What follows belongs to an exercise in optimizing a design on an open flow for a short achievable clock period and few clock cycles; a production flow would make more cautious choices.
Where RTL was checked, it was by simulation tests only, not by an equivalence proof against the original.
Not every run is shown, and edits may drop behaviour that the tests do not exercise.
For run 5, only the layout was checked, not whether the RTL still works.
No activity file was given, so power comes from the tool's default toggle rates.

--- flow/run.sh ---
#!/bin/bash
# synth_recipe.tcl (not shown) runs the flow's synth.tcl, then flattens the netlist and writes it again
# the make line also repeats each setting of config.mk as NAME=value (left out here)
make -C /OpenROAD-flow-scripts/flow DESIGN_CONFIG=/design/flow/config.mk WORK_HOME=/design/flow/orfs CLKGATE_MAP_FILE= SYNTH_SCRIPT=/design/flow/synth_recipe.tcl finish
--- flow/config.mk ---
export PLATFORM = sky130hd
export DESIGN_NAME = single_cycle_rv32i_core
export DESIGN_NICKNAME = single_cycle_rv32i_core
export VERILOG_FILES = /design/flow/design.v
export SDC_FILE = /design/flow/constraint.sdc
export NUM_CORES = 4
export LEC_CHECK = 0
export CAP_MARGIN = 20
export CORE_MARGIN = 2
export CORE_UTILIZATION = 25
export PLACE_DENSITY = 0.4
export SLEW_MARGIN = 20
--- flow/constraint.sdc ---
create_clock -name core_clock -period 13.0 [get_ports {clk}]
set_input_delay 2.6000 -clock core_clock [delete_from_list [all_inputs] [get_ports {clk}]]
set_output_delay 2.6000 -clock core_clock [all_outputs]
set_load 0.01 [all_outputs]
--- flow/design.v ---
`timescale 1ns / 1ps
module adder32(
    input [31:0] in1,
    input [31:0] in2,
    output [31:0] out
    );
    assign out = in1 + in2;
endmodule
`timescale 1ns / 1ps
module alu_control(
    input [1:0] alu_op,
    input [2:0] fun3,
    input [6:0] fun7,
    output reg [3:0] out,
    output reg invert
    );
    always @(*) begin
    invert = 0;
        case(alu_op) 
            2'b00: out = 4'd2; 
            2'b01: begin     
                case (fun3)
                    3'b000: out = 4'd3;   
                    3'b001: begin out = 4'd3; invert = 1; end   
                    3'b100: begin out = 4'd6; invert = 1; end   
                    3'b101: begin out = 4'd6; invert = 0; end 
                    3'b110: begin out = 4'd7; invert = 1; end  
                    3'b111: begin out = 4'd7; invert = 0; end
                    default: out = 4'd0;
                endcase
            end
            2'b10: begin       
                case ({fun7[5], fun3})   
                    4'b0000: out = 4'd2;  
                    4'b0111: out = 4'd0;  
                    4'b0110: out = 4'd1;  
                    4'b0100: out = 4'd4;  
                    4'b0010: out = 4'd6;  
                    4'b0011: out = 4'd7;  
                    4'b0001: out = 4'd5; 
                    4'b1000: out = 4'd2;  
                    4'b1111: out = 4'd0;  
                    4'b1110: out = 4'd1;  
                    4'b1100: out = 4'd4;  
                    4'b1010: out = 4'd6;  
                    4'b1011: out = 4'd7;  
                    4'b1001: out = 4'd5; 
                    4'b0101: out = 4'd8; 
                    4'b1101: out = 4'd9; 
                    default: out = 4'd0;
                endcase
            end
            2'b11: begin        
                case ({fun7[5], fun3})
                    4'b0000: out = 4'd2;  
                    4'b1000: out = 4'd3; 
                    4'b0111: out = 4'd0; 
                    4'b0110: out = 4'd1; 
                    4'b0100: out = 4'd4; 
                    4'b0001: out = 4'd5; 
                    4'b0101: out = 4'd8; 
                    4'b1101: out = 4'd9; 
                    4'b0010: out = 4'd6;  
                    4'b0011: out = 4'd7;  
                    default: out = 4'd0;
                endcase
            end          
        endcase 
    end
endmodule
`timescale 1ns / 1ps
module control_unit (
    input [6:0] opcode,
    input [2:0] func3,
    output reg byte_op,
    output reg half_op,
    output reg unsigned_op, 
    output reg mem_read, mem_write, reg_write,
    output reg [1:0] alu_op, pc_src, alu_src,
    output reg [2:0] mem_to_reg
);
    always @(*) begin
        mem_read   = 0;
        mem_write  = 0;
        reg_write  = 0;
        alu_src    = 0;
        alu_op     = 2'b00;
        pc_src     = 2'b00;
        mem_to_reg = 3'b000;
        byte_op = 0;
        half_op = 0;
        unsigned_op = 0;
        if (opcode == 7'd3 || opcode == 7'd35) begin
            case (func3)
                3'd0: begin  
                    byte_op = 1;
                    half_op = 0;
                    unsigned_op = 0;
                end
                3'd1: begin  
                    byte_op = 0;
                    half_op = 1;
                    unsigned_op = 0;
                end
                3'd2: begin  
                    byte_op = 0;
                    half_op = 0;
                    unsigned_op = 0;
                end
                3'd4: begin  
                    byte_op = 1;
                    half_op = 0;
                    unsigned_op = 1;
                end
                3'd5: begin  
                    byte_op = 0;
                    half_op = 1;
                    unsigned_op = 1;
                end
            endcase
        end
        case (opcode)
            7'd51: begin
            alu_src = 0;
            mem_to_reg = 3'b000;
            reg_write = 1;
            mem_read = 0;
            mem_write = 0;
            alu_op = 2'b11;
            pc_src = 2'b00;
            end
            7'd19: begin
            alu_src = 1;
            mem_to_reg = 3'b000;
            reg_write = 1;
            mem_read = 0;
            mem_write = 0;
            alu_op = 2'b10;
            pc_src = 2'b00;
            end
            7'd3: begin
            alu_src = 1;
            mem_to_reg = 3'b001;
            reg_write = 1;
            mem_read = 1;
            mem_write = 0;
            alu_op = 2'b00;
            pc_src = 2'b00;
            end
            7'd35: begin
            alu_src = 2;
            mem_to_reg = 3'b000; 
            reg_write = 0;
            mem_read = 0;
            mem_write = 1;
            alu_op = 2'b00;
            pc_src = 2'b00;
            end
            7'd99: begin
            alu_src = 0;
            mem_to_reg = 3'b000; 
            reg_write = 0;
            mem_read = 0;
            mem_write = 0;
            alu_op = 2'b01;
            pc_src = 2'b01;
            end
            7'd111: begin
            alu_src = 0;
            mem_to_reg = 3'b010; 
            reg_write = 1;
            mem_read = 0;
            mem_write = 0;
            alu_op = 2'b00; 
            pc_src = 2'b10;
            end
            7'd103: begin
            alu_src = 1;
            mem_to_reg = 3'b010; 
            reg_write = 1;
            mem_read = 0;
            mem_write = 0;
            alu_op = 2'b00;
            pc_src = 2'b11;
            end
            7'd55: begin
            alu_src = 0;
            mem_to_reg = 3'b011; 
            reg_write = 1;
            mem_read = 0;
            mem_write = 0;
            alu_op = 2'b00;
            pc_src = 2'b00;
            end
            7'd23: begin
            alu_src = 0;
            mem_to_reg = 3'b100; 
            reg_write = 1;
            mem_read = 0;
            mem_write = 0;
            alu_op = 2'b00;
            end
        endcase
    end
endmodule
`timescale 1ns / 1ps
module load_op(
    input byte_op,
    input half_op,
    input unsigned_op,
    input [1:0] byte_offset,
    input [31:0] data_from_mem,
    output reg [31:0] op_data
);
    always @(*) begin
        if(byte_op) begin
            case(byte_offset)
            2'b00:
            op_data = unsigned_op ?
                {24'b0, data_from_mem[7:0]} :
                {{24{data_from_mem[7]}}, data_from_mem[7:0]};
            2'b01:
            op_data = unsigned_op ?
                {24'b0, data_from_mem[15:8]} :
                {{24{data_from_mem[15]}}, data_from_mem[15:8]};
            2'b10:
            op_data = unsigned_op ?
                {24'b0, data_from_mem[23:16]} :
                {{24{data_from_mem[23]}}, data_from_mem[23:16]};
            2'b11:
            op_data = unsigned_op ?
                {24'b0, data_from_mem[31:24]} :
                {{24{data_from_mem[31]}}, data_from_mem[31:24]};
            endcase
        end else if(half_op) begin
            case(byte_offset[1])
            1'b0:
            op_data = unsigned_op ?
                {16'b0, data_from_mem[15:0]} :
                {{16{data_from_mem[15]}}, data_from_mem[15:0]};
            1'b1:
            op_data = unsigned_op ?
                {16'b0, data_from_mem[31:16]} :
                {{16{data_from_mem[31]}}, data_from_mem[31:16]};
            endcase
        end else begin
            op_data = data_from_mem;
        end
    end
endmodule
`timescale 1ns / 1ps
module main_alu(
    input invert,
    input [31:0] src1, src2,
    input [3:0] operation,
    output reg zero_flag,
    output reg [31:0] out
);
    always @(*) begin
        case (operation)
            4'b0000: out = src1 & src2;              
            4'b0001: out = src1 | src2;              
            4'b0010: out = src1 + src2;            
            4'b0011: out = src1 - src2;            
            4'b0100: out = src1 ^ src2;            
            4'b0101: out = src1 << src2[4:0];      
            4'b0110: out = ($signed(src1) < $signed(src2)) ? 1 : 0; 
            4'b0111: out = (src1 < src2) ? 1 : 0;  
            4'b1000: out = src1 >> src2[4:0];        
            4'b1001: out = $signed(src1) >>> src2[4:0]; 
            default: out = 32'h0;
        endcase
        if (invert == 1'b0)
            zero_flag = (out == 32'h0) ? 1'b1 : 1'b0; 
        else
            zero_flag = (out == 32'h0) ? 1'b0 : 1'b1;  
    end
endmodule
`timescale 1ns / 1ps
module mux_4X1(
    input [31:0] in0,
    input [31:0] in1,
    input [31:0] in2,
    input [31:0] in3,
    input [1:0]sel,
    output reg [31:0] out
    );
    always @(*) begin
        case(sel)
            2'b00: out = in0;
            2'b01: out = in1;
            2'b10: out = in2;
            2'b11: out = in3;
        endcase
    end
endmodule
`timescale 1ns / 1ps
module mux_5x1 (
    input  [31:0] in0,
    input  [31:0] in1,
    input  [31:0] in2,
    input  [31:0] in3,
    input  [31:0] in4,
    input  [2:0]  sel,
    output reg [31:0] out
);
    always @(*) begin
        case (sel)
            3'b000: out = in0;
            3'b001: out = in1;
            3'b010: out = in2;
            3'b011: out = in3;
            3'b100: out = in4;
            default: out = 32'b0;
        endcase
    end
endmodule
`timescale 1ns / 1ps
module pc(
    input clk,
    input rst,
    input [31:0] jump_address,
    output reg [31:0] pc_next
);
    reg [31:0] pc_value;
    always @(posedge clk or posedge rst) begin
        if (rst) begin
            pc_value <= 32'b0;   
        end else begin
            pc_value <= jump_address;
        end
    end
    always @(*) begin
        pc_next = pc_value;  
    end
endmodule
`timescale 1ns / 1ps
module pc_src_control(
    input [1:0] pc_mux_control,
    input zero_flag,
    output reg [1:0] pc_control
    );
    always @(*) begin
        if(pc_mux_control == 2'b01 && zero_flag == 1) begin
            pc_control = 01;
        end else if(pc_mux_control == 2'b10 || pc_mux_control == 2'b11) begin
            pc_control = pc_mux_control;
        end else begin
            pc_control = 00;
        end
    end
endmodule
`timescale 1ns / 1ps
module reg_file (
    input clk,
    input rst,
    input [4:0] dest_reg, src1_reg, src2_reg,
    input [31:0] reg_write_data,
    input reg_write_control,
    output [31:0] src1_reg_value, src2_reg_value
);
    reg [31:0] registers [0:31];
   integer i;
    always @(posedge clk or posedge rst) begin
        if (rst) begin
            for (i = 0; i < 32; i = i + 1)
                registers[i] <= 32'd0;
        end else if (reg_write_control && dest_reg != 0) begin
            registers[dest_reg] <= reg_write_data;
        end
    end
    assign src1_reg_value = registers[src1_reg];
    assign src2_reg_value = registers[src2_reg];
endmodule
`timescale 1ns / 1ps
module sign_ext_12_to_32(
    input [31:0] instruction,
    output [31:0] out, u_type_immediate, jal_offset, s_type_immediate, b_type_immediate
    );
    assign b_type_immediate = { {20{instruction[31]}}, instruction[7], instruction[30:25], instruction[11:8], 1'b0 };
    assign jal_offset = { {12{instruction[31]}}, instruction[19:12], instruction[20], instruction[30:21], 1'b0 };
    assign out = {{20{instruction[31]}}, instruction[31:20]};
    assign s_type_immediate = {{20{instruction[31]}}, instruction[31:25], instruction[11:7]};   
    assign u_type_immediate = {instruction[31:12], 12'b0};
endmodule
`timescale 1ns / 1ps
module single_cycle_rv32i_core(
    input clk,
    input rst,
    output [31:0] instruction_address,
    input [31:0] instruction,
    output mem_write,
    output mem_read,
    output byte_op,
    output half_op,
    output [31:0] mem_address,
    input [31:0] mem_data_from_mem,
    output [31:0] mem_data_to_mem
);
    reg  [31:0] pc;
    reg         e_valid;
    reg  [31:0] e_a, e_b, e_sdata;
    reg  [31:0] e_pc4, e_btarget, e_alt;
    reg  [4:0]  e_rd;
    reg         e_wr, e_load, e_store, e_br, e_jalr, e_pred;
    reg  [2:0]  e_f3;
    reg         e_add, e_sub, e_sll, e_slt, e_sltu, e_xor, e_sr, e_sra, e_or, e_and, e_alt_sel;
    reg         m_wr, m_load, m_store;
    reg  [4:0]  m_rd;
    reg  [31:0] m_res, m_sdata;
    reg  [2:0]  m_f3;
    assign mem_address     = m_res;
    assign mem_read        = m_load;
    assign mem_write       = m_store;
    assign byte_op         = (m_f3[1:0] == 2'b00);
    assign half_op         = (m_f3[1:0] == 2'b01);
    assign mem_data_to_mem = m_sdata;
    reg [31:0] ld_val;
    always @(*) begin
        case (m_f3[1:0])
            2'b00: begin
                case (m_res[1:0])
                    2'b00: ld_val = {{24{~m_f3[2] & mem_data_from_mem[7]}},  mem_data_from_mem[7:0]};
                    2'b01: ld_val = {{24{~m_f3[2] & mem_data_from_mem[15]}}, mem_data_from_mem[15:8]};
                    2'b10: ld_val = {{24{~m_f3[2] & mem_data_from_mem[23]}}, mem_data_from_mem[23:16]};
                    default: ld_val = {{24{~m_f3[2] & mem_data_from_mem[31]}}, mem_data_from_mem[31:24]};
                endcase
            end
            2'b01: begin
                if (m_res[1]) ld_val = {{16{~m_f3[2] & mem_data_from_mem[31]}}, mem_data_from_mem[31:16]};
                else          ld_val = {{16{~m_f3[2] & mem_data_from_mem[15]}}, mem_data_from_mem[15:0]};
            end
            default: ld_val = mem_data_from_mem;
        endcase
    end
    wire [31:0] m_result = m_load ? ld_val : m_res;
    reg  [31:1] rvld;
    wire [31:0] rf [0:31];
    assign rf[0] = 32'd0;
    genvar gi;
    generate
        for (gi = 1; gi < 32; gi = gi + 1) begin : g_rf
            reg [31:0] r;
            always @(posedge clk)
                if (m_wr && m_rd == gi) r <= m_result;
            assign rf[gi] = r & {32{rvld[gi]}};
        end
    endgenerate
    always @(posedge clk or posedge rst) begin
        if (rst) rvld <= 31'd0;
        else if (m_wr) rvld <= rvld | (31'd1 << (m_rd - 5'd1));
    end
    wire [31:0] e_sum = e_a + (e_b ^ {32{e_sub}}) + {31'd0, e_sub};
    wire        e_eq  = (e_a == e_b);
    wire        e_ltu = (e_a < e_b);
    wire        e_lt  = ($signed(e_a) < $signed(e_b));
    wire [31:0] e_shl = e_a << e_b[4:0];
    wire [31:0] e_shr = $signed({e_sra & e_a[31], e_a}) >>> e_b[4:0];
    wire [31:0] e_result =
          ({32{e_add | e_sub}} & e_sum)
        | ({32{e_sll}}  & e_shl)
        | ({32{e_slt}}  & {31'd0, e_lt})
        | ({32{e_sltu}} & {31'd0, e_ltu})
        | ({32{e_xor}}  & (e_a ^ e_b))
        | ({32{e_sr}}   & e_shr)
        | ({32{e_or}}   & (e_a | e_b))
        | ({32{e_and}}  & (e_a & e_b))
        | ({32{e_alt_sel}} & e_alt);
    wire e_cond  = e_f3[2] ? (e_f3[1] ? e_ltu : e_lt) : e_eq;
    wire e_taken = e_cond ^ e_f3[0];
    wire e_mispredict = e_valid & ((e_br & (e_taken ^ e_pred)) | e_jalr);
    wire [31:0] e_target = e_jalr ? {e_sum[31:1], 1'b0} : (e_taken ? e_btarget : e_pc4);
    always @(posedge clk or posedge rst) begin
        if (rst) begin
            m_wr <= 1'b0; m_load <= 1'b0; m_store <= 1'b0;
            m_rd <= 5'd0; m_res <= 32'd0; m_sdata <= 32'd0; m_f3 <= 3'd0;
        end else begin
            m_wr    <= e_valid & e_wr;
            m_load  <= e_valid & e_load;
            m_store <= e_valid & e_store;
            m_rd    <= e_rd;
            m_res   <= e_result;
            m_sdata <= e_sdata;
            m_f3    <= e_f3;
        end
    end
    assign instruction_address = pc;
    wire [31:0] ins = instruction;
    wire [4:0]  opc = ins[6:2];
    wire [4:0]  f_rd  = ins[11:7];
    wire [4:0]  f_rs1 = ins[19:15];
    wire [4:0]  f_rs2 = ins[24:20];
    wire [2:0]  f_f3  = ins[14:12];
    wire op_lui   = (opc == 5'b01101);
    wire op_auipc = (opc == 5'b00101);
    wire op_jal   = (opc == 5'b11011);
    wire op_jalr  = (opc == 5'b11001);
    wire op_br    = (opc == 5'b11000);
    wire op_load  = (opc == 5'b00000);
    wire op_store = (opc == 5'b01000);
    wire op_alui  = (opc == 5'b00100);
    wire op_alur  = (opc == 5'b01100);
    wire use_rs1 = op_jalr | op_br | op_load | op_store | op_alui | op_alur;
    wire use_rs2 = op_br | op_store | op_alur;
    wire f_wr    = (op_lui | op_auipc | op_jal | op_jalr | op_load | op_alui | op_alur) & (f_rd != 5'd0);
    wire [31:0] i_imm = {{20{ins[31]}}, ins[31:20]};
    wire [31:0] s_imm = {{20{ins[31]}}, ins[31:25], ins[11:7]};
    wire [31:0] b_imm = {{19{ins[31]}}, ins[31], ins[7], ins[30:25], ins[11:8], 1'b0};
    wire [31:0] j_imm = {{11{ins[31]}}, ins[31], ins[19:12], ins[20], ins[30:21], 1'b0};
    wire [31:0] u_imm = {ins[31:12], 12'd0};
    wire [31:0] pc4      = pc + 32'd4;
    wire [31:0] pc_b     = pc + b_imm;
    wire [31:0] pc_j     = pc + j_imm;
    wire [31:0] pc_u     = pc + u_imm;
    wire e_fw = e_valid & e_wr;
    wire [31:0] rs1v = (e_fw && e_rd == f_rs1) ? e_result :
                       (m_wr && m_rd == f_rs1) ? m_result : rf[f_rs1];
    wire [31:0] rs2v = (e_fw && e_rd == f_rs2) ? e_result :
                       (m_wr && m_rd == f_rs2) ? m_result : rf[f_rs2];
    wire stall = e_valid & e_load & e_wr &
                 ((use_rs1 & (f_rs1 == e_rd)) | (use_rs2 & (f_rs2 == e_rd)));
    wire f_redirect = op_jal | (op_br & ins[31]);
    always @(posedge clk or posedge rst) begin
        if (rst) pc <= 32'd0;
        else if (e_mispredict) pc <= e_target;
        else if (stall) pc <= pc;
        else if (f_redirect) pc <= op_jal ? pc_j : pc_b;
        else pc <= pc4;
    end
    always @(posedge clk or posedge rst) begin
        if (rst) e_valid <= 1'b0;
        else e_valid <= ~(e_mispredict | stall);
    end
    always @(posedge clk) begin
        e_a       <= rs1v;
        e_b       <= (op_alur | op_br) ? rs2v : (op_store ? s_imm : i_imm);
        e_sdata   <= rs2v;
        e_pc4     <= pc4;
        e_btarget <= pc_b;
        e_alt     <= op_lui ? u_imm : (op_auipc ? pc_u : pc4);
        e_rd      <= f_rd;
        e_wr      <= f_wr;
        e_load    <= op_load;
        e_store   <= op_store;
        e_br      <= op_br;
        e_jalr    <= op_jalr;
        e_pred    <= ins[31];
        e_f3      <= f_f3;
        e_add     <= op_load | op_store | ((op_alui | (op_alur & ~ins[30])) & f_f3 == 3'd0);
        e_sub     <= op_alur & ins[30] & f_f3 == 3'd0;
        e_sll     <= (op_alui | op_alur) & f_f3 == 3'd1;
        e_slt     <= (op_alui | op_alur) & f_f3 == 3'd2;
        e_sltu    <= (op_alui | op_alur) & f_f3 == 3'd3;
        e_xor     <= (op_alui | op_alur) & f_f3 == 3'd4;
        e_sr      <= (op_alui | op_alur) & f_f3 == 3'd5;
        e_sra     <= (op_alui | op_alur) & f_f3 == 3'd5 & ins[30];
        e_or      <= (op_alui | op_alur) & f_f3 == 3'd6;
        e_and     <= (op_alui | op_alur) & f_f3 == 3'd7;
        e_alt_sel <= op_lui | op_auipc | op_jal | op_jalr;
    end
endmodule
Figure 1. Cells coloured by class (run 1).
Fill, decap, tap and diode cells in grey.
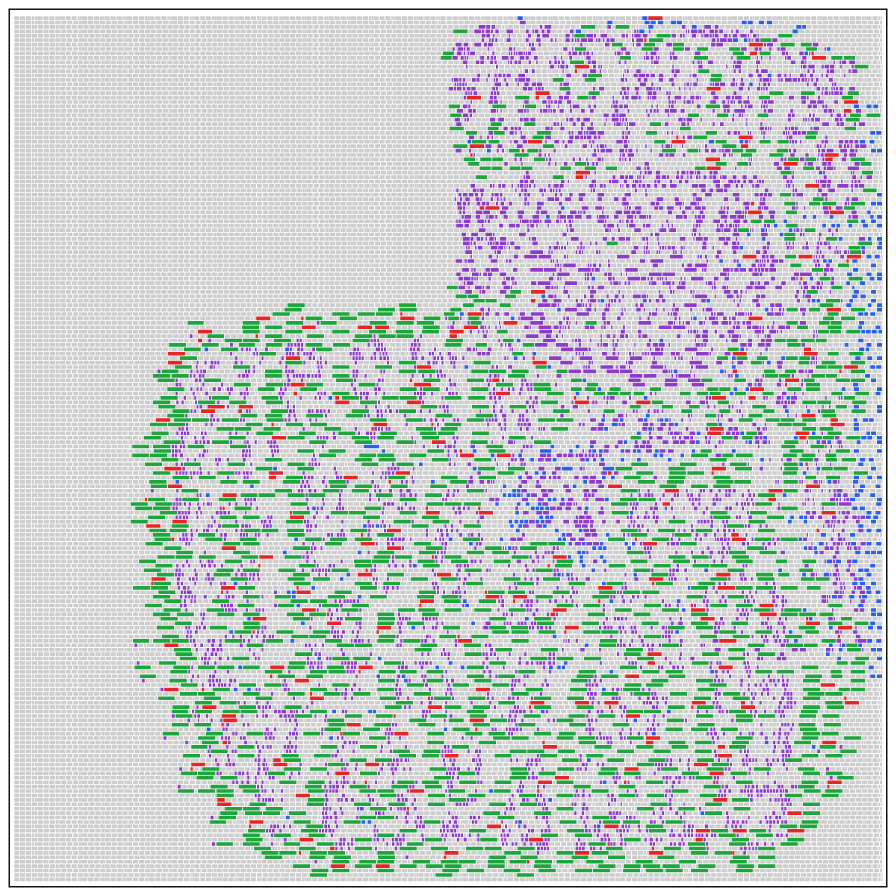
[green] registers | cells: 1,347 | share of their area: 47%
[red] clock drivers and dummy loads | cells: 294 | share of their area: 6.6%
[purple] remaining logic cells | cells: 5,275 | share of their area: 41%
[blue] remaining buffers and delay cells | cells: 491 | share of their area: 5.2%

Figure 2. Clock wires, drivers and flops (run 1).
Scale bar: 200 um.
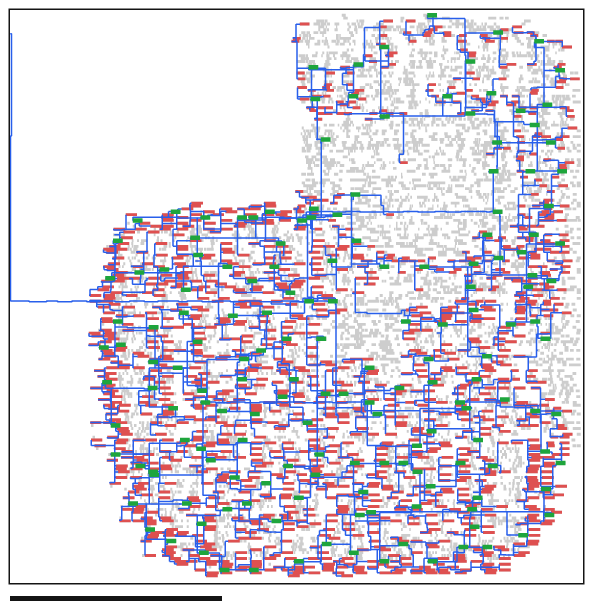
[blue] clock wires | length: 20.8 mm
[green] clock-net drivers | count: 166
[red] flip-flops | count: 1,347
routed clock nets: 167

==> flow_summary.yaml, run 1 <==
floorplan:
  ios: 166
  core_area_sq_mm: 0.285
  initial_core_util: 0.251
  die_area_sq_mm: 0.291
  row_count: 196
  dieHeight_um: 539
  die_x_um: 539
cts:
  insertion_delay_ps: 910
  htreeDepth: 4
  hold_buffers: 0
  ctsResizeCount: 0
  post-cts-setup-buffer-count: 0
  root_buffer: "clkbuf_16"
  cts_tree: "built"
  cts_made_buffers: 166
  clk_path_buf_depth: 4
  clkSlewWorstSetupHoldPaths_ps: 60
  cts.sinks: 1347
outcome:
  status: "timing/DRC/antenna clean"
yosys:
  ys_top_cells_by_count: "2,040 x nand3_1, 992 x edfxtp_1, 525 x clkbuf_1"
  synth_top_cell_by_area: "edfxtp_1"
  synth.distinct_cells: 80
  synth_ff_type: "edfxtp_1"
  synth_fp_nets: 7493
  yosysMostFrequentCell: "nand3_1"
  mappedNetlistArea_sq_mm: 0.0717
  ys_ff_latch: 1347
  ys_seq_area_frac: 0.524
  synth_edf_count: 992
  synthTopCellsByArea: "edfxtp_1 42%, nand3_1 14%, dfxtp_1 6.0%, dfrtp_1 4.9%, nand4_1 3.8%"
  synth_area_per_cell_sq_um: 9.90
  synthCells: 7241
  synth_top_area_frac: 0.416
  async_flop_share: 0.103
  ys_warn_count: 1
critical_path:
  slowest_stage: "clkdlybuf4s50_1"
  crit_path_end_kind: "flop"
  worst_ep_required_time_ps: 13720
  path_cells: "clkdlybuf4s50_1 -> nand2_1 -> nor2_4 -> buf_4 -> buf_4 -> nand3_1 -> nand4_1 -> nor4_1 -> a21oi_1 -> a211oi_1 -> a21oi_1"
  start_kind: "primary input"
  path_class: "in -> reg"
  cp_max_fo: 14
  arrival_ps: 8240
  cp_top_family: "buffers and inverters"
  crit_buf_inv: 3
  cpPeakStageDelay_ps: 1190
drt:
  drtAntennaViolNets: 0
  wl_per_cell_um: 40.9
  dr_total_vias: 71355
  drt-initial-drc-count: 13730
  viasPerCell: 6.38
  drcViolationCount: 0
  wl_um: 457000
  first_pass_iters: 7
grt:
  grt_pass1_vias: 66035
  grt_start_max_net_pins: 72
  antenna_found_initial: 37
  grt_pass1_wl_um: 602000
  grt_use_total: 0.302
  overflow: 0
sta:
  period_needed_ps: 7530
  fmaxAchievable_mhz: 133
  holdWs_ps: 298
  worst_slew_pin_slew_ps: 1300
  fin_ws_ps: 5470
  setup_viol_count_final: 0
  finalCritPeriodShare: 0.579
  hold_viol_final: 0
  slew_headroom: 0.137
  drv_slew: 0
  tns_ps: 0
  rsz0062_at_grt: "no"
  fin_skew_ps: 125
final_layout:
  fin_nets: 7533
  drive_gt1_frac: 0.124
  multi_input_area_sq_mm: 0.0320
  largest-register: "g_rf.r"
  finalNonFillerCells: 11187
  syn_to_final_growth_pct: 17.8
  regArea_sq_mm: 0.0377
  fill_cells: 29698
  finish.utilization: 0.296
  largest_register_ffs: 992
  finalInstanceArea_sq_mm: 0.0844
hold_path:
  hold_class: "reg -> reg"
placement:
  hpwlAfterDp_um: 282000
  place_congestion: 0.962
  dp.cells: 10873
  pre_cts_ws_ps: 5060
  numPortBuffers: 163
  placed_area_sq_mm: 0.0791
power_and_ir_drop:
  leakagePower_nw: 29.3
  p_per_area_mw_per_mm2: 163
  p_total_mw: 13.8
  ir_drop_mv: 0.115
run:
  maxCapViolCount: 0
Testbench counts for the RTL of run 1, summed over its fixed seeds: cycles 126,436.
Figure 3. Wiring by layer (run 1).
Only two layers are drawn.
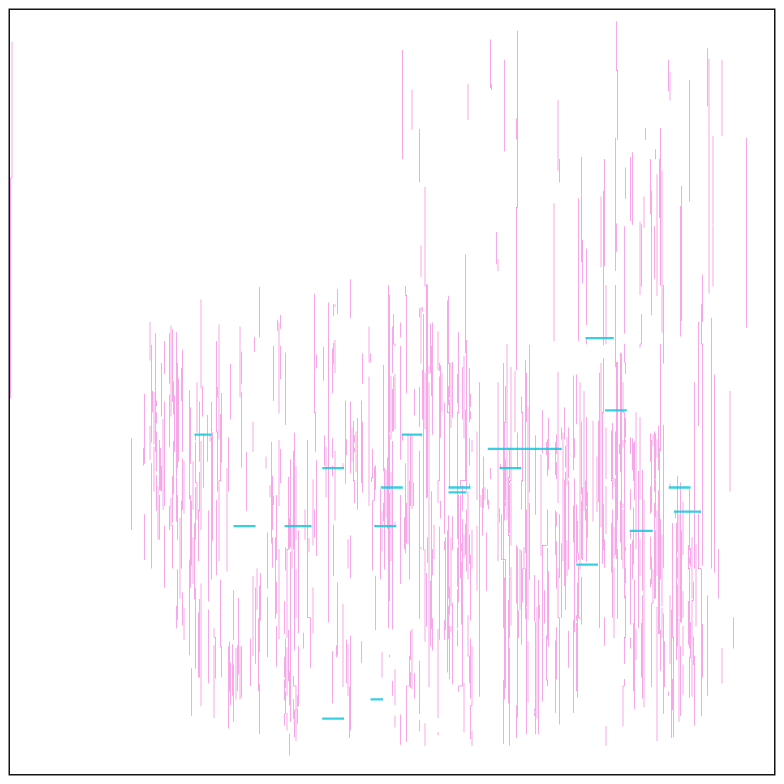
[cyan] M5 | wire length: 298 um
[magenta] M4 | wire length: 31.8 mm

-- run 1: placed cells by master (no fill, tap or decap), types with 38 or more instances in the layout --
cell,count
clkdlybuf4s50_1,162
a21oi_1,239
nor2_1,319
a211oi_1,45
dfxtp_1,210
ha_1,182
buf_4,322
nor4_1,130
a221oi_1,39
nor3_1,57
and3_1,39
nand2_1,305
clkbuf_16,170
mux4_2,65
dfrtp_1,107
inv_1,143
nand3_1,2040
xnor2_1,65
mux2i_1,82
or2_2,45
nand4_1,441
xor2_1,101
nor2_4,86
o21ai_0,224
edfxtp_1,992
mux2_2,38
a31oi_1,47
-- run 1: path summary, 6_finish.rpt --
| kind | start | slack (ps) | cells past startpoint | to |
|---|---|---|---|---|
| worst max-delay path | instruction[18] | 5470 | 11 | e_a[31]$_DFF_P_ |
| worst min-delay path | e_sdata[10]$_DFF_P_ | 300 | 0 | m_sdata[10]$_DFF_PP0_ |
| worst max register to register | e_a[31]$_DFF_P_ | 6580 | 14 | pc[24]$_DFFE_PP0P_ |
| worst min register to register | e_sdata[10]$_DFF_P_ | 300 | 0 | m_sdata[10]$_DFF_PP0_ |
| max in group asynchronous | rst | 9490 | 3 | rvld[2]$_DFFE_PP0P_ |
| min in group asynchronous | rst | 2260 | 2 | pc[22]$_DFFE_PP0P_ |
-- run 1: final cells by class --
type / count / share of cell area
diodes: 18 / 0.000533
flip-flops and latches: 1347 / 0.447
clock inverters: 68 / 0.00667
clock buffers: 226 / 0.0554
inverters: 147 / 0.00662
repair buffers: 491 / 0.0491
well taps: 3762 / 0.0557
multi-input cells: 5128 / 0.379
-- run 1: power by group --
| part | total, mW | switching, mW | internal (mW) |
|---|---|---|---|
| Clock | 4.65 | 2.00 | 2.65 |
| Combinational | 3.48 | 2.37 | 1.11 |
| Sequential | 5.63 | 0.632 | 5.00 |
-- run 1: logic make-up (layout without fill, tap and decap cells) --
family          Yosys count  count (layout)  synth area share
simple gates           3621            3621             0.256
fa+ha+maj               186             186            0.0329
buf+inv                 766             932            0.0407
mux                     197             197            0.0397
other cells               0              18                 0
flops                  1347            1347             0.524
xor+xnor                166             166            0.0203
compound gates          958             958            0.0861
-- run 1: routing by layer --
layer | vias to the layer above | track usage | routed length, um
li1 | 27617 | - | -
met1 | 35733 | 0.396 | 178000
met2 | 6411 | 0.422 | 182000
met3 | 1556 | 0.113 | 65700
met4 | 38 | 0.170 | 31800
met5 | - | 0 | 298
--- run 2 (diff from run 1) ---
--- a/flow/design.v
+++ b/flow/design.v
@@ -399,21 +399,29 @@
 );
     reg  [31:0] pc;
     reg         e_valid;
-    reg  [31:0] e_a, e_b, e_sdata;
-    reg  [31:0] e_pc4, e_btarget, e_alt;
+    reg  [31:0] e_rd1, e_rd2;           
+    reg         e_bm1, e_bm2;           
+    reg         e_bw1, e_bw2;           
+    reg  [31:0] e_imm;                  
+    reg  [20:0] e_off;                  
+    reg  [19:0] e_uimm;
+    reg         e_use_imm;
+    reg  [31:0] e_pc, e_pc4;
     reg  [4:0]  e_rd;
-    reg         e_wr, e_load, e_store, e_br, e_jalr, e_pred;
+    reg         e_wr, e_load, e_store, e_br, e_jal, e_jalr, e_pred, e_mis_static;
     reg  [2:0]  e_f3;
-    reg         e_add, e_sub, e_sll, e_slt, e_sltu, e_xor, e_sr, e_sra, e_or, e_and, e_alt_sel;
-    reg         m_wr, m_load, m_store;
+    reg         e_add, e_sub, e_sll, e_slt, e_sltu, e_xor, e_sr, e_sra, e_or, e_and;
+    reg         e_lui, e_auipc, e_link;
+    reg         m_wr, m_load, m_store, m_byte, m_half;
     reg  [4:0]  m_rd;
     reg  [31:0] m_res, m_sdata;
     reg  [2:0]  m_f3;
+    reg  [31:0] w_res;
     assign mem_address     = m_res;
     assign mem_read        = m_load;
     assign mem_write       = m_store;
-    assign byte_op         = (m_f3[1:0] == 2'b00);
-    assign half_op         = (m_f3[1:0] == 2'b01);
+    assign byte_op         = m_byte;
+    assign half_op         = m_half;
     assign mem_data_to_mem = m_sdata;
     reg [31:0] ld_val;
     always @(*) begin
@@ -434,28 +442,35 @@
         endcase
     end
     wire [31:0] m_result = m_load ? ld_val : m_res;
+    always @(posedge clk) w_res <= m_result;
     reg  [31:1] rvld;
-    wire [31:0] rf [0:31];
-    assign rf[0] = 32'd0;
+    wire [31:0] rf [1:31];
     genvar gi;
     generate
         for (gi = 1; gi < 32; gi = gi + 1) begin : g_rf
             reg [31:0] r;
             always @(posedge clk)
                 if (m_wr && m_rd == gi) r <= m_result;
-            assign rf[gi] = r & {32{rvld[gi]}};
+            assign rf[gi] = r;
         end
     endgenerate
     always @(posedge clk or posedge rst) begin
         if (rst) rvld <= 31'd0;
         else if (m_wr) rvld <= rvld | (31'd1 << (m_rd - 5'd1));
     end
+    wire [31:0] e_a  = e_bm1 ? m_res : (e_bw1 ? w_res : e_rd1);
+    wire [31:0] e_r2 = e_bm2 ? m_res : (e_bw2 ? w_res : e_rd2);
+    wire [31:0] e_b  = e_use_imm ? e_imm : e_r2;
     wire [31:0] e_sum = e_a + (e_b ^ {32{e_sub}}) + {31'd0, e_sub};
-    wire        e_eq  = (e_a == e_b);
+    wire        e_eq  = (e_a == e_r2);
+    wire        e_ltu_b = (e_a < e_r2);
+    wire        e_lt_b  = ($signed(e_a) < $signed(e_r2));
     wire        e_ltu = (e_a < e_b);
     wire        e_lt  = ($signed(e_a) < $signed(e_b));
     wire [31:0] e_shl = e_a << e_b[4:0];
     wire [31:0] e_shr = $signed({e_sra & e_a[31], e_a}) >>> e_b[4:0];
+    wire [31:0] e_ttarget = e_pc + {{11{e_off[20]}}, e_off};
+    wire [31:0] e_upc = {e_pc[31:12] + e_uimm, e_pc[11:0]};
     wire [31:0] e_result =
           ({32{e_add | e_sub}} & e_sum)
         | ({32{e_sll}}  & e_shl)
@@ -465,26 +480,51 @@
         | ({32{e_sr}}   & e_shr)
         | ({32{e_or}}   & (e_a | e_b))
         | ({32{e_and}}  & (e_a & e_b))
-        | ({32{e_alt_sel}} & e_alt);
-    wire e_cond  = e_f3[2] ? (e_f3[1] ? e_ltu : e_lt) : e_eq;
-    wire e_taken = e_cond ^ e_f3[0];
-    wire e_mispredict = e_valid & ((e_br & (e_taken ^ e_pred)) | e_jalr);
-    wire [31:0] e_target = e_jalr ? {e_sum[31:1], 1'b0} : (e_taken ? e_btarget : e_pc4);
+        | ({32{e_lui}}  & {e_uimm, 12'd0})
+        | ({32{e_auipc}} & e_upc)
+        | ({32{e_link}} & e_pc4);
+    wire e_cond  = e_f3[2] ? (e_f3[1] ? e_ltu_b : e_lt_b) : e_eq;
+    wire e_taken = e_br & (e_cond ^ e_f3[0]);
+    wire e_mispredict = e_valid & (e_mis_static | e_jalr |
+                                   (e_br & (e_taken ^ e_pred)) |
+                                   (e_jal & ~e_pred));
+    wire [31:0] e_jt  = e_a + e_imm;
+    wire [31:0] e_target = e_jalr ? {e_jt[31:1], 1'b0} : ((e_taken | e_jal) ? e_ttarget : e_pc4);
     always @(posedge clk or posedge rst) begin
         if (rst) begin
             m_wr <= 1'b0; m_load <= 1'b0; m_store <= 1'b0;
-            m_rd <= 5'd0; m_res <= 32'd0; m_sdata <= 32'd0; m_f3 <= 3'd0;
         end else begin
             m_wr    <= e_valid & e_wr;
             m_load  <= e_valid & e_load;
             m_store <= e_valid & e_store;
-            m_rd    <= e_rd;
-            m_res   <= e_result;
-            m_sdata <= e_sdata;
-            m_f3    <= e_f3;
+        end
+    end
+    always @(posedge clk) begin
+        m_rd    <= e_rd;
+        m_res   <= e_result;
+        m_sdata <= e_r2;
+        m_f3    <= e_f3;
+        m_byte  <= (e_f3[1:0] == 2'b00);
+        m_half  <= (e_f3[1:0] == 2'b01);
+    end
+    reg  [15:0] btb_v;
+    reg  [25:0] btb_tag [0:15];
+    reg  [29:0] btb_tgt [0:15];
+    wire [3:0]  e_bi = e_pc[5:2];
+    always @(posedge clk or posedge rst) begin
+        if (rst) btb_v <= 16'd0;
+        else if (e_valid & (e_br | e_jal)) btb_v[e_bi] <= e_taken | e_jal;
+    end
+    always @(posedge clk) begin
+        if (e_valid & (e_br | e_jal)) begin
+            btb_tag[e_bi] <= e_pc[31:6];
+            btb_tgt[e_bi] <= e_ttarget[31:2];
         end
     end
     assign instruction_address = pc;
+    wire [3:0]  f_bi  = pc[5:2];
+    wire        f_hit = btb_v[f_bi] && (btb_tag[f_bi] == pc[31:6]);
+    wire [31:0] f_ptarget = {btb_tgt[f_bi], 2'b00};
     wire [31:0] ins = instruction;
     wire [4:0]  opc = ins[6:2];
     wire [4:0]  f_rd  = ins[11:7];
@@ -505,46 +545,53 @@
     wire f_wr    = (op_lui | op_auipc | op_jal | op_jalr | op_load | op_alui | op_alur) & (f_rd != 5'd0);
     wire [31:0] i_imm = {{20{ins[31]}}, ins[31:20]};
     wire [31:0] s_imm = {{20{ins[31]}}, ins[31:25], ins[11:7]};
-    wire [31:0] b_imm = {{19{ins[31]}}, ins[31], ins[7], ins[30:25], ins[11:8], 1'b0};
-    wire [31:0] j_imm = {{11{ins[31]}}, ins[31], ins[19:12], ins[20], ins[30:21], 1'b0};
-    wire [31:0] u_imm = {ins[31:12], 12'd0};
-    wire [31:0] pc4      = pc + 32'd4;
-    wire [31:0] pc_b     = pc + b_imm;
-    wire [31:0] pc_j     = pc + j_imm;
-    wire [31:0] pc_u     = pc + u_imm;
-    wire e_fw = e_valid & e_wr;
-    wire [31:0] rs1v = (e_fw && e_rd == f_rs1) ? e_result :
-                       (m_wr && m_rd == f_rs1) ? m_result : rf[f_rs1];
-    wire [31:0] rs2v = (e_fw && e_rd == f_rs2) ? e_result :
-                       (m_wr && m_rd == f_rs2) ? m_result : rf[f_rs2];
-    wire stall = e_valid & e_load & e_wr &
+    wire [20:0] b_off = {{8{ins[31]}}, ins[31], ins[7], ins[30:25], ins[11:8], 1'b0};
+    wire [20:0] j_off = {ins[31], ins[19:12], ins[20], ins[30:21], 1'b0};
+    wire [31:0] pc4 = pc + 32'd4;
+    reg [31:0] rd1, rd2;
+    integer k;
+    always @(*) begin
+        rd1 = 32'd0;
+        rd2 = 32'd0;
+        for (k = 1; k < 32; k = k + 1) begin
+            rd1 = rd1 | (rf[k] & {32{rvld[k] & (f_rs1 == k)}});
+            rd2 = rd2 | (rf[k] & {32{rvld[k] & (f_rs2 == k)}});
+        end
+    end
+    wire stall = e_valid & e_load & e_wr & ~e_mis_static &
                  ((use_rs1 & (f_rs1 == e_rd)) | (use_rs2 & (f_rs2 == e_rd)));
-    wire f_redirect = op_jal | (op_br & ins[31]);
+    wire [31:0] pc_nostall = e_mispredict ? e_target : (f_hit ? f_ptarget : pc4);
     always @(posedge clk or posedge rst) begin
         if (rst) pc <= 32'd0;
-        else if (e_mispredict) pc <= e_target;
         else if (stall) pc <= pc;
-        else if (f_redirect) pc <= op_jal ? pc_j : pc_b;
-        else pc <= pc4;
+        else pc <= pc_nostall;
     end
     always @(posedge clk or posedge rst) begin
         if (rst) e_valid <= 1'b0;
         else e_valid <= ~(e_mispredict | stall);
     end
     always @(posedge clk) begin
-        e_a       <= rs1v;
-        e_b       <= (op_alur | op_br) ? rs2v : (op_store ? s_imm : i_imm);
-        e_sdata   <= rs2v;
+        e_rd1     <= rd1;
+        e_rd2     <= rd2;
+        e_bm1     <= e_valid & e_wr & (f_rs1 == e_rd);
+        e_bm2     <= e_valid & e_wr & (f_rs2 == e_rd);
+        e_bw1     <= m_wr & (f_rs1 == m_rd);
+        e_bw2     <= m_wr & (f_rs2 == m_rd);
+        e_imm     <= op_store ? s_imm : i_imm;
+        e_off     <= op_jal ? j_off : b_off;
+        e_uimm    <= ins[31:12];
+        e_use_imm <= ~(op_alur | op_br);
+        e_pc      <= pc;
         e_pc4     <= pc4;
-        e_btarget <= pc_b;
-        e_alt     <= op_lui ? u_imm : (op_auipc ? pc_u : pc4);
         e_rd      <= f_rd;
         e_wr      <= f_wr;
         e_load    <= op_load;
         e_store   <= op_store;
         e_br      <= op_br;
+        e_jal     <= op_jal;
         e_jalr    <= op_jalr;
-        e_pred    <= ins[31];
+        e_pred    <= f_hit;
+        e_mis_static <= f_hit & ~(op_br | op_jal | op_jalr);
         e_f3      <= f_f3;
         e_add     <= op_load | op_store | ((op_alui | (op_alur & ~ins[30])) & f_f3 == 3'd0);
         e_sub     <= op_alur & ins[30] & f_f3 == 3'd0;
@@ -556,6 +603,8 @@
         e_sra     <= (op_alui | op_alur) & f_f3 == 3'd5 & ins[30];
         e_or      <= (op_alui | op_alur) & f_f3 == 3'd6;
         e_and     <= (op_alui | op_alur) & f_f3 == 3'd7;
-        e_alt_sel <= op_lui | op_auipc | op_jal | op_jalr;
+        e_lui     <= op_lui;
+        e_auipc   <= op_auipc;
+        e_link    <= op_jal | op_jalr;
     end
 endmodule
==> flow/flow/run.sh (new file) <==
#!/bin/bash
set -euo pipefail
bash standard.sh ADDER_MAP_FILE= synth > synth.log 2>&1
bash standard.sh SETUP_SLACK_MARGIN=9.5 "BUFFER_PORTS_ARGS=-buffer_cell sky130_fd_sc_hd__buf_8" finish > layout.log 2>&1
==> flow/standard.sh (new file) <==
#!/bin/bash
# synth_recipe.tcl (not shown) runs the flow's synth.tcl, then flattens the netlist and writes it again
# the make line also repeats each setting of config.mk as NAME=value (left out here)
make -C /OpenROAD-flow-scripts/flow DESIGN_CONFIG=/design/flow/config.mk WORK_HOME=/design/flow/orfs CLKGATE_MAP_FILE= SYNTH_SCRIPT=/design/flow/synth_recipe.tcl "${@:-finish}"
--- a/flow/config.mk
+++ b/flow/config.mk
@@ -5,6 +5,7 @@
 export SDC_FILE = /design/flow/constraint.sdc
 export NUM_CORES = 4
 export LEC_CHECK = 0
+export ABC_CLOCK_PERIOD_IN_PS = 1000
 export CAP_MARGIN = 20
 export CORE_MARGIN = 2
 export CORE_UTILIZATION = 25
removed: flow/run.sh
Figure 4. Cells coloured by class (run 2).
Fill, decap, tap and diode cells in grey.
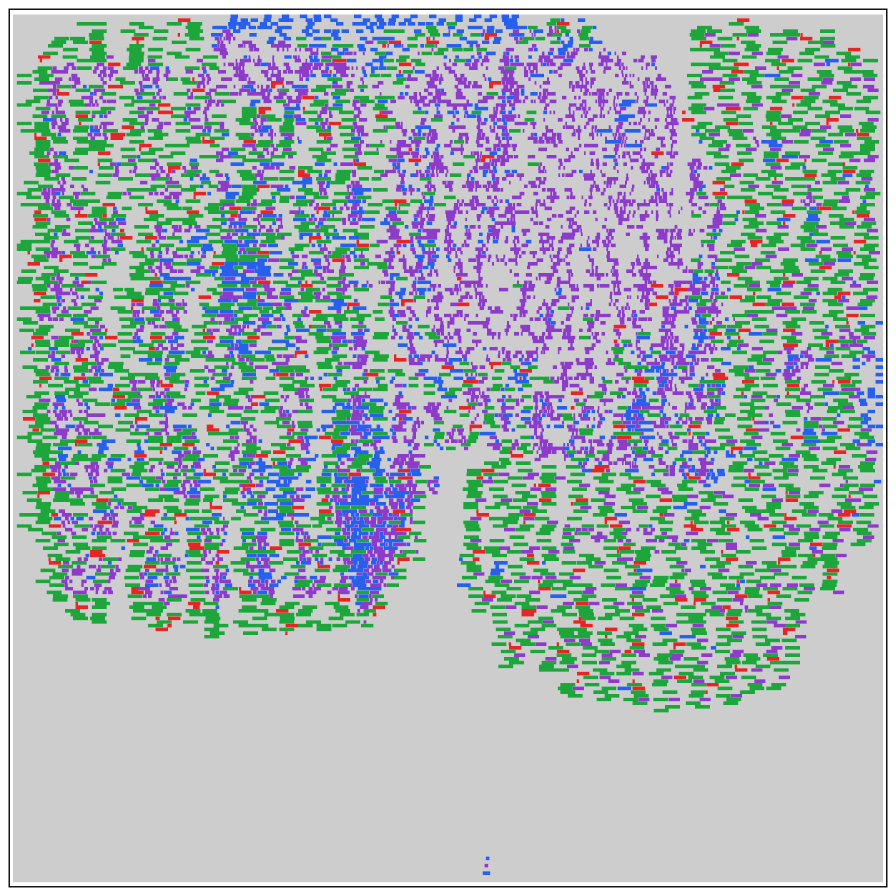
[red] clock drivers and dummy loads | cells: 455 | share of their area: 6.0%
[green] registers | cells: 2,272 | share of their area: 49%
[purple] remaining logic cells | cells: 4,753 | share of their area: 32%
[blue] remaining buffers and delay cells | cells: 1,356 | share of their area: 14%

Figure 5. Clock wires, drivers and flops (run 2).
Scale bar: 200 um.
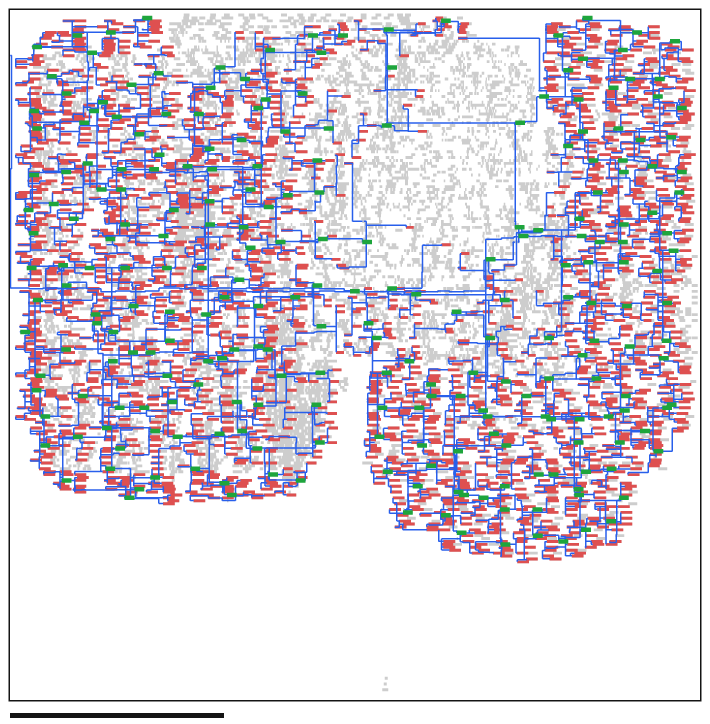
[blue] clock wires | length: 31.8 mm
[red] flip-flops | count: 2,272
[green] clock-net drivers | count: 248
routed clock nets: 249

Figure 6. Worst path highlighted (run 2).
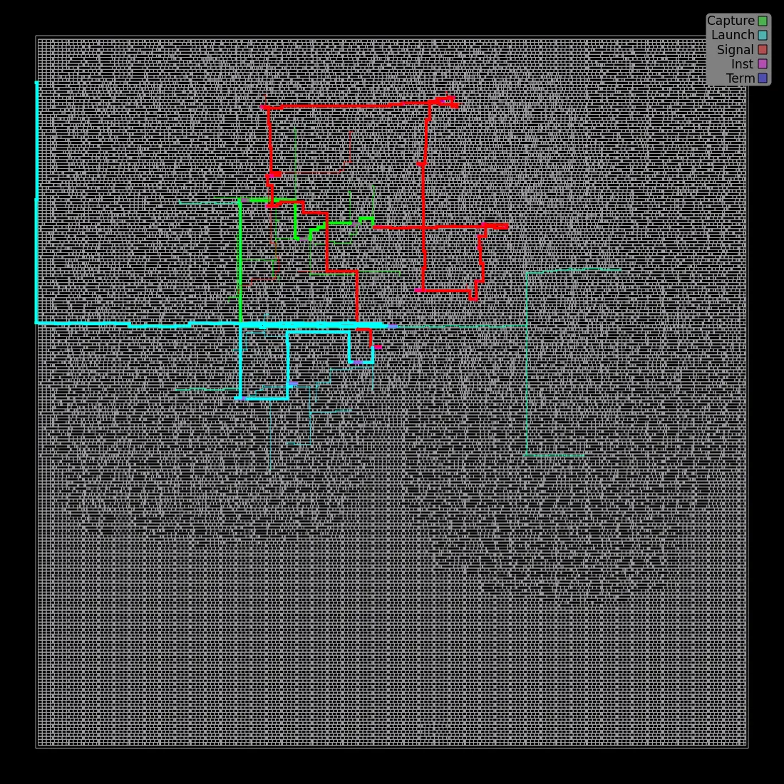
Util after Layout: 0.345
Setup TNS: 0 ps
post-route minimum period: 4840 ps
Post-Layout Cell Count: 14,328
Worst Setup Slack, final: 8160 ps

==> flow_summary.yaml, run 2 <==
placement:
  pre_cts_ws_ps: 6480
  hpwlAfterDp_um: 314000
  numPortBuffers: 163
  dp.cells: 12903
  place_congestion: 0.967
  placed_area_sq_mm: 0.115
critical_path:
  cpPeakStageDelay_ps: 560
  path_class: "reg -> reg"
  arrival_ps: 5570
  slowest_stage: "a2111oi_4"
  path_cells: "buf_16 -> buf_12 -> mux2_2 -> o211ai_1 -> nand2_1 -> maj3_1 -> nand2_2 -> o311a_4 -> o211ai_1 -> a2111oi_4 -> o211ai_1 -> buf_4 -> a21boi_2 -> xor2_1 -> mux2i_1 -> o211ai_1"
  worst_ep_required_time_ps: 13730
  cp_max_fo: 5
  start_kind: "flop"
  cp_common_cell: "o211ai_1"
  crit_path_end_kind: "flop"
cts:
  clk_path_buf_depth: 4
  cts_tree: "built"
  root_buffer: "clkbuf_16"
  cts_made_buffers: 248
  insertion_delay_ps: 970
  cts.sinks: 2272
  htreeDepth: 4
  clkSlewWorstSetupHoldPaths_ps: 70
sta:
  setup_viol_count_final: 0
  hold_viol_final: 0
  finalCritPeriodShare: 0.372
  rsz0062_at_grt: "yes"
  slew_headroom: 0.0195
  fmaxAchievable_mhz: 207
  fin_skew_ps: 83.6
  drv_slew: 0
  holdWs_ps: 400
  worst_slew_pin_slew_ps: 1470
floorplan:
  dieHeight_um: 645
  ios: 166
  row_count: 235
  core_area_sq_mm: 0.410
  initial_core_util: 0.251
  die_area_sq_mm: 0.416
  die_x_um: 645
power_and_ir_drop:
  p_total_mw: 23.9
  p_per_area_mw_per_mm2: 169
  leakagePower_nw: 47.8
  ir_drop_mv: 0.110
drt:
  first_pass_iters: 10
  wl_um: 611000
  dr_total_vias: 86549
  viasPerCell: 6.04
  drtAntennaViolNets: 0
  drcViolationCount: 0
  drt-initial-drc-count: 14552
  wl_per_cell_um: 42.6
grt:
  overflow: 0
  grt_use_total: 0.278
  grt_pass1_wl_um: 779000
  antenna_found_initial: 49
  grt_pass1_vias: 80067
  grt_start_max_net_pins: 88
yosys:
  synth_fp_nets: 7662
  synth_area_per_cell_sq_um: 13.5
  ys_top_cells_by_count: "1,888 x edfxtp_1, 559 x a22oi_1, 483 x nand2_1"
  mappedNetlistArea_sq_mm: 0.103
  synth_edf_count: 1888
  synth_ff_type: "edfxtp_1"
  synth_top_area_frac: 0.551
  synth_top_cell_by_area: "edfxtp_1"
  synthTopCellsByArea: "edfxtp_1 55%, mux4_2 6.0%, dfxtp_1 5.9%, a22oi_1 4.1%, xnor2_1 2.1%"
  ys_seq_area_frac: 0.630
  async_flop_share: 0.0365
  synthCells: 7596
  ys_ff_latch: 2272
  ys_warn_count: 1
  yosysMostFrequentCell: "edfxtp_1"
  synth.distinct_cells: 103
final_layout:
  reg_top3: "g_rf.r (992), btb_tgt (480), btb_tag (416)"
  fin_nets: 8697
  largest_register_ffs: 992
  drive_gt1_frac: 0.371
  finalInstanceArea_sq_mm: 0.141
  layout_commonest_cell: "edfxtp_1"
  largest-register: "g_rf.r"
  syn_to_final_growth_pct: 37.3
  final_cell_mix: "1,888 x edfxtp_1, 644 x buf_4, 456 x nand2_1"
  fill_cells: 39460
run:
  maxCapViolCount: 0
hold_path:
  hold_class: "reg -> reg"
outcome:
  status: "timing/DRC/antenna clean"
Testbench counts for the RTL of run 2, summed over its fixed seeds: cycles 126,408.
## run 2: where the power goes
part,leakage (nW),switching (mW),total [mW],internal (mW)
Combinational,23.3,4.26,7.33,3.07
Clock,3.90,3.13,7.19,4.07
Sequential,20.6,0.535,9.39,8.86
Total,47.8,7.92,23.9,16.0
## run 2: path summary, 6_finish.rpt
check / from / endpoint / slack (ps) / cells past startpoint
setup / recovery: e_bw2$_DFF_P_ / m_res[27]$_DFF_P_ / 8160 / 16
hold / removal: e_rd[0]$_DFF_P_ / m_rd[0]$_DFF_P_ / 400 / 0
setup reg to reg: e_bw2$_DFF_P_ / m_res[27]$_DFF_P_ / 8160 / 16
hold reg to reg: e_rd[0]$_DFF_P_ / m_rd[0]$_DFF_P_ / 400 / 0
max in group asynchronous: rst / pc[6]$_DFFE_PP0N_ / 9760 / 4
min in group asynchronous: rst / rvld[10]$_DFFE_PP0P_ / 1840 / 3
## run 2: kinds of logic (layout without fill, tap and decap cells)
group,Yosys count,in the layout,share of synthesized area
buffers and inverters,683,1890,0.0264
flip-flops,2272,2272,0.630
AO/OA/AOI/OAI,2100,2128,0.150
AND/OR/NAND/NOR,1709,1714,0.0806
adder cells (fa/ha/maj),53,53,0.00516
other,0,41,0
multiplexers,478,478,0.0817
XOR/XNOR,301,301,0.0257
## run 2: worst max-delay path, delay by kind of cell, from the launching register on
kind / cells / cell delay, ps
XOR/XNOR: 1 / 220
AO/OA/AOI/OAI: 7 / 2020
flip-flops: 1 / 510
buffers and inverters: 3 / 500
adder cells (fa/ha/maj): 1 / 370
multiplexers: 2 / 700
AND/OR/NAND/NOR: 2 / 290
## run 2: what timing repair did
action,in CTS,in global routing
resized for setup,1298,395
hold buffers,0,0
pin swaps,323,267
cloned,118,29
hold endpoints to repair,0,0
setup buffers,613,166
setup endpoints to repair,1320,904
## run 2: layout make-up
class                      count  area [sq um]  area share
sequential                  2272         65100       0.461
multi-input combinational   4674         42300       0.300
timing repair buffer        1356         18500       0.131
tap                         5451          6820      0.0483
clock buffer                 328          6790      0.0481
clock inverter               127          1220     0.00864
inverter                      79           332     0.00235
antenna                       41           103    0.000727
## run 2: per-layer routing
metal	global-route usage	wire length, um	vias to the layer above
li1	-	-	32855
met1	0.343	223000	44600
met2	0.418	260000	6888
met3	0.0730	68000	2186
met4	0.206	59600	20
met5	0.00116	432	-
--- run 3 (diff from run 2) ---
--- a/flow/design.v
+++ b/flow/design.v
@@ -401,14 +401,13 @@
     reg         e_valid;
     reg  [31:0] e_rd1, e_rd2;           
     reg         e_bm1, e_bm2;           
-    reg         e_bw1, e_bw2;           
     reg  [31:0] e_imm;                  
     reg  [20:0] e_off;                  
     reg  [19:0] e_uimm;
     reg         e_use_imm;
     reg  [31:0] e_pc, e_pc4;
     reg  [4:0]  e_rd;
-    reg         e_wr, e_load, e_store, e_br, e_jal, e_jalr, e_pred, e_mis_static;
+    reg         e_wr, e_load, e_store, e_br, e_jal, e_jalr, e_pred, e_mis_static, e_replay;
     reg  [2:0]  e_f3;
     reg         e_add, e_sub, e_sll, e_slt, e_sltu, e_xor, e_sr, e_sra, e_or, e_and;
     reg         e_lui, e_auipc, e_link;
@@ -416,10 +415,11 @@
     reg  [4:0]  m_rd;
     reg  [31:0] m_res, m_sdata;
     reg  [2:0]  m_f3;
-    reg  [31:0] w_res;
-    assign mem_address     = m_res;
-    assign mem_read        = m_load;
-    assign mem_write       = m_store;
+    reg  [31:0] o_pc, o_addr;
+    reg         o_read, o_write;
+    assign mem_address     = o_addr;
+    assign mem_read        = o_read;
+    assign mem_write       = o_write;
     assign byte_op         = m_byte;
     assign half_op         = m_half;
     assign mem_data_to_mem = m_sdata;
@@ -442,7 +442,6 @@
         endcase
     end
     wire [31:0] m_result = m_load ? ld_val : m_res;
-    always @(posedge clk) w_res <= m_result;
     reg  [31:1] rvld;
     wire [31:0] rf [1:31];
     genvar gi;
@@ -458,13 +457,18 @@
         if (rst) rvld <= 31'd0;
         else if (m_wr) rvld <= rvld | (31'd1 << (m_rd - 5'd1));
     end
-    wire [31:0] e_a  = e_bm1 ? m_res : (e_bw1 ? w_res : e_rd1);
-    wire [31:0] e_r2 = e_bm2 ? m_res : (e_bw2 ? w_res : e_rd2);
+    wire [31:0] e_a  = e_bm1 ? m_res : e_rd1;
+    wire [31:0] e_r2 = e_bm2 ? m_res : e_rd2;
     wire [31:0] e_b  = e_use_imm ? e_imm : e_r2;
     wire [31:0] e_sum = e_a + (e_b ^ {32{e_sub}}) + {31'd0, e_sub};
-    wire        e_eq  = (e_a == e_r2);
-    wire        e_ltu_b = (e_a < e_r2);
-    wire        e_lt_b  = ($signed(e_a) < $signed(e_r2));
+    wire eq00 = (e_rd1 == e_rd2), eq10 = (m_res == e_rd2), eq01 = (e_rd1 == m_res);
+    wire lu00 = (e_rd1 < e_rd2),  lu10 = (m_res < e_rd2),  lu01 = (e_rd1 < m_res);
+    wire ls00 = ($signed(e_rd1) < $signed(e_rd2));
+    wire ls10 = ($signed(m_res) < $signed(e_rd2));
+    wire ls01 = ($signed(e_rd1) < $signed(m_res));
+    wire e_eq    = e_bm1 ? (e_bm2 ? 1'b1 : eq10) : (e_bm2 ? eq01 : eq00);
+    wire e_ltu_b = e_bm1 ? (e_bm2 ? 1'b0 : lu10) : (e_bm2 ? lu01 : lu00);
+    wire e_lt_b  = e_bm1 ? (e_bm2 ? 1'b0 : ls10) : (e_bm2 ? ls01 : ls00);
     wire        e_ltu = (e_a < e_b);
     wire        e_lt  = ($signed(e_a) < $signed(e_b));
     wire [31:0] e_shl = e_a << e_b[4:0];
@@ -485,18 +489,19 @@
         | ({32{e_link}} & e_pc4);
     wire e_cond  = e_f3[2] ? (e_f3[1] ? e_ltu_b : e_lt_b) : e_eq;
     wire e_taken = e_br & (e_cond ^ e_f3[0]);
-    wire e_mispredict = e_valid & (e_mis_static | e_jalr |
+    wire e_live = e_valid & ~e_replay;
+    wire e_mispredict = e_valid & (e_replay | e_mis_static | e_jalr |
                                    (e_br & (e_taken ^ e_pred)) |
                                    (e_jal & ~e_pred));
     wire [31:0] e_jt  = e_a + e_imm;
-    wire [31:0] e_target = e_jalr ? {e_jt[31:1], 1'b0} : ((e_taken | e_jal) ? e_ttarget : e_pc4);
+    wire [31:0] e_target = e_replay ? e_pc : e_jalr ? {e_jt[31:1], 1'b0} : ((e_taken | e_jal) ? e_ttarget : e_pc4);
     always @(posedge clk or posedge rst) begin
         if (rst) begin
             m_wr <= 1'b0; m_load <= 1'b0; m_store <= 1'b0;
         end else begin
-            m_wr    <= e_valid & e_wr;
-            m_load  <= e_valid & e_load;
-            m_store <= e_valid & e_store;
+            m_wr    <= e_live & e_wr;
+            m_load  <= e_live & e_load;
+            m_store <= e_live & e_store;
         end
     end
     always @(posedge clk) begin
@@ -505,6 +510,9 @@
         m_sdata <= e_r2;
         m_f3    <= e_f3;
         m_byte  <= (e_f3[1:0] == 2'b00);
+        o_read  <= ~rst & e_live & e_load;
+        o_write <= ~rst & e_live & e_store;
+        if (e_valid) o_addr <= e_result;
         m_half  <= (e_f3[1:0] == 2'b01);
     end
     reg  [15:0] btb_v;
@@ -513,15 +521,15 @@
     wire [3:0]  e_bi = e_pc[5:2];
     always @(posedge clk or posedge rst) begin
         if (rst) btb_v <= 16'd0;
-        else if (e_valid & (e_br | e_jal)) btb_v[e_bi] <= e_taken | e_jal;
+        else if (e_live & (e_br | e_jal)) btb_v[e_bi] <= e_taken | e_jal;
     end
     always @(posedge clk) begin
-        if (e_valid & (e_br | e_jal)) begin
+        if (e_live & (e_br | e_jal)) begin
             btb_tag[e_bi] <= e_pc[31:6];
             btb_tgt[e_bi] <= e_ttarget[31:2];
         end
     end
-    assign instruction_address = pc;
+    assign instruction_address = o_pc;
     wire [3:0]  f_bi  = pc[5:2];
     wire        f_hit = btb_v[f_bi] && (btb_tag[f_bi] == pc[31:6]);
     wire [31:0] f_ptarget = {btb_tgt[f_bi], 2'b00};
@@ -558,25 +566,28 @@
             rd2 = rd2 | (rf[k] & {32{rvld[k] & (f_rs2 == k)}});
         end
     end
-    wire stall = e_valid & e_load & e_wr & ~e_mis_static &
+    wire f_replay = e_valid & e_load & e_wr &
                  ((use_rs1 & (f_rs1 == e_rd)) | (use_rs2 & (f_rs2 == e_rd)));
-    wire [31:0] pc_nostall = e_mispredict ? e_target : (f_hit ? f_ptarget : pc4);
+    wire [31:0] f_next  = f_hit ? f_ptarget : pc4;
+    wire [31:0] br_t    = e_pred ? f_next : e_ttarget;    
+    wire [31:0] br_n    = e_pred ? e_pc4 : f_next;        
+    wire        e_other = e_valid & (e_replay | e_mis_static | e_jalr | (e_jal & ~e_pred));
+    wire [31:0] o_next  = e_other ? (e_replay ? e_pc : e_jalr ? {e_jt[31:1], 1'b0} : e_ttarget) : f_next;
+    wire [31:0] pc_next = (e_live & e_br) ? (e_taken ? br_t : br_n) : o_next;
     always @(posedge clk or posedge rst) begin
         if (rst) pc <= 32'd0;
-        else if (stall) pc <= pc;
-        else pc <= pc_nostall;
+        else pc <= pc_next;
     end
+    always @(posedge clk) o_pc <= rst ? 32'd0 : pc_next;
     always @(posedge clk or posedge rst) begin
         if (rst) e_valid <= 1'b0;
-        else e_valid <= ~(e_mispredict | stall);
+        else e_valid <= ~e_mispredict;
     end
     always @(posedge clk) begin
-        e_rd1     <= rd1;
-        e_rd2     <= rd2;
-        e_bm1     <= e_valid & e_wr & (f_rs1 == e_rd);
-        e_bm2     <= e_valid & e_wr & (f_rs2 == e_rd);
-        e_bw1     <= m_wr & (f_rs1 == m_rd);
-        e_bw2     <= m_wr & (f_rs2 == m_rd);
+        e_rd1     <= (m_wr && f_rs1 == m_rd) ? m_result : rd1;
+        e_rd2     <= (m_wr && f_rs2 == m_rd) ? m_result : rd2;
+        e_bm1     <= e_live & e_wr & (f_rs1 == e_rd);
+        e_bm2     <= e_live & e_wr & (f_rs2 == e_rd);
         e_imm     <= op_store ? s_imm : i_imm;
         e_off     <= op_jal ? j_off : b_off;
         e_uimm    <= ins[31:12];
@@ -591,6 +602,7 @@
         e_jal     <= op_jal;
         e_jalr    <= op_jalr;
         e_pred    <= f_hit;
+        e_replay  <= f_replay;
         e_mis_static <= f_hit & ~(op_br | op_jal | op_jalr);
         e_f3      <= f_f3;
         e_add     <= op_load | op_store | ((op_alui | (op_alur & ~ins[30])) & f_f3 == 3'd0);
--- a/flow/config.mk
+++ b/flow/config.mk
@@ -8,6 +8,6 @@
 export ABC_CLOCK_PERIOD_IN_PS = 1000
 export CAP_MARGIN = 20
 export CORE_MARGIN = 2
-export CORE_UTILIZATION = 25
-export PLACE_DENSITY = 0.4
+export CORE_UTILIZATION = 35
+export PLACE_DENSITY = 0.5
 export SLEW_MARGIN = 20
Figure 7. Cells coloured by class (run 3).
Fill, decap, tap and diode cells in grey.
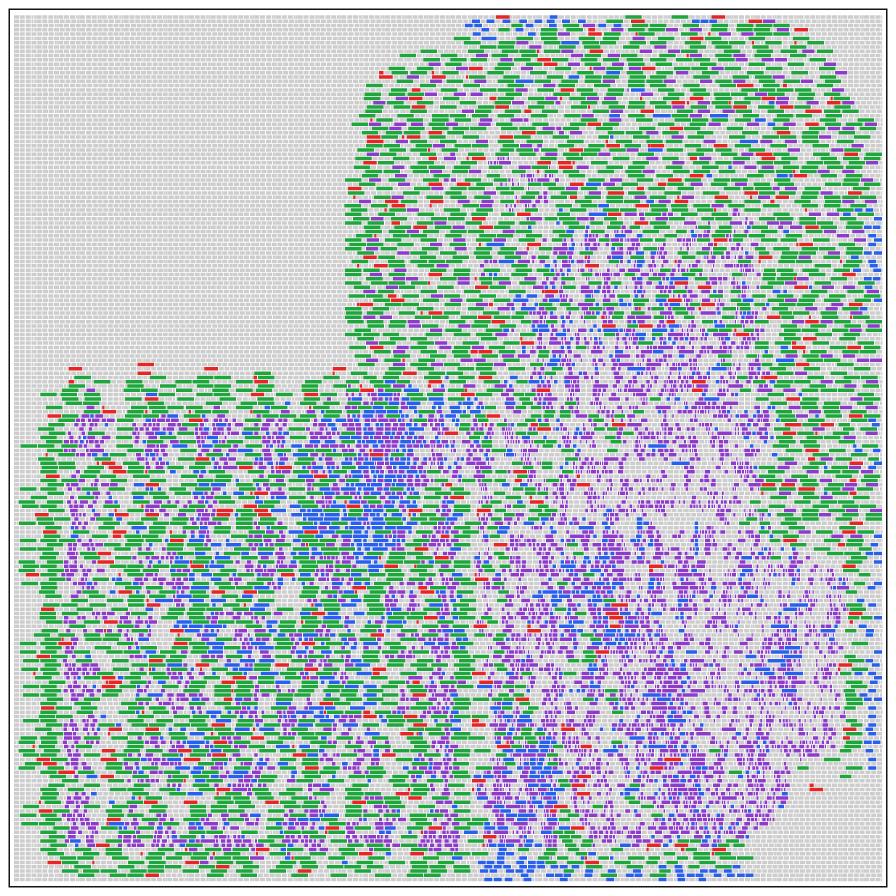
num rows: 202
sequential share of cell area: 0.458
Std-Cell Core Area: 0.303 sq mm

Figure 8. Wiring by layer (run 3).
Only two layers are drawn.
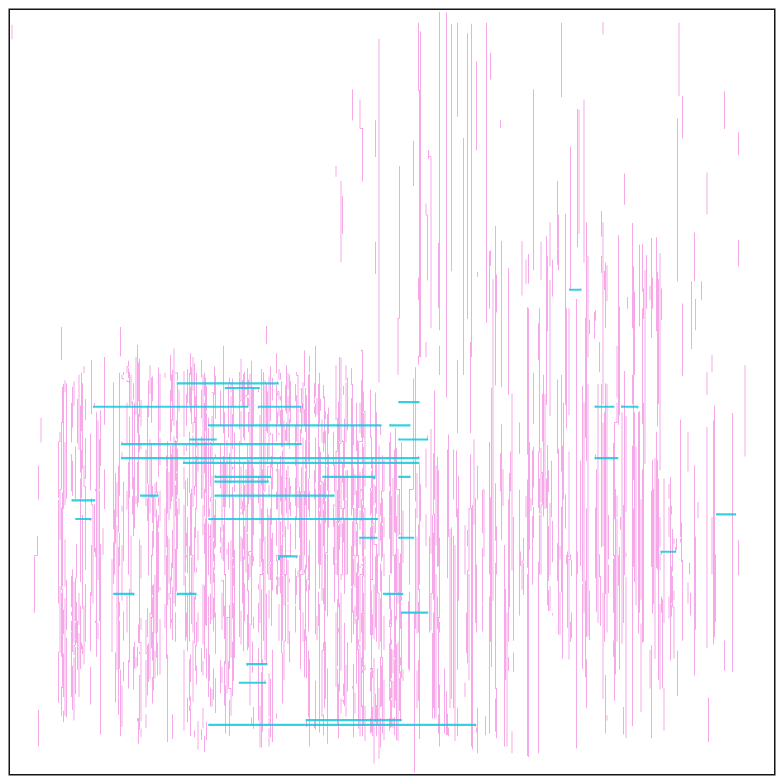
[magenta] M4 | wire length: 53.7 mm
[cyan] M5 | wire length: 1,770 um

Figure 9. Worst path highlighted (run 3).
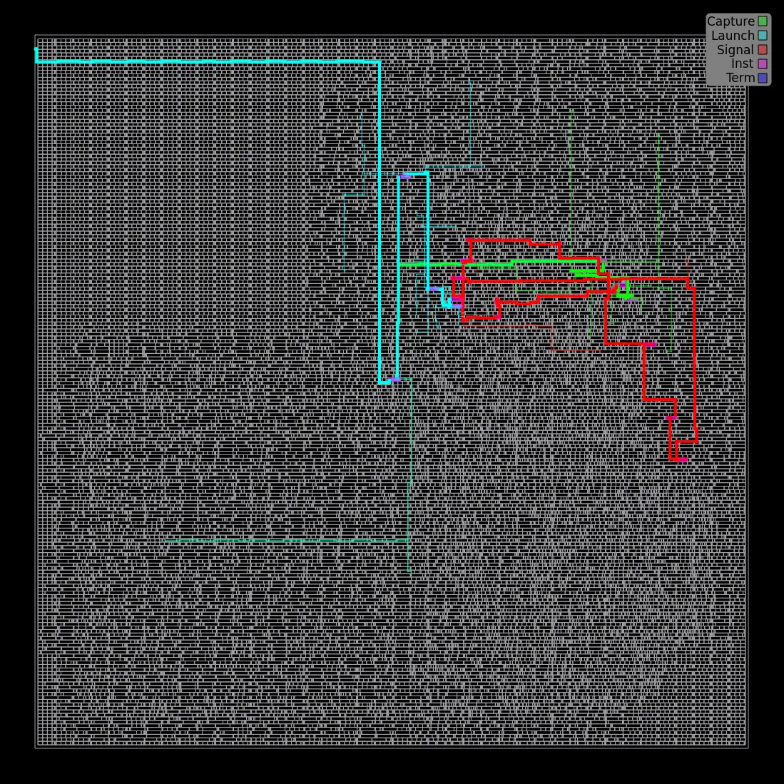
Post-Layout Cell Count: 13,238
Worst Setup Slack, final: 8640 ps
Util after Layout: 0.477
post-route minimum period: 4360 ps

==> flow_summary.yaml, run 3 <==
sta:
  rsz0062_at_grt: "yes"
  finalCritPeriodShare: 0.335
  fmaxAchievable_mhz: 229
  slew_headroom: 0.128
  setup_viol_count_final: 0
  worst_slew_pin_slew_ps: 1310
  hold_viol_final: 0
  drv_slew: 0
  fin_skew_ps: 99.6
  holdWs_ps: 383
  tns_ps: 0
yosys:
  ys_seq_area_frac: 0.618
  mappedNetlistArea_sq_mm: 0.106
  synth_area_per_cell_sq_um: 13.4
  async_flop_share: 0.0356
  synth_top_area_frac: 0.542
  synth.distinct_cells: 108
  synthCells: 7948
  yosysMostFrequentCell: "edfxtp_1"
  ys_top_cells_by_count: "1,920 x edfxtp_1, 481 x clkbuf_1, 467 x nor2_1"
  ys_warn_count: 1
  synth_fp_nets: 8014
  synthTopCellsByArea: "edfxtp_1 54%, mux4_2 5.9%, dfxtp_1 5.7%, a221oi_1 2.7%, a22o_1 2.4%"
  synth_edf_count: 1920
  synth_ff_type: "edfxtp_1"
  synth_top_cell_by_area: "edfxtp_1"
  ys_ff_latch: 2304
drt:
  wl_per_cell_um: 42.9
  viasPerCell: 6.88
  drcViolationCount: 0
  routed.top_layer: "met5"
  dr_total_vias: 91106
  first_pass_iters: 14
  wl_met3_um: 84600
  wl_met1_um: 197000
  drtAntennaViolNets: 0
  wl_um: 569000
  routed-wl-met2_um: 231000
  drt-initial-drc-count: 17078
final_layout:
  largest-register: "g_rf.r"
  multi_input_area_sq_mm: 0.0460
  largest_register_ffs: 992
  syn_to_final_growth_pct: 35.8
  layout_commonest_cell: "edfxtp_1"
  fin_nets: 9083
  fill_cells: 25767
  reg_top3: "g_rf.r (992), btb_tgt (480), btb_tag (416)"
  finalInstanceArea_sq_mm: 0.144
  drive_gt1_frac: 0.368
  regArea_sq_mm: 0.0661
  final_cell_mix: "1,920 x edfxtp_1, 588 x buf_4, 395 x nor2_1"
power_and_ir_drop:
  seq-power_mw: 9.73
  pg_comb_mw: 7.63
  power.switching_mw: 8.36
  leakagePower_nw: 49.7
  power_frac_seq: 0.393
  swShare: 0.337
  pg_clk_mw: 7.41
  pwr-share-comb: 0.308
  intPower_mw: 16.4
  clock_power_share: 0.299
  ir_drop_mv: 0.152
  p_per_area_mw_per_mm2: 172
  power.group.top: "registers"
placement:
  numPortBuffers: 163
  placed_area_sq_mm: 0.116
  place_congestion: 1.03
  pre_cts_ws_ps: 6600
  hpwlAfterDp_um: 302000
grt:
  antenna_found_initial: 53
  grt_use_total: 0.353
  grt_use_met1: 0.426
  met3_usage: 0.152
  grt_pass1_vias: 84412
  grt_start_max_net_pins: 80
  grt_pass1_wl_um: 744000
  overflow: 0
  met2_usage: 0.498
  busiest_layer: "met2"
cts:
  root_buffer: "clkbuf_16"
  insertion_delay_ps: 940
  post-cts-setup-buffer-count: 625
  htreeDepth: 5
  cts_tree: "built"
  cts.sinks: 2304
  hold_buffers: 0
  clkSlewWorstSetupHoldPaths_ps: 60
  cts_made_buffers: 262
  clk_path_buf_depth: 4
  ctsResizeCount: 1466
critical_path:
  path_class: "reg -> reg"
  worst_ep_required_time_ps: 13770
  crit_path_end_kind: "flop"
  slowest_stage: "or4_4"
  path_cells: "buf_16 -> mux4_2 -> mux4_2 -> xnor2_4 -> nand4_1 -> or4_4 -> nor2_8 -> buf_4 -> mux2i_2 -> nor3_1 -> a211o_1 -> and2_1"
  cpPeakStageDelay_ps: 610
  arrival_ps: 5130
  start_kind: "flop"
  cp_max_fo: 5
  cp_common_cell: "mux4_2"
outcome:
  status: "timing/DRC/antenna clean"
floorplan:
  dieHeight_um: 555
  die_area_sq_mm: 0.308
  die_x_um: 555
  ios: 166
  initial_core_util: 0.351
run:
  maxCapViolCount: 0
hold_path:
  hold_class: "reg -> reg"
Testbench counts for the RTL of run 3, summed over its fixed seeds: cycles 127,234.
==> run 3: cell types whose count changed after synthesis, moves of 28 or more <==
| cell | before | now |
|---|---|---|
| buf_2 | 40 | 68 |
| nand3_1 | 251 | 211 |
| nand2b_1 | 42 | 76 |
| a221oi_1 | 201 | 325 |
| nor3_1 | 124 | 171 |
| nor2_1 | 370 | 467 |
| mux2i_1 | 120 | 173 |
| edfxtp_1 | 1888 | 1920 |
| a22oi_1 | 559 | 343 |
| or4_1 | 43 | 7 |
| a22o_1 | 195 | 295 |
| nand2_1 | 483 | 407 |
==> run 3: final cells by class <==
| cell class | count | share of cell area |
|---|---|---|
| Sequential cell | 2304 | 0.458 |
| Multi-Input combinational cell | 4980 | 0.319 |
| Timing Repair Buffer | 1376 | 0.128 |
| Clock buffer | 343 | 0.0501 |
| Tap cell | 3978 | 0.0345 |
| Clock inverter | 125 | 0.00801 |
| Inverter | 93 | 0.00256 |
| Antenna cell | 39 | 0.000676 |
==> run 3: path summary, 6_finish.rpt <==
check,from,endpoint,slack (ps),depth (start not counted)
max,pc[2]$_DFF_PP0_,o_pc[5]$_SDFF_PP0_,8640,12
min,pc[0]$_DFF_PP0_,e_pc4[0]$_DFF_P_,380,0
max reg2reg,pc[2]$_DFF_PP0_,o_pc[5]$_SDFF_PP0_,8640,12
min reg2reg,pc[0]$_DFF_PP0_,e_pc4[0]$_DFF_P_,380,0
max in group asynchronous,rst,pc[5]$_DFF_PP0_,10320,3
min in group asynchronous,rst,pc[19]$_DFF_PP0_,1800,2
==> run 3: cells by family after synthesis <==
kind of cell,after synthesis,synth area share
flops,2304,0.618
compound gates,2131,0.149
simple gates,1823,0.0835
buf+inv,726,0.0278
mux,551,0.0860
xor+xnor,329,0.0272
fa+ha+maj,84,0.00795
==> run 3: stage by stage <==
| stage | std cells | total power, mW | util |
|---|---|---|---|
| after global routing | 13217 | 25.3 | 0.477 |
| after global placement | 11749 | 15.7 | 0.384 |
| after CTS | 12998 | 24.3 | 0.463 |
| after detailed placement | 11751 | 15.8 | 0.384 |
| after floorplan | 7948 | 13.1 | - |
| final | 13238 | 24.8 | 0.477 |
==> run 3: critical path: cells and delay by family (launching register included) <==
family / cells / cell delay, ps
AND/OR/NAND/NOR: 5 / 1300
buffers and inverters: 2 / 360
multiplexers: 3 / 1370
AO/OA/AOI/OAI: 1 / 380
XOR/XNOR: 1 / 290
flip-flops: 1 / 560
--- run 4 (diff from run 3) ---
--- a/flow/design.v
+++ b/flow/design.v
@@ -512,7 +512,7 @@
         m_byte  <= (e_f3[1:0] == 2'b00);
         o_read  <= ~rst & e_live & e_load;
         o_write <= ~rst & e_live & e_store;
-        if (e_valid) o_addr <= e_result;
+        o_addr  <= e_jt;             
         m_half  <= (e_f3[1:0] == 2'b01);
     end
     reg  [15:0] btb_v;
@@ -531,7 +531,14 @@
     end
     assign instruction_address = o_pc;
     wire [3:0]  f_bi  = pc[5:2];
-    wire        f_hit = btb_v[f_bi] && (btb_tag[f_bi] == pc[31:6]);
+    wire [15:0] f_match;
+    genvar bi;
+    generate
+        for (bi = 0; bi < 16; bi = bi + 1) begin : g_btb
+            assign f_match[bi] = btb_v[bi] & (f_bi == bi) & (btb_tag[bi] == pc[31:6]);
+        end
+    endgenerate
+    wire        f_hit = |f_match;
     wire [31:0] f_ptarget = {btb_tgt[f_bi], 2'b00};
     wire [31:0] ins = instruction;
     wire [4:0]  opc = ins[6:2];
Figure 10. Wiring by layer (run 4).
Only two layers are drawn.
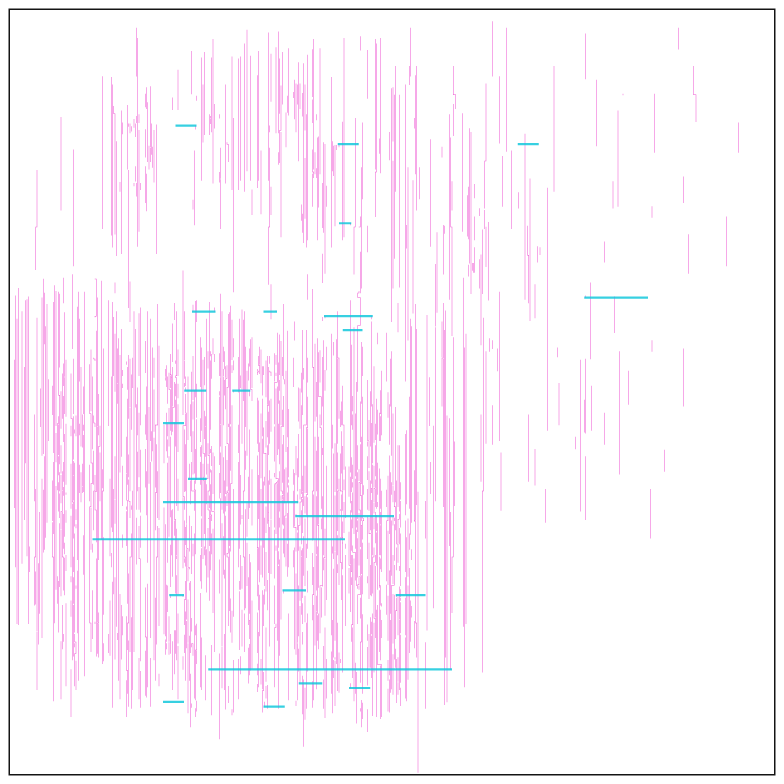
[cyan] M5 | wire length: 846 um
[magenta] M4 | wire length: 54.2 mm

Figure 11. Pin map (run 4).
Scale bar: 200 um. Pins as bars across the die edge, other pins in grey.
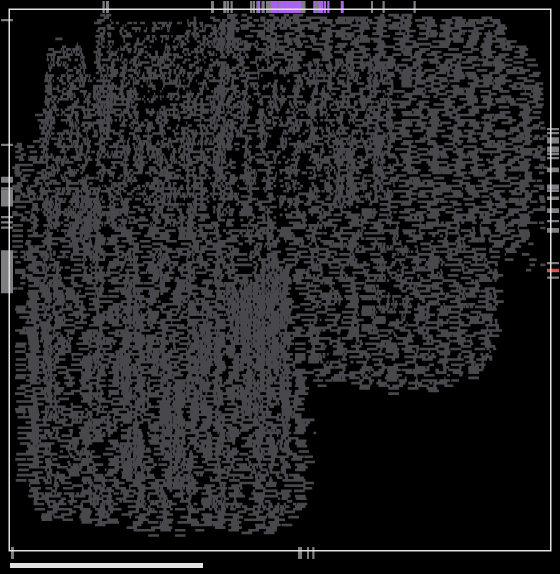
[red] mem_read | pins: 1 | direction: output | edge: right
[purple] mem_address | pins: 32 | direction: output | edge: top

Figure 12. Clock wires, drivers and flops (run 4).
Scale bar: 200 um.
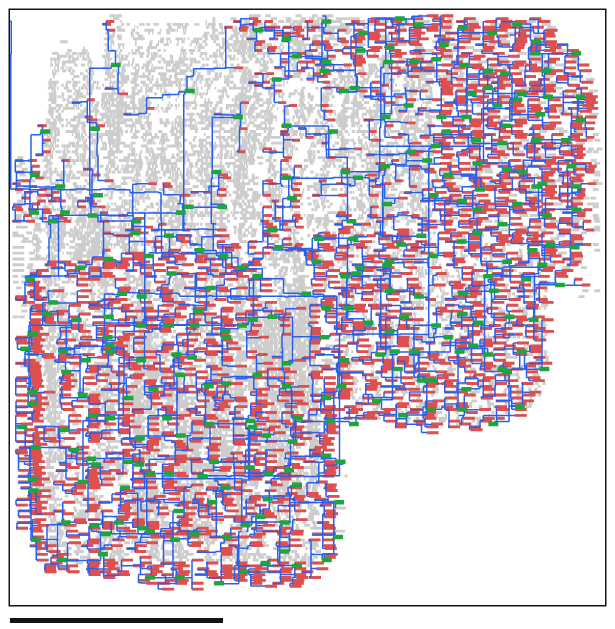
[blue] clock wires | length: 31.0 mm
[red] flip-flops | count: 2,304
[green] clock-net drivers | count: 268
flops lie: all over the die
routed clock nets: 269

==> flow_summary.yaml, run 4 <==
critical_path:
  crit_buf_inv: 3
  path_cells: "buf_16 -> buf_4 -> nand2_1 -> nor2_1 -> and3_4 -> buf_12 -> a22oi_1 -> nand3_1 -> nor4_4 -> a21oi_2"
  arrival_ps: 5420
  crit_path_end_kind: "flop"
  path_class: "in -> reg"
  cpPeakStageDelay_ps: 1030
  worst_ep_required_time_ps: 13760
  start_kind: "primary input"
  worstSetupPathDepth: 10
drt:
  wl_per_cell_um: 42.1
  dr_total_vias: 94500
  wl_um: 585000
  drcViolationCount: 0
  drtAntennaViolNets: 0
  routed.top_layer: "met5"
  wl_met1_um: 206000
  viasPerCell: 6.79
  routed-wl-met2_um: 235000
power_and_ir_drop:
  power_frac_seq: 0.378
  swShare: 0.357
  intPower_mw: 16.4
  power.switching_mw: 9.10
  pwr-share-comb: 0.323
  clock_power_share: 0.300
sta:
  slew_headroom: 0.137
  rsz0062_at_grt: "yes"
  tns_ps: 0
  hold_viol_final: 0
  fin_ws_ps: 8340
  finalCritPeriodShare: 0.359
  holdWs_ps: 388
  fmaxAchievable_mhz: 214
  fin_skew_ps: 93.0
cts:
  cts.sinks: 2304
  root_buffer: "clkbuf_16"
  cts_tree: "built"
  clk_path_buf_depth: 4
  insertion_delay_ps: 970
yosys:
  synth_edf_count: 1888
  mappedNetlistArea_sq_mm: 0.108
  async_flop_share: 0.0356
  synthTopCellsByArea: "edfxtp_1 53%, dfxtp_1 6.2%, xnor2_1 4.9%, mux4_2 3.2%, a22oi_1 2.6%"
  synth_area_per_cell_sq_um: 12.8
  synth_top_cell_by_area: "edfxtp_1"
  synth_ff_type: "edfxtp_1"
  ys_seq_area_frac: 0.607
  synth.distinct_cells: 115
  ys_ff_latch: 2304
  synth_fp_nets: 8511
  synthCells: 8445
  ys_top_cells_by_count: "1,888 x edfxtp_1, 604 x xnor2_1, 510 x nor2_1"
  ys_warn_count: 1
final_layout:
  largest_register_ffs: 992
  fin_nets: 9647
  syn_to_final_growth_pct: 36.8
  reg_top3: "g_rf.r (992), btb_tgt (480), btb_tag (416)"
  final_cell_mix: "1,888 x edfxtp_1, 666 x buf_4, 555 x xnor2_1"
  finalInstanceArea_sq_mm: 0.147
  layout_commonest_cell: "edfxtp_1"
  drive_gt1_frac: 0.366
  largest-register: "g_rf.r"
hold_path:
  hold_class: "reg -> reg"
  hold_depth: 0
floorplan:
  dieHeight_um: 559
  die_area_sq_mm: 0.312
  core_area_sq_mm: 0.306
  row_count: 203
  ios: 166
  die_x_um: 559
placement:
  place_congestion: 0.998
  placed_area_sq_mm: 0.117
  numPortBuffers: 163
grt:
  grt_pass1_wl_um: 762000
  overflow: 0
  grt_pass1_vias: 85387
  grt_use_total: 0.359
  antenna_found_initial: 48
outcome:
  status: "timing/DRC/antenna clean"
run:
  maxCapViolCount: 0
Testbench counts for the RTL of run 4, summed over its fixed seeds: cycles 127,234.
[run 4: layout make-up]
cell class / instances / area [sq um]
flip-flops and latches: 2304 / 65700
diodes: 27 / 67.6
clock inverters: 154 / 1610
clock buffers: 327 / 7080
multi-input cells: 5466 / 48700
repair buffers: 1442 / 18700
inverters: 99 / 385
fillers: 26179 / 159000
well taps: 4100 / 5130
[run 4: power by group through the flow]
stage	combinational [mW]	sequential, mW	clock (mW)
final	8.23	9.64	7.64
after global routing	8.44	9.66	7.94
after CTS	7.46	9.62	7.64
after detailed placement	6.52	9.79	0
after global placement	6.46	9.79	0
after floorplan	3.71	9.49	0
[run 4: metal layers]
layer / GRT usage / vias to the layer above
li1: - / 35785
met1: 0.445 / 47146
met2: 0.503 / 8872
met3: 0.151 / 2649
met4: 0.251 / 48
met5: 0.00108 / -
[run 4: kinds of logic (layout without fill, tap and decap cells)]
group / after synthesis / after routing / synth area share
xor+xnor: 728 / 728 / 0.0593
buf+inv: 749 / 2022 / 0.0284
other cells: 0 / 27 / 0
flops: 2304 / 2304 / 0.607
compound gates: 2184 / 2251 / 0.150
mux: 410 / 412 / 0.0574
simple gates: 2000 / 2005 / 0.0911
fa+ha+maj: 70 / 70 / 0.00654
[run 4: timing repair]
action,CTS,global route
resized for setup,1607,662
pin swaps,495,444
buffers inserted,605,280
hold buffers,0,0
endpoints found under the setup margin,1854,1250
cloned,142,18
[run 4: worst paths after layout]
path / startpoint / endpoint / slack, ps
max: instruction[19] / e_rd1[1]$_DFF_P_ / 8340
min: pc[0]$_DFF_PP0_ / e_pc4[0]$_DFF_P_ / 390
max reg2reg: e_bm2$_DFF_P_ / m_res[30]$_DFF_P_ / 8820
min reg2reg: pc[0]$_DFF_PP0_ / e_pc4[0]$_DFF_P_ / 390
max in group asynchronous: rst / rvld[1]$_DFFE_PP0P_ / 10380
min in group asynchronous: rst / pc[12]$_DFF_PP0_ / 1820
[run 4: stage by stage]
stage / std cells / util / power, mW
2_1_floorplan: 8445 / - / 13.2
3_3_place_gp: 12363 / 0.383 / 16.2
3_5_place_dp: 12363 / 0.383 / 16.3
4_1_cts: 13591 / 0.462 / 24.7
5_1_grt: 13894 / 0.481 / 26.0
6_report: 13919 / 0.482 / 25.5
--- run 5 (changed files replaced; the others as in run 4) ---
removed: flow/flow/run.sh
removed: flow/standard.sh
==> flow/design.v <==
`timescale 1ns / 1ps
module adder32(
    input [31:0] in1,
    input [31:0] in2,
    output [31:0] out
    );
    assign out = in1 + in2;
endmodule
`timescale 1ns / 1ps
module alu_control(
    input [1:0] alu_op,
    input [2:0] fun3,
    input [6:0] fun7,
    output reg [3:0] out,
    output reg invert
    );
    always @(*) begin
    invert = 0;
        case(alu_op) 
            2'b00: out = 4'd2; 
            2'b01: begin     
                case (fun3)
                    3'b000: out = 4'd3;   
                    3'b001: begin out = 4'd3; invert = 1; end   
                    3'b100: begin out = 4'd6; invert = 1; end   
                    3'b101: begin out = 4'd6; invert = 0; end 
                    3'b110: begin out = 4'd7; invert = 1; end  
                    3'b111: begin out = 4'd7; invert = 0; end
                    default: out = 4'd0;
                endcase
            end
            2'b10: begin       
                case ({fun7[5], fun3})   
                    4'b0000: out = 4'd2;  
                    4'b0111: out = 4'd0;  
                    4'b0110: out = 4'd1;  
                    4'b0100: out = 4'd4;  
                    4'b0010: out = 4'd6;  
                    4'b0011: out = 4'd7;  
                    4'b0001: out = 4'd5; 
                    4'b1000: out = 4'd2;  
                    4'b1111: out = 4'd0;  
                    4'b1110: out = 4'd1;  
                    4'b1100: out = 4'd4;  
                    4'b1010: out = 4'd6;  
                    4'b1011: out = 4'd7;  
                    4'b1001: out = 4'd5; 
                    4'b0101: out = 4'd8; 
                    4'b1101: out = 4'd9; 
                    default: out = 4'd0;
                endcase
            end
            2'b11: begin        
                case ({fun7[5], fun3})
                    4'b0000: out = 4'd2;  
                    4'b1000: out = 4'd3; 
                    4'b0111: out = 4'd0; 
                    4'b0110: out = 4'd1; 
                    4'b0100: out = 4'd4; 
                    4'b0001: out = 4'd5; 
                    4'b0101: out = 4'd8; 
                    4'b1101: out = 4'd9; 
                    4'b0010: out = 4'd6;  
                    4'b0011: out = 4'd7;  
                    default: out = 4'd0;
                endcase
            end          
        endcase 
    end
endmodule
`timescale 1ns / 1ps
module control_unit (
    input [6:0] opcode,
    input [2:0] func3,
    output reg byte_op,
    output reg half_op,
    output reg unsigned_op, 
    output reg mem_read, mem_write, reg_write,
    output reg [1:0] alu_op, pc_src, alu_src,
    output reg [2:0] mem_to_reg
);
    always @(*) begin
        mem_read   = 0;
        mem_write  = 0;
        reg_write  = 0;
        alu_src    = 0;
        alu_op     = 2'b00;
        pc_src     = 2'b00;
        mem_to_reg = 3'b000;
        byte_op = 0;
        half_op = 0;
        unsigned_op = 0;
        if (opcode == 7'd3 || opcode == 7'd35) begin
            case (func3)
                3'd0: begin  
                    byte_op = 1;
                    half_op = 0;
                    unsigned_op = 0;
                end
                3'd1: begin  
                    byte_op = 0;
                    half_op = 1;
                    unsigned_op = 0;
                end
                3'd2: begin  
                    byte_op = 0;
                    half_op = 0;
                    unsigned_op = 0;
                end
                3'd4: begin  
                    byte_op = 1;
                    half_op = 0;
                    unsigned_op = 1;
                end
                3'd5: begin  
                    byte_op = 0;
                    half_op = 1;
                    unsigned_op = 1;
                end
            endcase
        end
        case (opcode)
            7'd51: begin
            alu_src = 0;
            mem_to_reg = 3'b000;
            reg_write = 1;
            mem_read = 0;
            mem_write = 0;
            alu_op = 2'b11;
            pc_src = 2'b00;
            end
            7'd19: begin
            alu_src = 1;
            mem_to_reg = 3'b000;
            reg_write = 1;
            mem_read = 0;
            mem_write = 0;
            alu_op = 2'b10;
            pc_src = 2'b00;
            end
            7'd3: begin
            alu_src = 1;
            mem_to_reg = 3'b001;
            reg_write = 1;
            mem_read = 1;
            mem_write = 0;
            alu_op = 2'b00;
            pc_src = 2'b00;
            end
            7'd35: begin
            alu_src = 2;
            mem_to_reg = 3'b000; 
            reg_write = 0;
            mem_read = 0;
            mem_write = 1;
            alu_op = 2'b00;
            pc_src = 2'b00;
            end
            7'd99: begin
            alu_src = 0;
            mem_to_reg = 3'b000; 
            reg_write = 0;
            mem_read = 0;
            mem_write = 0;
            alu_op = 2'b01;
            pc_src = 2'b01;
            end
            7'd111: begin
            alu_src = 0;
            mem_to_reg = 3'b010; 
            reg_write = 1;
            mem_read = 0;
            mem_write = 0;
            alu_op = 2'b00; 
            pc_src = 2'b10;
            end
            7'd103: begin
            alu_src = 1;
            mem_to_reg = 3'b010; 
            reg_write = 1;
            mem_read = 0;
            mem_write = 0;
            alu_op = 2'b00;
            pc_src = 2'b11;
            end
            7'd55: begin
            alu_src = 0;
            mem_to_reg = 3'b011; 
            reg_write = 1;
            mem_read = 0;
            mem_write = 0;
            alu_op = 2'b00;
            pc_src = 2'b00;
            end
            7'd23: begin
            alu_src = 0;
            mem_to_reg = 3'b100; 
            reg_write = 1;
            mem_read = 0;
            mem_write = 0;
            alu_op = 2'b00;
            end
        endcase
    end
endmodule
`timescale 1ns / 1ps
module load_op(
    input byte_op,
    input half_op,
    input unsigned_op,
    input [1:0] byte_offset,
    input [31:0] data_from_mem,
    output reg [31:0] op_data
);
    always @(*) begin
        if(byte_op) begin
            case(byte_offset)
            2'b00:
            op_data = unsigned_op ?
                {24'b0, data_from_mem[7:0]} :
                {{24{data_from_mem[7]}}, data_from_mem[7:0]};
            2'b01:
            op_data = unsigned_op ?
                {24'b0, data_from_mem[15:8]} :
                {{24{data_from_mem[15]}}, data_from_mem[15:8]};
            2'b10:
            op_data = unsigned_op ?
                {24'b0, data_from_mem[23:16]} :
                {{24{data_from_mem[23]}}, data_from_mem[23:16]};
            2'b11:
            op_data = unsigned_op ?
                {24'b0, data_from_mem[31:24]} :
                {{24{data_from_mem[31]}}, data_from_mem[31:24]};
            endcase
        end else if(half_op) begin
            case(byte_offset[1])
            1'b0:
            op_data = unsigned_op ?
                {16'b0, data_from_mem[15:0]} :
                {{16{data_from_mem[15]}}, data_from_mem[15:0]};
            1'b1:
            op_data = unsigned_op ?
                {16'b0, data_from_mem[31:16]} :
                {{16{data_from_mem[31]}}, data_from_mem[31:16]};
            endcase
        end else begin
            op_data = data_from_mem;
        end
    end
endmodule
`timescale 1ns / 1ps
module main_alu(
    input invert,
    input [31:0] src1, src2,
    input [3:0] operation,
    output reg zero_flag,
    output reg [31:0] out
);
    always @(*) begin
        case (operation)
            4'b0000: out = src1 & src2;              
            4'b0001: out = src1 | src2;              
            4'b0010: out = src1 + src2;            
            4'b0011: out = src1 - src2;            
            4'b0100: out = src1 ^ src2;            
            4'b0101: out = src1 << src2[4:0];      
            4'b0110: out = ($signed(src1) < $signed(src2)) ? 1 : 0; 
            4'b0111: out = (src1 < src2) ? 1 : 0;  
            4'b1000: out = src1 >> src2[4:0];        
            4'b1001: out = $signed(src1) >>> src2[4:0]; 
            default: out = 32'h0;
        endcase
        if (invert == 1'b0)
            zero_flag = (out == 32'h0) ? 1'b1 : 1'b0; 
        else
            zero_flag = (out == 32'h0) ? 1'b0 : 1'b1;  
    end
endmodule
`timescale 1ns / 1ps
module mux_4X1(
    input [31:0] in0,
    input [31:0] in1,
    input [31:0] in2,
    input [31:0] in3,
    input [1:0]sel,
    output reg [31:0] out
    );
    always @(*) begin
        case(sel)
            2'b00: out = in0;
            2'b01: out = in1;
            2'b10: out = in2;
            2'b11: out = in3;
        endcase
    end
endmodule
`timescale 1ns / 1ps
module mux_5x1 (
    input  [31:0] in0,
    input  [31:0] in1,
    input  [31:0] in2,
    input  [31:0] in3,
    input  [31:0] in4,
    input  [2:0]  sel,
    output reg [31:0] out
);
    always @(*) begin
        case (sel)
            3'b000: out = in0;
            3'b001: out = in1;
            3'b010: out = in2;
            3'b011: out = in3;
            3'b100: out = in4;
            default: out = 32'b0;
        endcase
    end
endmodule
`timescale 1ns / 1ps
module pc(
    input clk,
    input rst,
    input [31:0] jump_address,
    output reg [31:0] pc_next
);
    reg [31:0] pc_value;
    always @(posedge clk or posedge rst) begin
        if (rst) begin
            pc_value <= 32'b0;   
        end else begin
            pc_value <= jump_address;
        end
    end
    always @(*) begin
        pc_next = pc_value;  
    end
endmodule
`timescale 1ns / 1ps
module pc_src_control(
    input [1:0] pc_mux_control,
    input zero_flag,
    output reg [1:0] pc_control
    );
    always @(*) begin
        if(pc_mux_control == 2'b01 && zero_flag == 1) begin
            pc_control = 01;
        end else if(pc_mux_control == 2'b10 || pc_mux_control == 2'b11) begin
            pc_control = pc_mux_control;
        end else begin
            pc_control = 00;
        end
    end
endmodule
`timescale 1ns / 1ps
module reg_file (
    input clk,
    input rst,
    input [4:0] dest_reg, src1_reg, src2_reg,
    input [31:0] reg_write_data,
    input reg_write_control,
    output [31:0] src1_reg_value, src2_reg_value
);
    reg [31:0] registers [0:31];
   integer i;
    always @(posedge clk or posedge rst) begin
        if (rst) begin
            for (i = 0; i < 32; i = i + 1)
                registers[i] <= 32'd0;
        end else if (reg_write_control && dest_reg != 0) begin
            registers[dest_reg] <= reg_write_data;
        end
    end
    assign src1_reg_value = registers[src1_reg];
    assign src2_reg_value = registers[src2_reg];
endmodule
`timescale 1ns / 1ps
module sign_ext_12_to_32(
    input [31:0] instruction,
    output [31:0] out, u_type_immediate, jal_offset, s_type_immediate, b_type_immediate
    );
    assign b_type_immediate = { {20{instruction[31]}}, instruction[7], instruction[30:25], instruction[11:8], 1'b0 };
    assign jal_offset = { {12{instruction[31]}}, instruction[19:12], instruction[20], instruction[30:21], 1'b0 };
    assign out = {{20{instruction[31]}}, instruction[31:20]};
    assign s_type_immediate = {{20{instruction[31]}}, instruction[31:25], instruction[11:7]};   
    assign u_type_immediate = {instruction[31:12], 12'b0};
endmodule
`timescale 1ns / 1ps
module single_cycle_rv32i_core(
    input clk,
    input rst,
    output [31:0] instruction_address,
    input [31:0] instruction,
    output mem_write,
    output mem_read,
    output byte_op,
    output half_op,
    output [31:0] mem_address,
    input [31:0] mem_data_from_mem,
    output [31:0] mem_data_to_mem
);
    wire [31:0] pc_in_add, pc_out_add;
    pc pc_instance(
        .clk(clk), 
        .rst(rst), 
        .jump_address(pc_in_add), 
        .pc_next(pc_out_add)
    );
    assign instruction_address = pc_out_add;
    wire [31:0] sign_ext_out_shifted;
    wire [31:0] sign_ext_out;
    wire [31:0] u_type_immediate, jal_offset, s_type_immediate, b_type_immediate;
    sign_ext_12_to_32 sign_ext_12_to_32_instance(
        .instruction(instruction), 
        .out(sign_ext_out), 
        .b_type_immediate(b_type_immediate),
        .u_type_immediate(u_type_immediate),
        .jal_offset(jal_offset),
        .s_type_immediate(s_type_immediate)
    );
    wire func3, reg_write_control, unsigned_op;
    wire [1:0] alu_op_control, pc_src, alu_src_control;
    wire [2:0] mem_to_reg_control;
    control_unit control_unit_instance(
        .opcode(instruction[6:0]),
        .func3(instruction[14:12]), 
        .mem_read(mem_read), 
        .mem_write(mem_write), 
        .alu_src(alu_src_control), 
        .reg_write(reg_write_control),
        .alu_op(alu_op_control), 
        .mem_to_reg(mem_to_reg_control),
        .pc_src(pc_src),
        .byte_op(byte_op),
        .half_op(half_op),
        .unsigned_op(unsigned_op)
    );
    wire [31:0] load_op_data;
    load_op load_op_instance(
        .byte_op(byte_op),
        .half_op(half_op),
        .unsigned_op(unsigned_op),
        .byte_offset(mem_address[1:0]),
        .data_from_mem(mem_data_from_mem),
        .op_data(load_op_data)
    );
    wire [3:0] alu_control_unit;
    wire invert;
    alu_control alu_control_instance(
        .alu_op(alu_op_control),
        .fun3(instruction[14:12]),
        .fun7(instruction[31:25]),
        .out(alu_control_unit),
        .invert(invert)
    );
    wire [1:0] pc_src_control;
    wire zero_flag;
    pc_src_control pc_src_control_instance(
        .pc_mux_control(pc_src),
        .zero_flag(zero_flag),
        .pc_control(pc_src_control)
    );
    wire [31:0] rs1, rs2, reg_write_data;
    reg_file reg_file_instance(
        .clk(clk),
        .rst(rst),
        .dest_reg(instruction[11:7]), 
        .src1_reg(instruction[19:15]), 
        .src2_reg(instruction[24:20]),
        .reg_write_data(reg_write_data),
        .reg_write_control(reg_write_control),
        .src1_reg_value(rs1), 
        .src2_reg_value(rs2)
    );
    assign mem_data_to_mem = rs2;
    wire [31:0] alu_src_value;
    mux_4X1 alu_src_mux(
        .in0(rs2),
        .in1(sign_ext_out),
        .in2(s_type_immediate),
        .in3(0),
        .sel(alu_src_control),
        .out(alu_src_value)
    ); 
    wire [31:0] alu_out;
    main_alu main_alu_instance(
        .invert(invert),
        .src1(rs1), 
        .src2(alu_src_value),
        .operation(alu_control_unit),
        .zero_flag(zero_flag),
        .out(alu_out)
    );
    assign mem_address = alu_out;
    wire [31:0] pc_plus_4;
    adder32 adder32_instance_const4(
        .in1(4),
        .in2(pc_out_add),
        .out(pc_plus_4)
    );
    wire [31:0] pc_plus_immediate_out;
    adder32 adder32_instance_immediate(
        .in1(pc_out_add),
        .in2(b_type_immediate),
        .out(pc_plus_immediate_out)
    );
    wire [31:0] jal_pc;
    adder32 jal_adder(
        .in1(pc_out_add),
        .in2(jal_offset),
        .out(jal_pc)
    );
    wire [31:0] jalr_pc;
    assign jalr_pc = {alu_out[31:1], 1'b0};
    mux_4X1 pc_mux(
        .in0(pc_plus_4),
        .in1(pc_plus_immediate_out),
        .in2(jal_pc), 
        .in3(jalr_pc), 
        .sel(pc_src_control),
        .out(pc_in_add)
    );
    wire [31:0] pc_plus_u_type_immediate;
    adder32 u_type_adder(
        .in1(u_type_immediate),
        .in2(pc_out_add),
        .out(pc_plus_u_type_immediate)
    );
    mux_5x1 reg_write_mux(
        .in0(alu_out),
        .in1(load_op_data),
        .in2(pc_plus_4), 
        .in3(u_type_immediate), 
        .in4(pc_plus_u_type_immediate),
        .sel(mem_to_reg_control),
        .out(reg_write_data)
    );
endmodule
==> flow/run.sh <==
#!/bin/bash
# synth_recipe.tcl (not shown) runs the flow's synth.tcl, then flattens the netlist and writes it again
# the make line also repeats each setting of config.mk as NAME=value (left out here)
make -C /OpenROAD-flow-scripts/flow DESIGN_CONFIG=/design/flow/config.mk WORK_HOME=/design/flow/orfs CLKGATE_MAP_FILE= SYNTH_SCRIPT=/design/flow/synth_recipe.tcl finish
==> flow/config.mk <==
export PLATFORM = sky130hd
export DESIGN_NAME = single_cycle_rv32i_core
export DESIGN_NICKNAME = single_cycle_rv32i_core
export VERILOG_FILES = /design/flow/design.v
export SDC_FILE = /design/flow/constraint.sdc
export NUM_CORES = 4
export LEC_CHECK = 0
export CAP_MARGIN = 20
export CORE_MARGIN = 2
export CORE_UTILIZATION = 25
export PLACE_DENSITY = 0.4
export SLEW_MARGIN = 20
Figure 13. Pin map (run 5).
Scale bar: 200 um. Pins as bars across the die edge, other pins in grey.
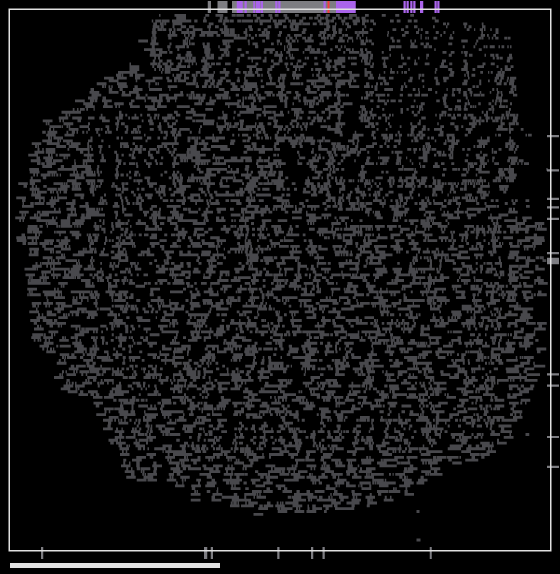
[purple] mem_address | pins: 32 | direction: output | edge: top
[red] mem_read | pins: 1 | direction: output | edge: top
all pins by edge: 144 top, 14 right, 8 bottom

Figure 14. Wiring by layer (run 5).
Only two layers are drawn.
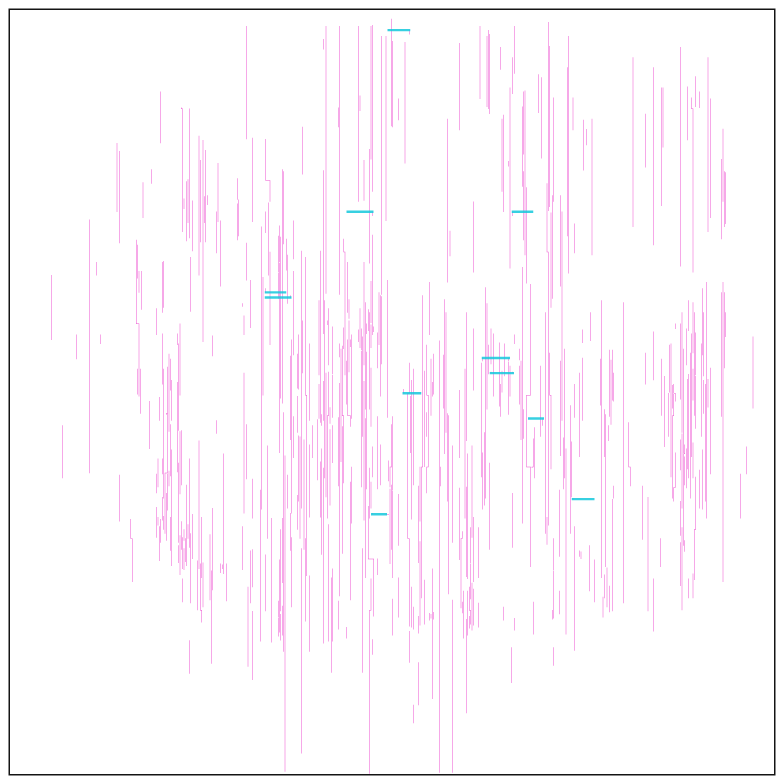
[magenta] M4 | wire length: 25.9 mm
[cyan] M5 | wire length: 148 um

Figure 15. Cells coloured by class (run 5).
Fill, decap, tap and diode cells in grey.
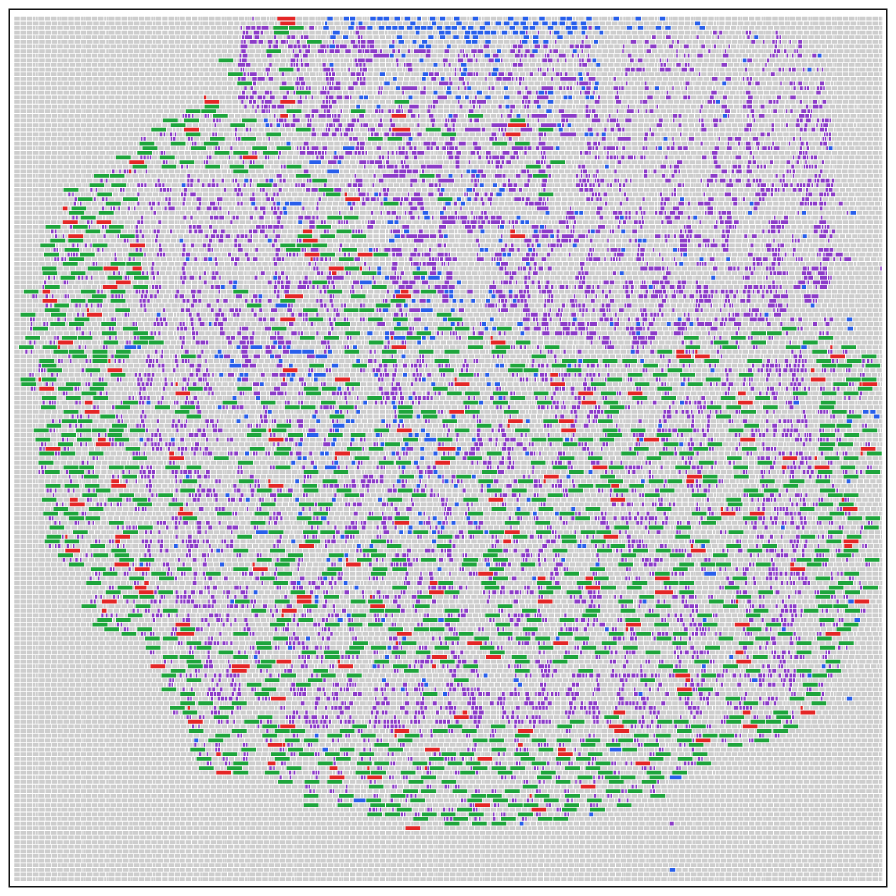
[purple] remaining logic cells | cells: 6,325 | share of their area: 51%
[green] registers | cells: 1,055 | share of their area: 36%
[blue] remaining buffers and delay cells | cells: 583 | share of their area: 7.0%
[red] clock drivers and dummy loads | cells: 231 | share of their area: 6.0%

==> flow_summary.yaml, run 5 <==
grt:
  met3_usage: 0.0764
  grt_use_total: 0.314
  grt_use_met1: 0.426
  grt_pass1_vias: 66941
  grt_pass1_wl_um: 584000
  busiest_layer: "met2"
  overflow: 0
  met2_usage: 0.460
  antenna_found_initial: 20
  grt_start_max_net_pins: 143
critical_path:
  r2r_start: "reg_file_instance.registers[11][1]$_DFFE_PP0P_"
  rrSetupSlack_ps: 4200
  cpPeakStageDelay_ps: 600
  worstSetupStartpoint: "instruction[22]"
  r2r_end: "pc_instance.pc_value[31]$_DFF_PP0_"
  worstSetupPathDepth: 28
  r2r_cells: 29
  worst_ep_required_time_ps: 10400
  path_class: "in -> out"
  arrival_ps: 10150
  cp_common_cell: "buf_4"
  slowest_stage: "clkdlybuf4s50_1"
  crit_path_end_kind: "primary output"
  worstSetupEndpoint: "mem_address[31]"
  crit_buf_inv: 9
  start_kind: "primary input"
  cp_max_fo: 18
  cp_top_family: "buffers and inverters"
drt:
  drcViolationCount: 0
  routed.top_layer: "met5"
  drt-initial-drc-count: 10739
  dr_total_vias: 71484
  wl_met1_um: 181000
  first_pass_iters: 10
  routed-wl-met2_um: 180000
  drtAntennaViolNets: 0
  wl_met3_um: 42800
  wl_per_cell_um: 37.0
  wl_um: 430000
  viasPerCell: 6.16
cts:
  cts_made_buffers: 133
  htreeDepth: 4
  cts_tree: "built"
  clk_path_buf_depth: 3
  root_buffer: "clkbuf_16"
  insertion_delay_ps: 830
  cts.sinks: 1055
  clkSlewWorstSetupHoldPaths_ps: 60
power_and_ir_drop:
  swShare: 0.371
  power_frac_seq: 0.370
  intPower_mw: 6.68
  pwr-share-comb: 0.269
  p_per_area_mw_per_mm2: 138
  power.switching_mw: 3.94
  leakagePower_nw: 33.3
  ir_drop_mv: 0.152
  clock_power_share: 0.361
floorplan:
  dieHeight_um: 515
  die_x_um: 515
  initial_core_util: 0.251
  row_count: 187
  ios: 166
  core_area_sq_mm: 0.260
  die_area_sq_mm: 0.265
placement:
  placed_area_sq_mm: 0.0724
  place_congestion: 0.979
  pre_cts_ws_ps: -339
  hpwlAfterDp_um: 292000
  numPortBuffers: 164
sta:
  fmaxAchievable_mhz: 78.4
  slew_headroom: 0.119
  fin_skew_ps: 49.6
  hold_viol_final: 0
  drv_slew: 0
  setup_viol_count_final: 0
  tns_ps: 0
  fin_ws_ps: 251
  finalCritPeriodShare: 0.981
  rsz0062_at_grt: "no"
  period_needed_ps: 12750
  worst_slew_pin_slew_ps: 1310
run:
  maxCapViolCount: 0
yosys:
  synthTopCellsByArea: "dfrtp_1 40%, a21oi_1 7.4%, nand3_1 7.1%, nor2_1 6.2%, a22oi_1 4.6%"
  ys_seq_area_frac: 0.404
  synth_ff_type: "dfrtp_1"
  synth_edf_count: 0
  ys_top_cells_by_count: "1,081 x nor2_1, 1,055 x dfrtp_1, 971 x a21oi_1"
  ys_warn_count: 10
  synthCells: 8162
  async_flop_share: 1.00
  mappedNetlistArea_sq_mm: 0.0653
  ys_ff_latch: 1055
  synth.distinct_cells: 101
  yosysMostFrequentCell: "nor2_1"
  synth_top_cell_by_area: "dfrtp_1"
  synth_top_area_frac: 0.404
  synth_fp_nets: 8384
  synth_area_per_cell_sq_um: 8.00
final_layout:
  fin_nets: 8320
  largest_register_ffs: 1024
  final_cell_mix: "1,055 x dfrtp_1, 1,024 x nor2_1, 959 x a21oi_1"
  finalInstanceArea_sq_mm: 0.0768
  multi_input_area_sq_mm: 0.0362
  regArea_sq_mm: 0.0264
  layout_commonest_cell: "dfrtp_1"
  syn_to_final_growth_pct: 17.6
  reg_top3: "reg_file_instance.registers (1024), pc_instance.pc_value (31)"
  largest-register: "reg_file_instance.registers"
  fill_cells: 27793
  drive_gt1_frac: 0.102
outcome:
  status: "timing/DRC/antenna clean"
hold_path:
  hold_class: "reg -> reg"
-- run 5: what timing repair did --
| item | 4_1_cts | 5_1_grt |
|---|---|---|
| setup endpoints to repair | 2 | 5 |
| resized for setup | 6 | 12 |
| cloned | 0 | 0 |
| hold buffers | 0 | 0 |
| buffers inserted | 0 | 0 |
| pin swaps | 0 | 0 |
-- run 5: kinds of logic after synthesis --
group / share of synthesized area
AOI/OAI and AO/OA: 0.239
muxes: 0.0162
adders and majority gates: 0.0303
other: 0.0000574
DFF: 0.404
buffers and inverters: 0.0559
xor gates and xnor gates: 0.0126
and+or+nand+nor: 0.242
-- run 5: worst min path at each step --
stage                     depth (start not counted)  slack (ps)                                      startpoint                                             end
after floorplan                                   1         450  reg_file_instance.registers[0][10]$_DFFE_PP0P_  reg_file_instance.registers[0][10]$_DFFE_PP0P_
after global placement                            0         390  reg_file_instance.registers[0][31]$_DFFE_PP0P_  reg_file_instance.registers[0][31]$_DFFE_PP0P_
after detailed placement                          0         390  reg_file_instance.registers[0][14]$_DFFE_PP0P_  reg_file_instance.registers[0][14]$_DFFE_PP0P_
after CTS                                         0         400  reg_file_instance.registers[0][14]$_DFFE_PP0P_  reg_file_instance.registers[0][14]$_DFFE_PP0P_
after global routing                              0         410  reg_file_instance.registers[0][17]$_DFFE_PP0P_  reg_file_instance.registers[0][17]$_DFFE_PP0P_
final                                             0         400  reg_file_instance.registers[0][17]$_DFFE_PP0P_  reg_file_instance.registers[0][17]$_DFFE_PP0P_
-- run 5: cell type report --
class,count,area share
multi-input cells,6194,0.471
flip-flops and latches,1055,0.344
repair buffers,583,0.0661
well taps,3402,0.0554
clock buffers,190,0.0501
clock inverters,41,0.00668
inverters,131,0.00645
diodes,8,0.000261
-- run 5: power groups by stage --
stage | clock [mW] | sequential (mW) | combinational, mW
after detailed placement | 0 | 3.96 | 2.79
after floorplan | 0 | 3.81 | 1.55
after global placement | 0 | 3.97 | 2.78
after CTS | 3.89 | 3.90 | 2.80
final | 3.83 | 3.93 | 2.86
after global routing | 4.01 | 3.94 | 3.01
-- run 5: stage by stage --
step                      hold WS [ps]  cells   util  power [mW]
after floorplan                    451   8162      -        5.36
final                              403  11604  0.296        10.6
after global placement             392  11362  0.279        6.75
after CTS                          404  11596  0.296        10.6
after global routing               415  11599  0.296        11.0
after detailed placement           391  11365  0.279        6.75

what the ideal ports hide:
The results above use ideal ports. As a check the final layouts listed here were re-extracted and re-timed, cells and wires unchanged.
Step 1 assumes that a clkbuf_16 drives the clock port and a buf_2 every other input.
Step 2 times the ports against the registers' clock, not the clock port: input delays grow and output delays shrink by t, the midpoint of the rising clock arrivals with the driver on.
Slacks: ideal / step 1 / step 2; pairs: ideal / step 1.
run	t (ns)	setup slack, ns	cell pins on the clock port's net
run 1	0.940	5.474 / 5.546 / 4.607	1
run 2	1.032	8.162 / 8.162 / 7.583	1
run 3	0.996	8.640 / 8.640 / 7.772	1
run 4	1.024	8.338 / 8.365 / 7.342	1
run 5	0.896	0.251 / 0.159 / 0.159	1
After both steps setup and hold are still met in every run listed. For run 4, which loses most, drivers alone change the setup slack by +0.027 ns; drivers and shift together by -0.996 ns.
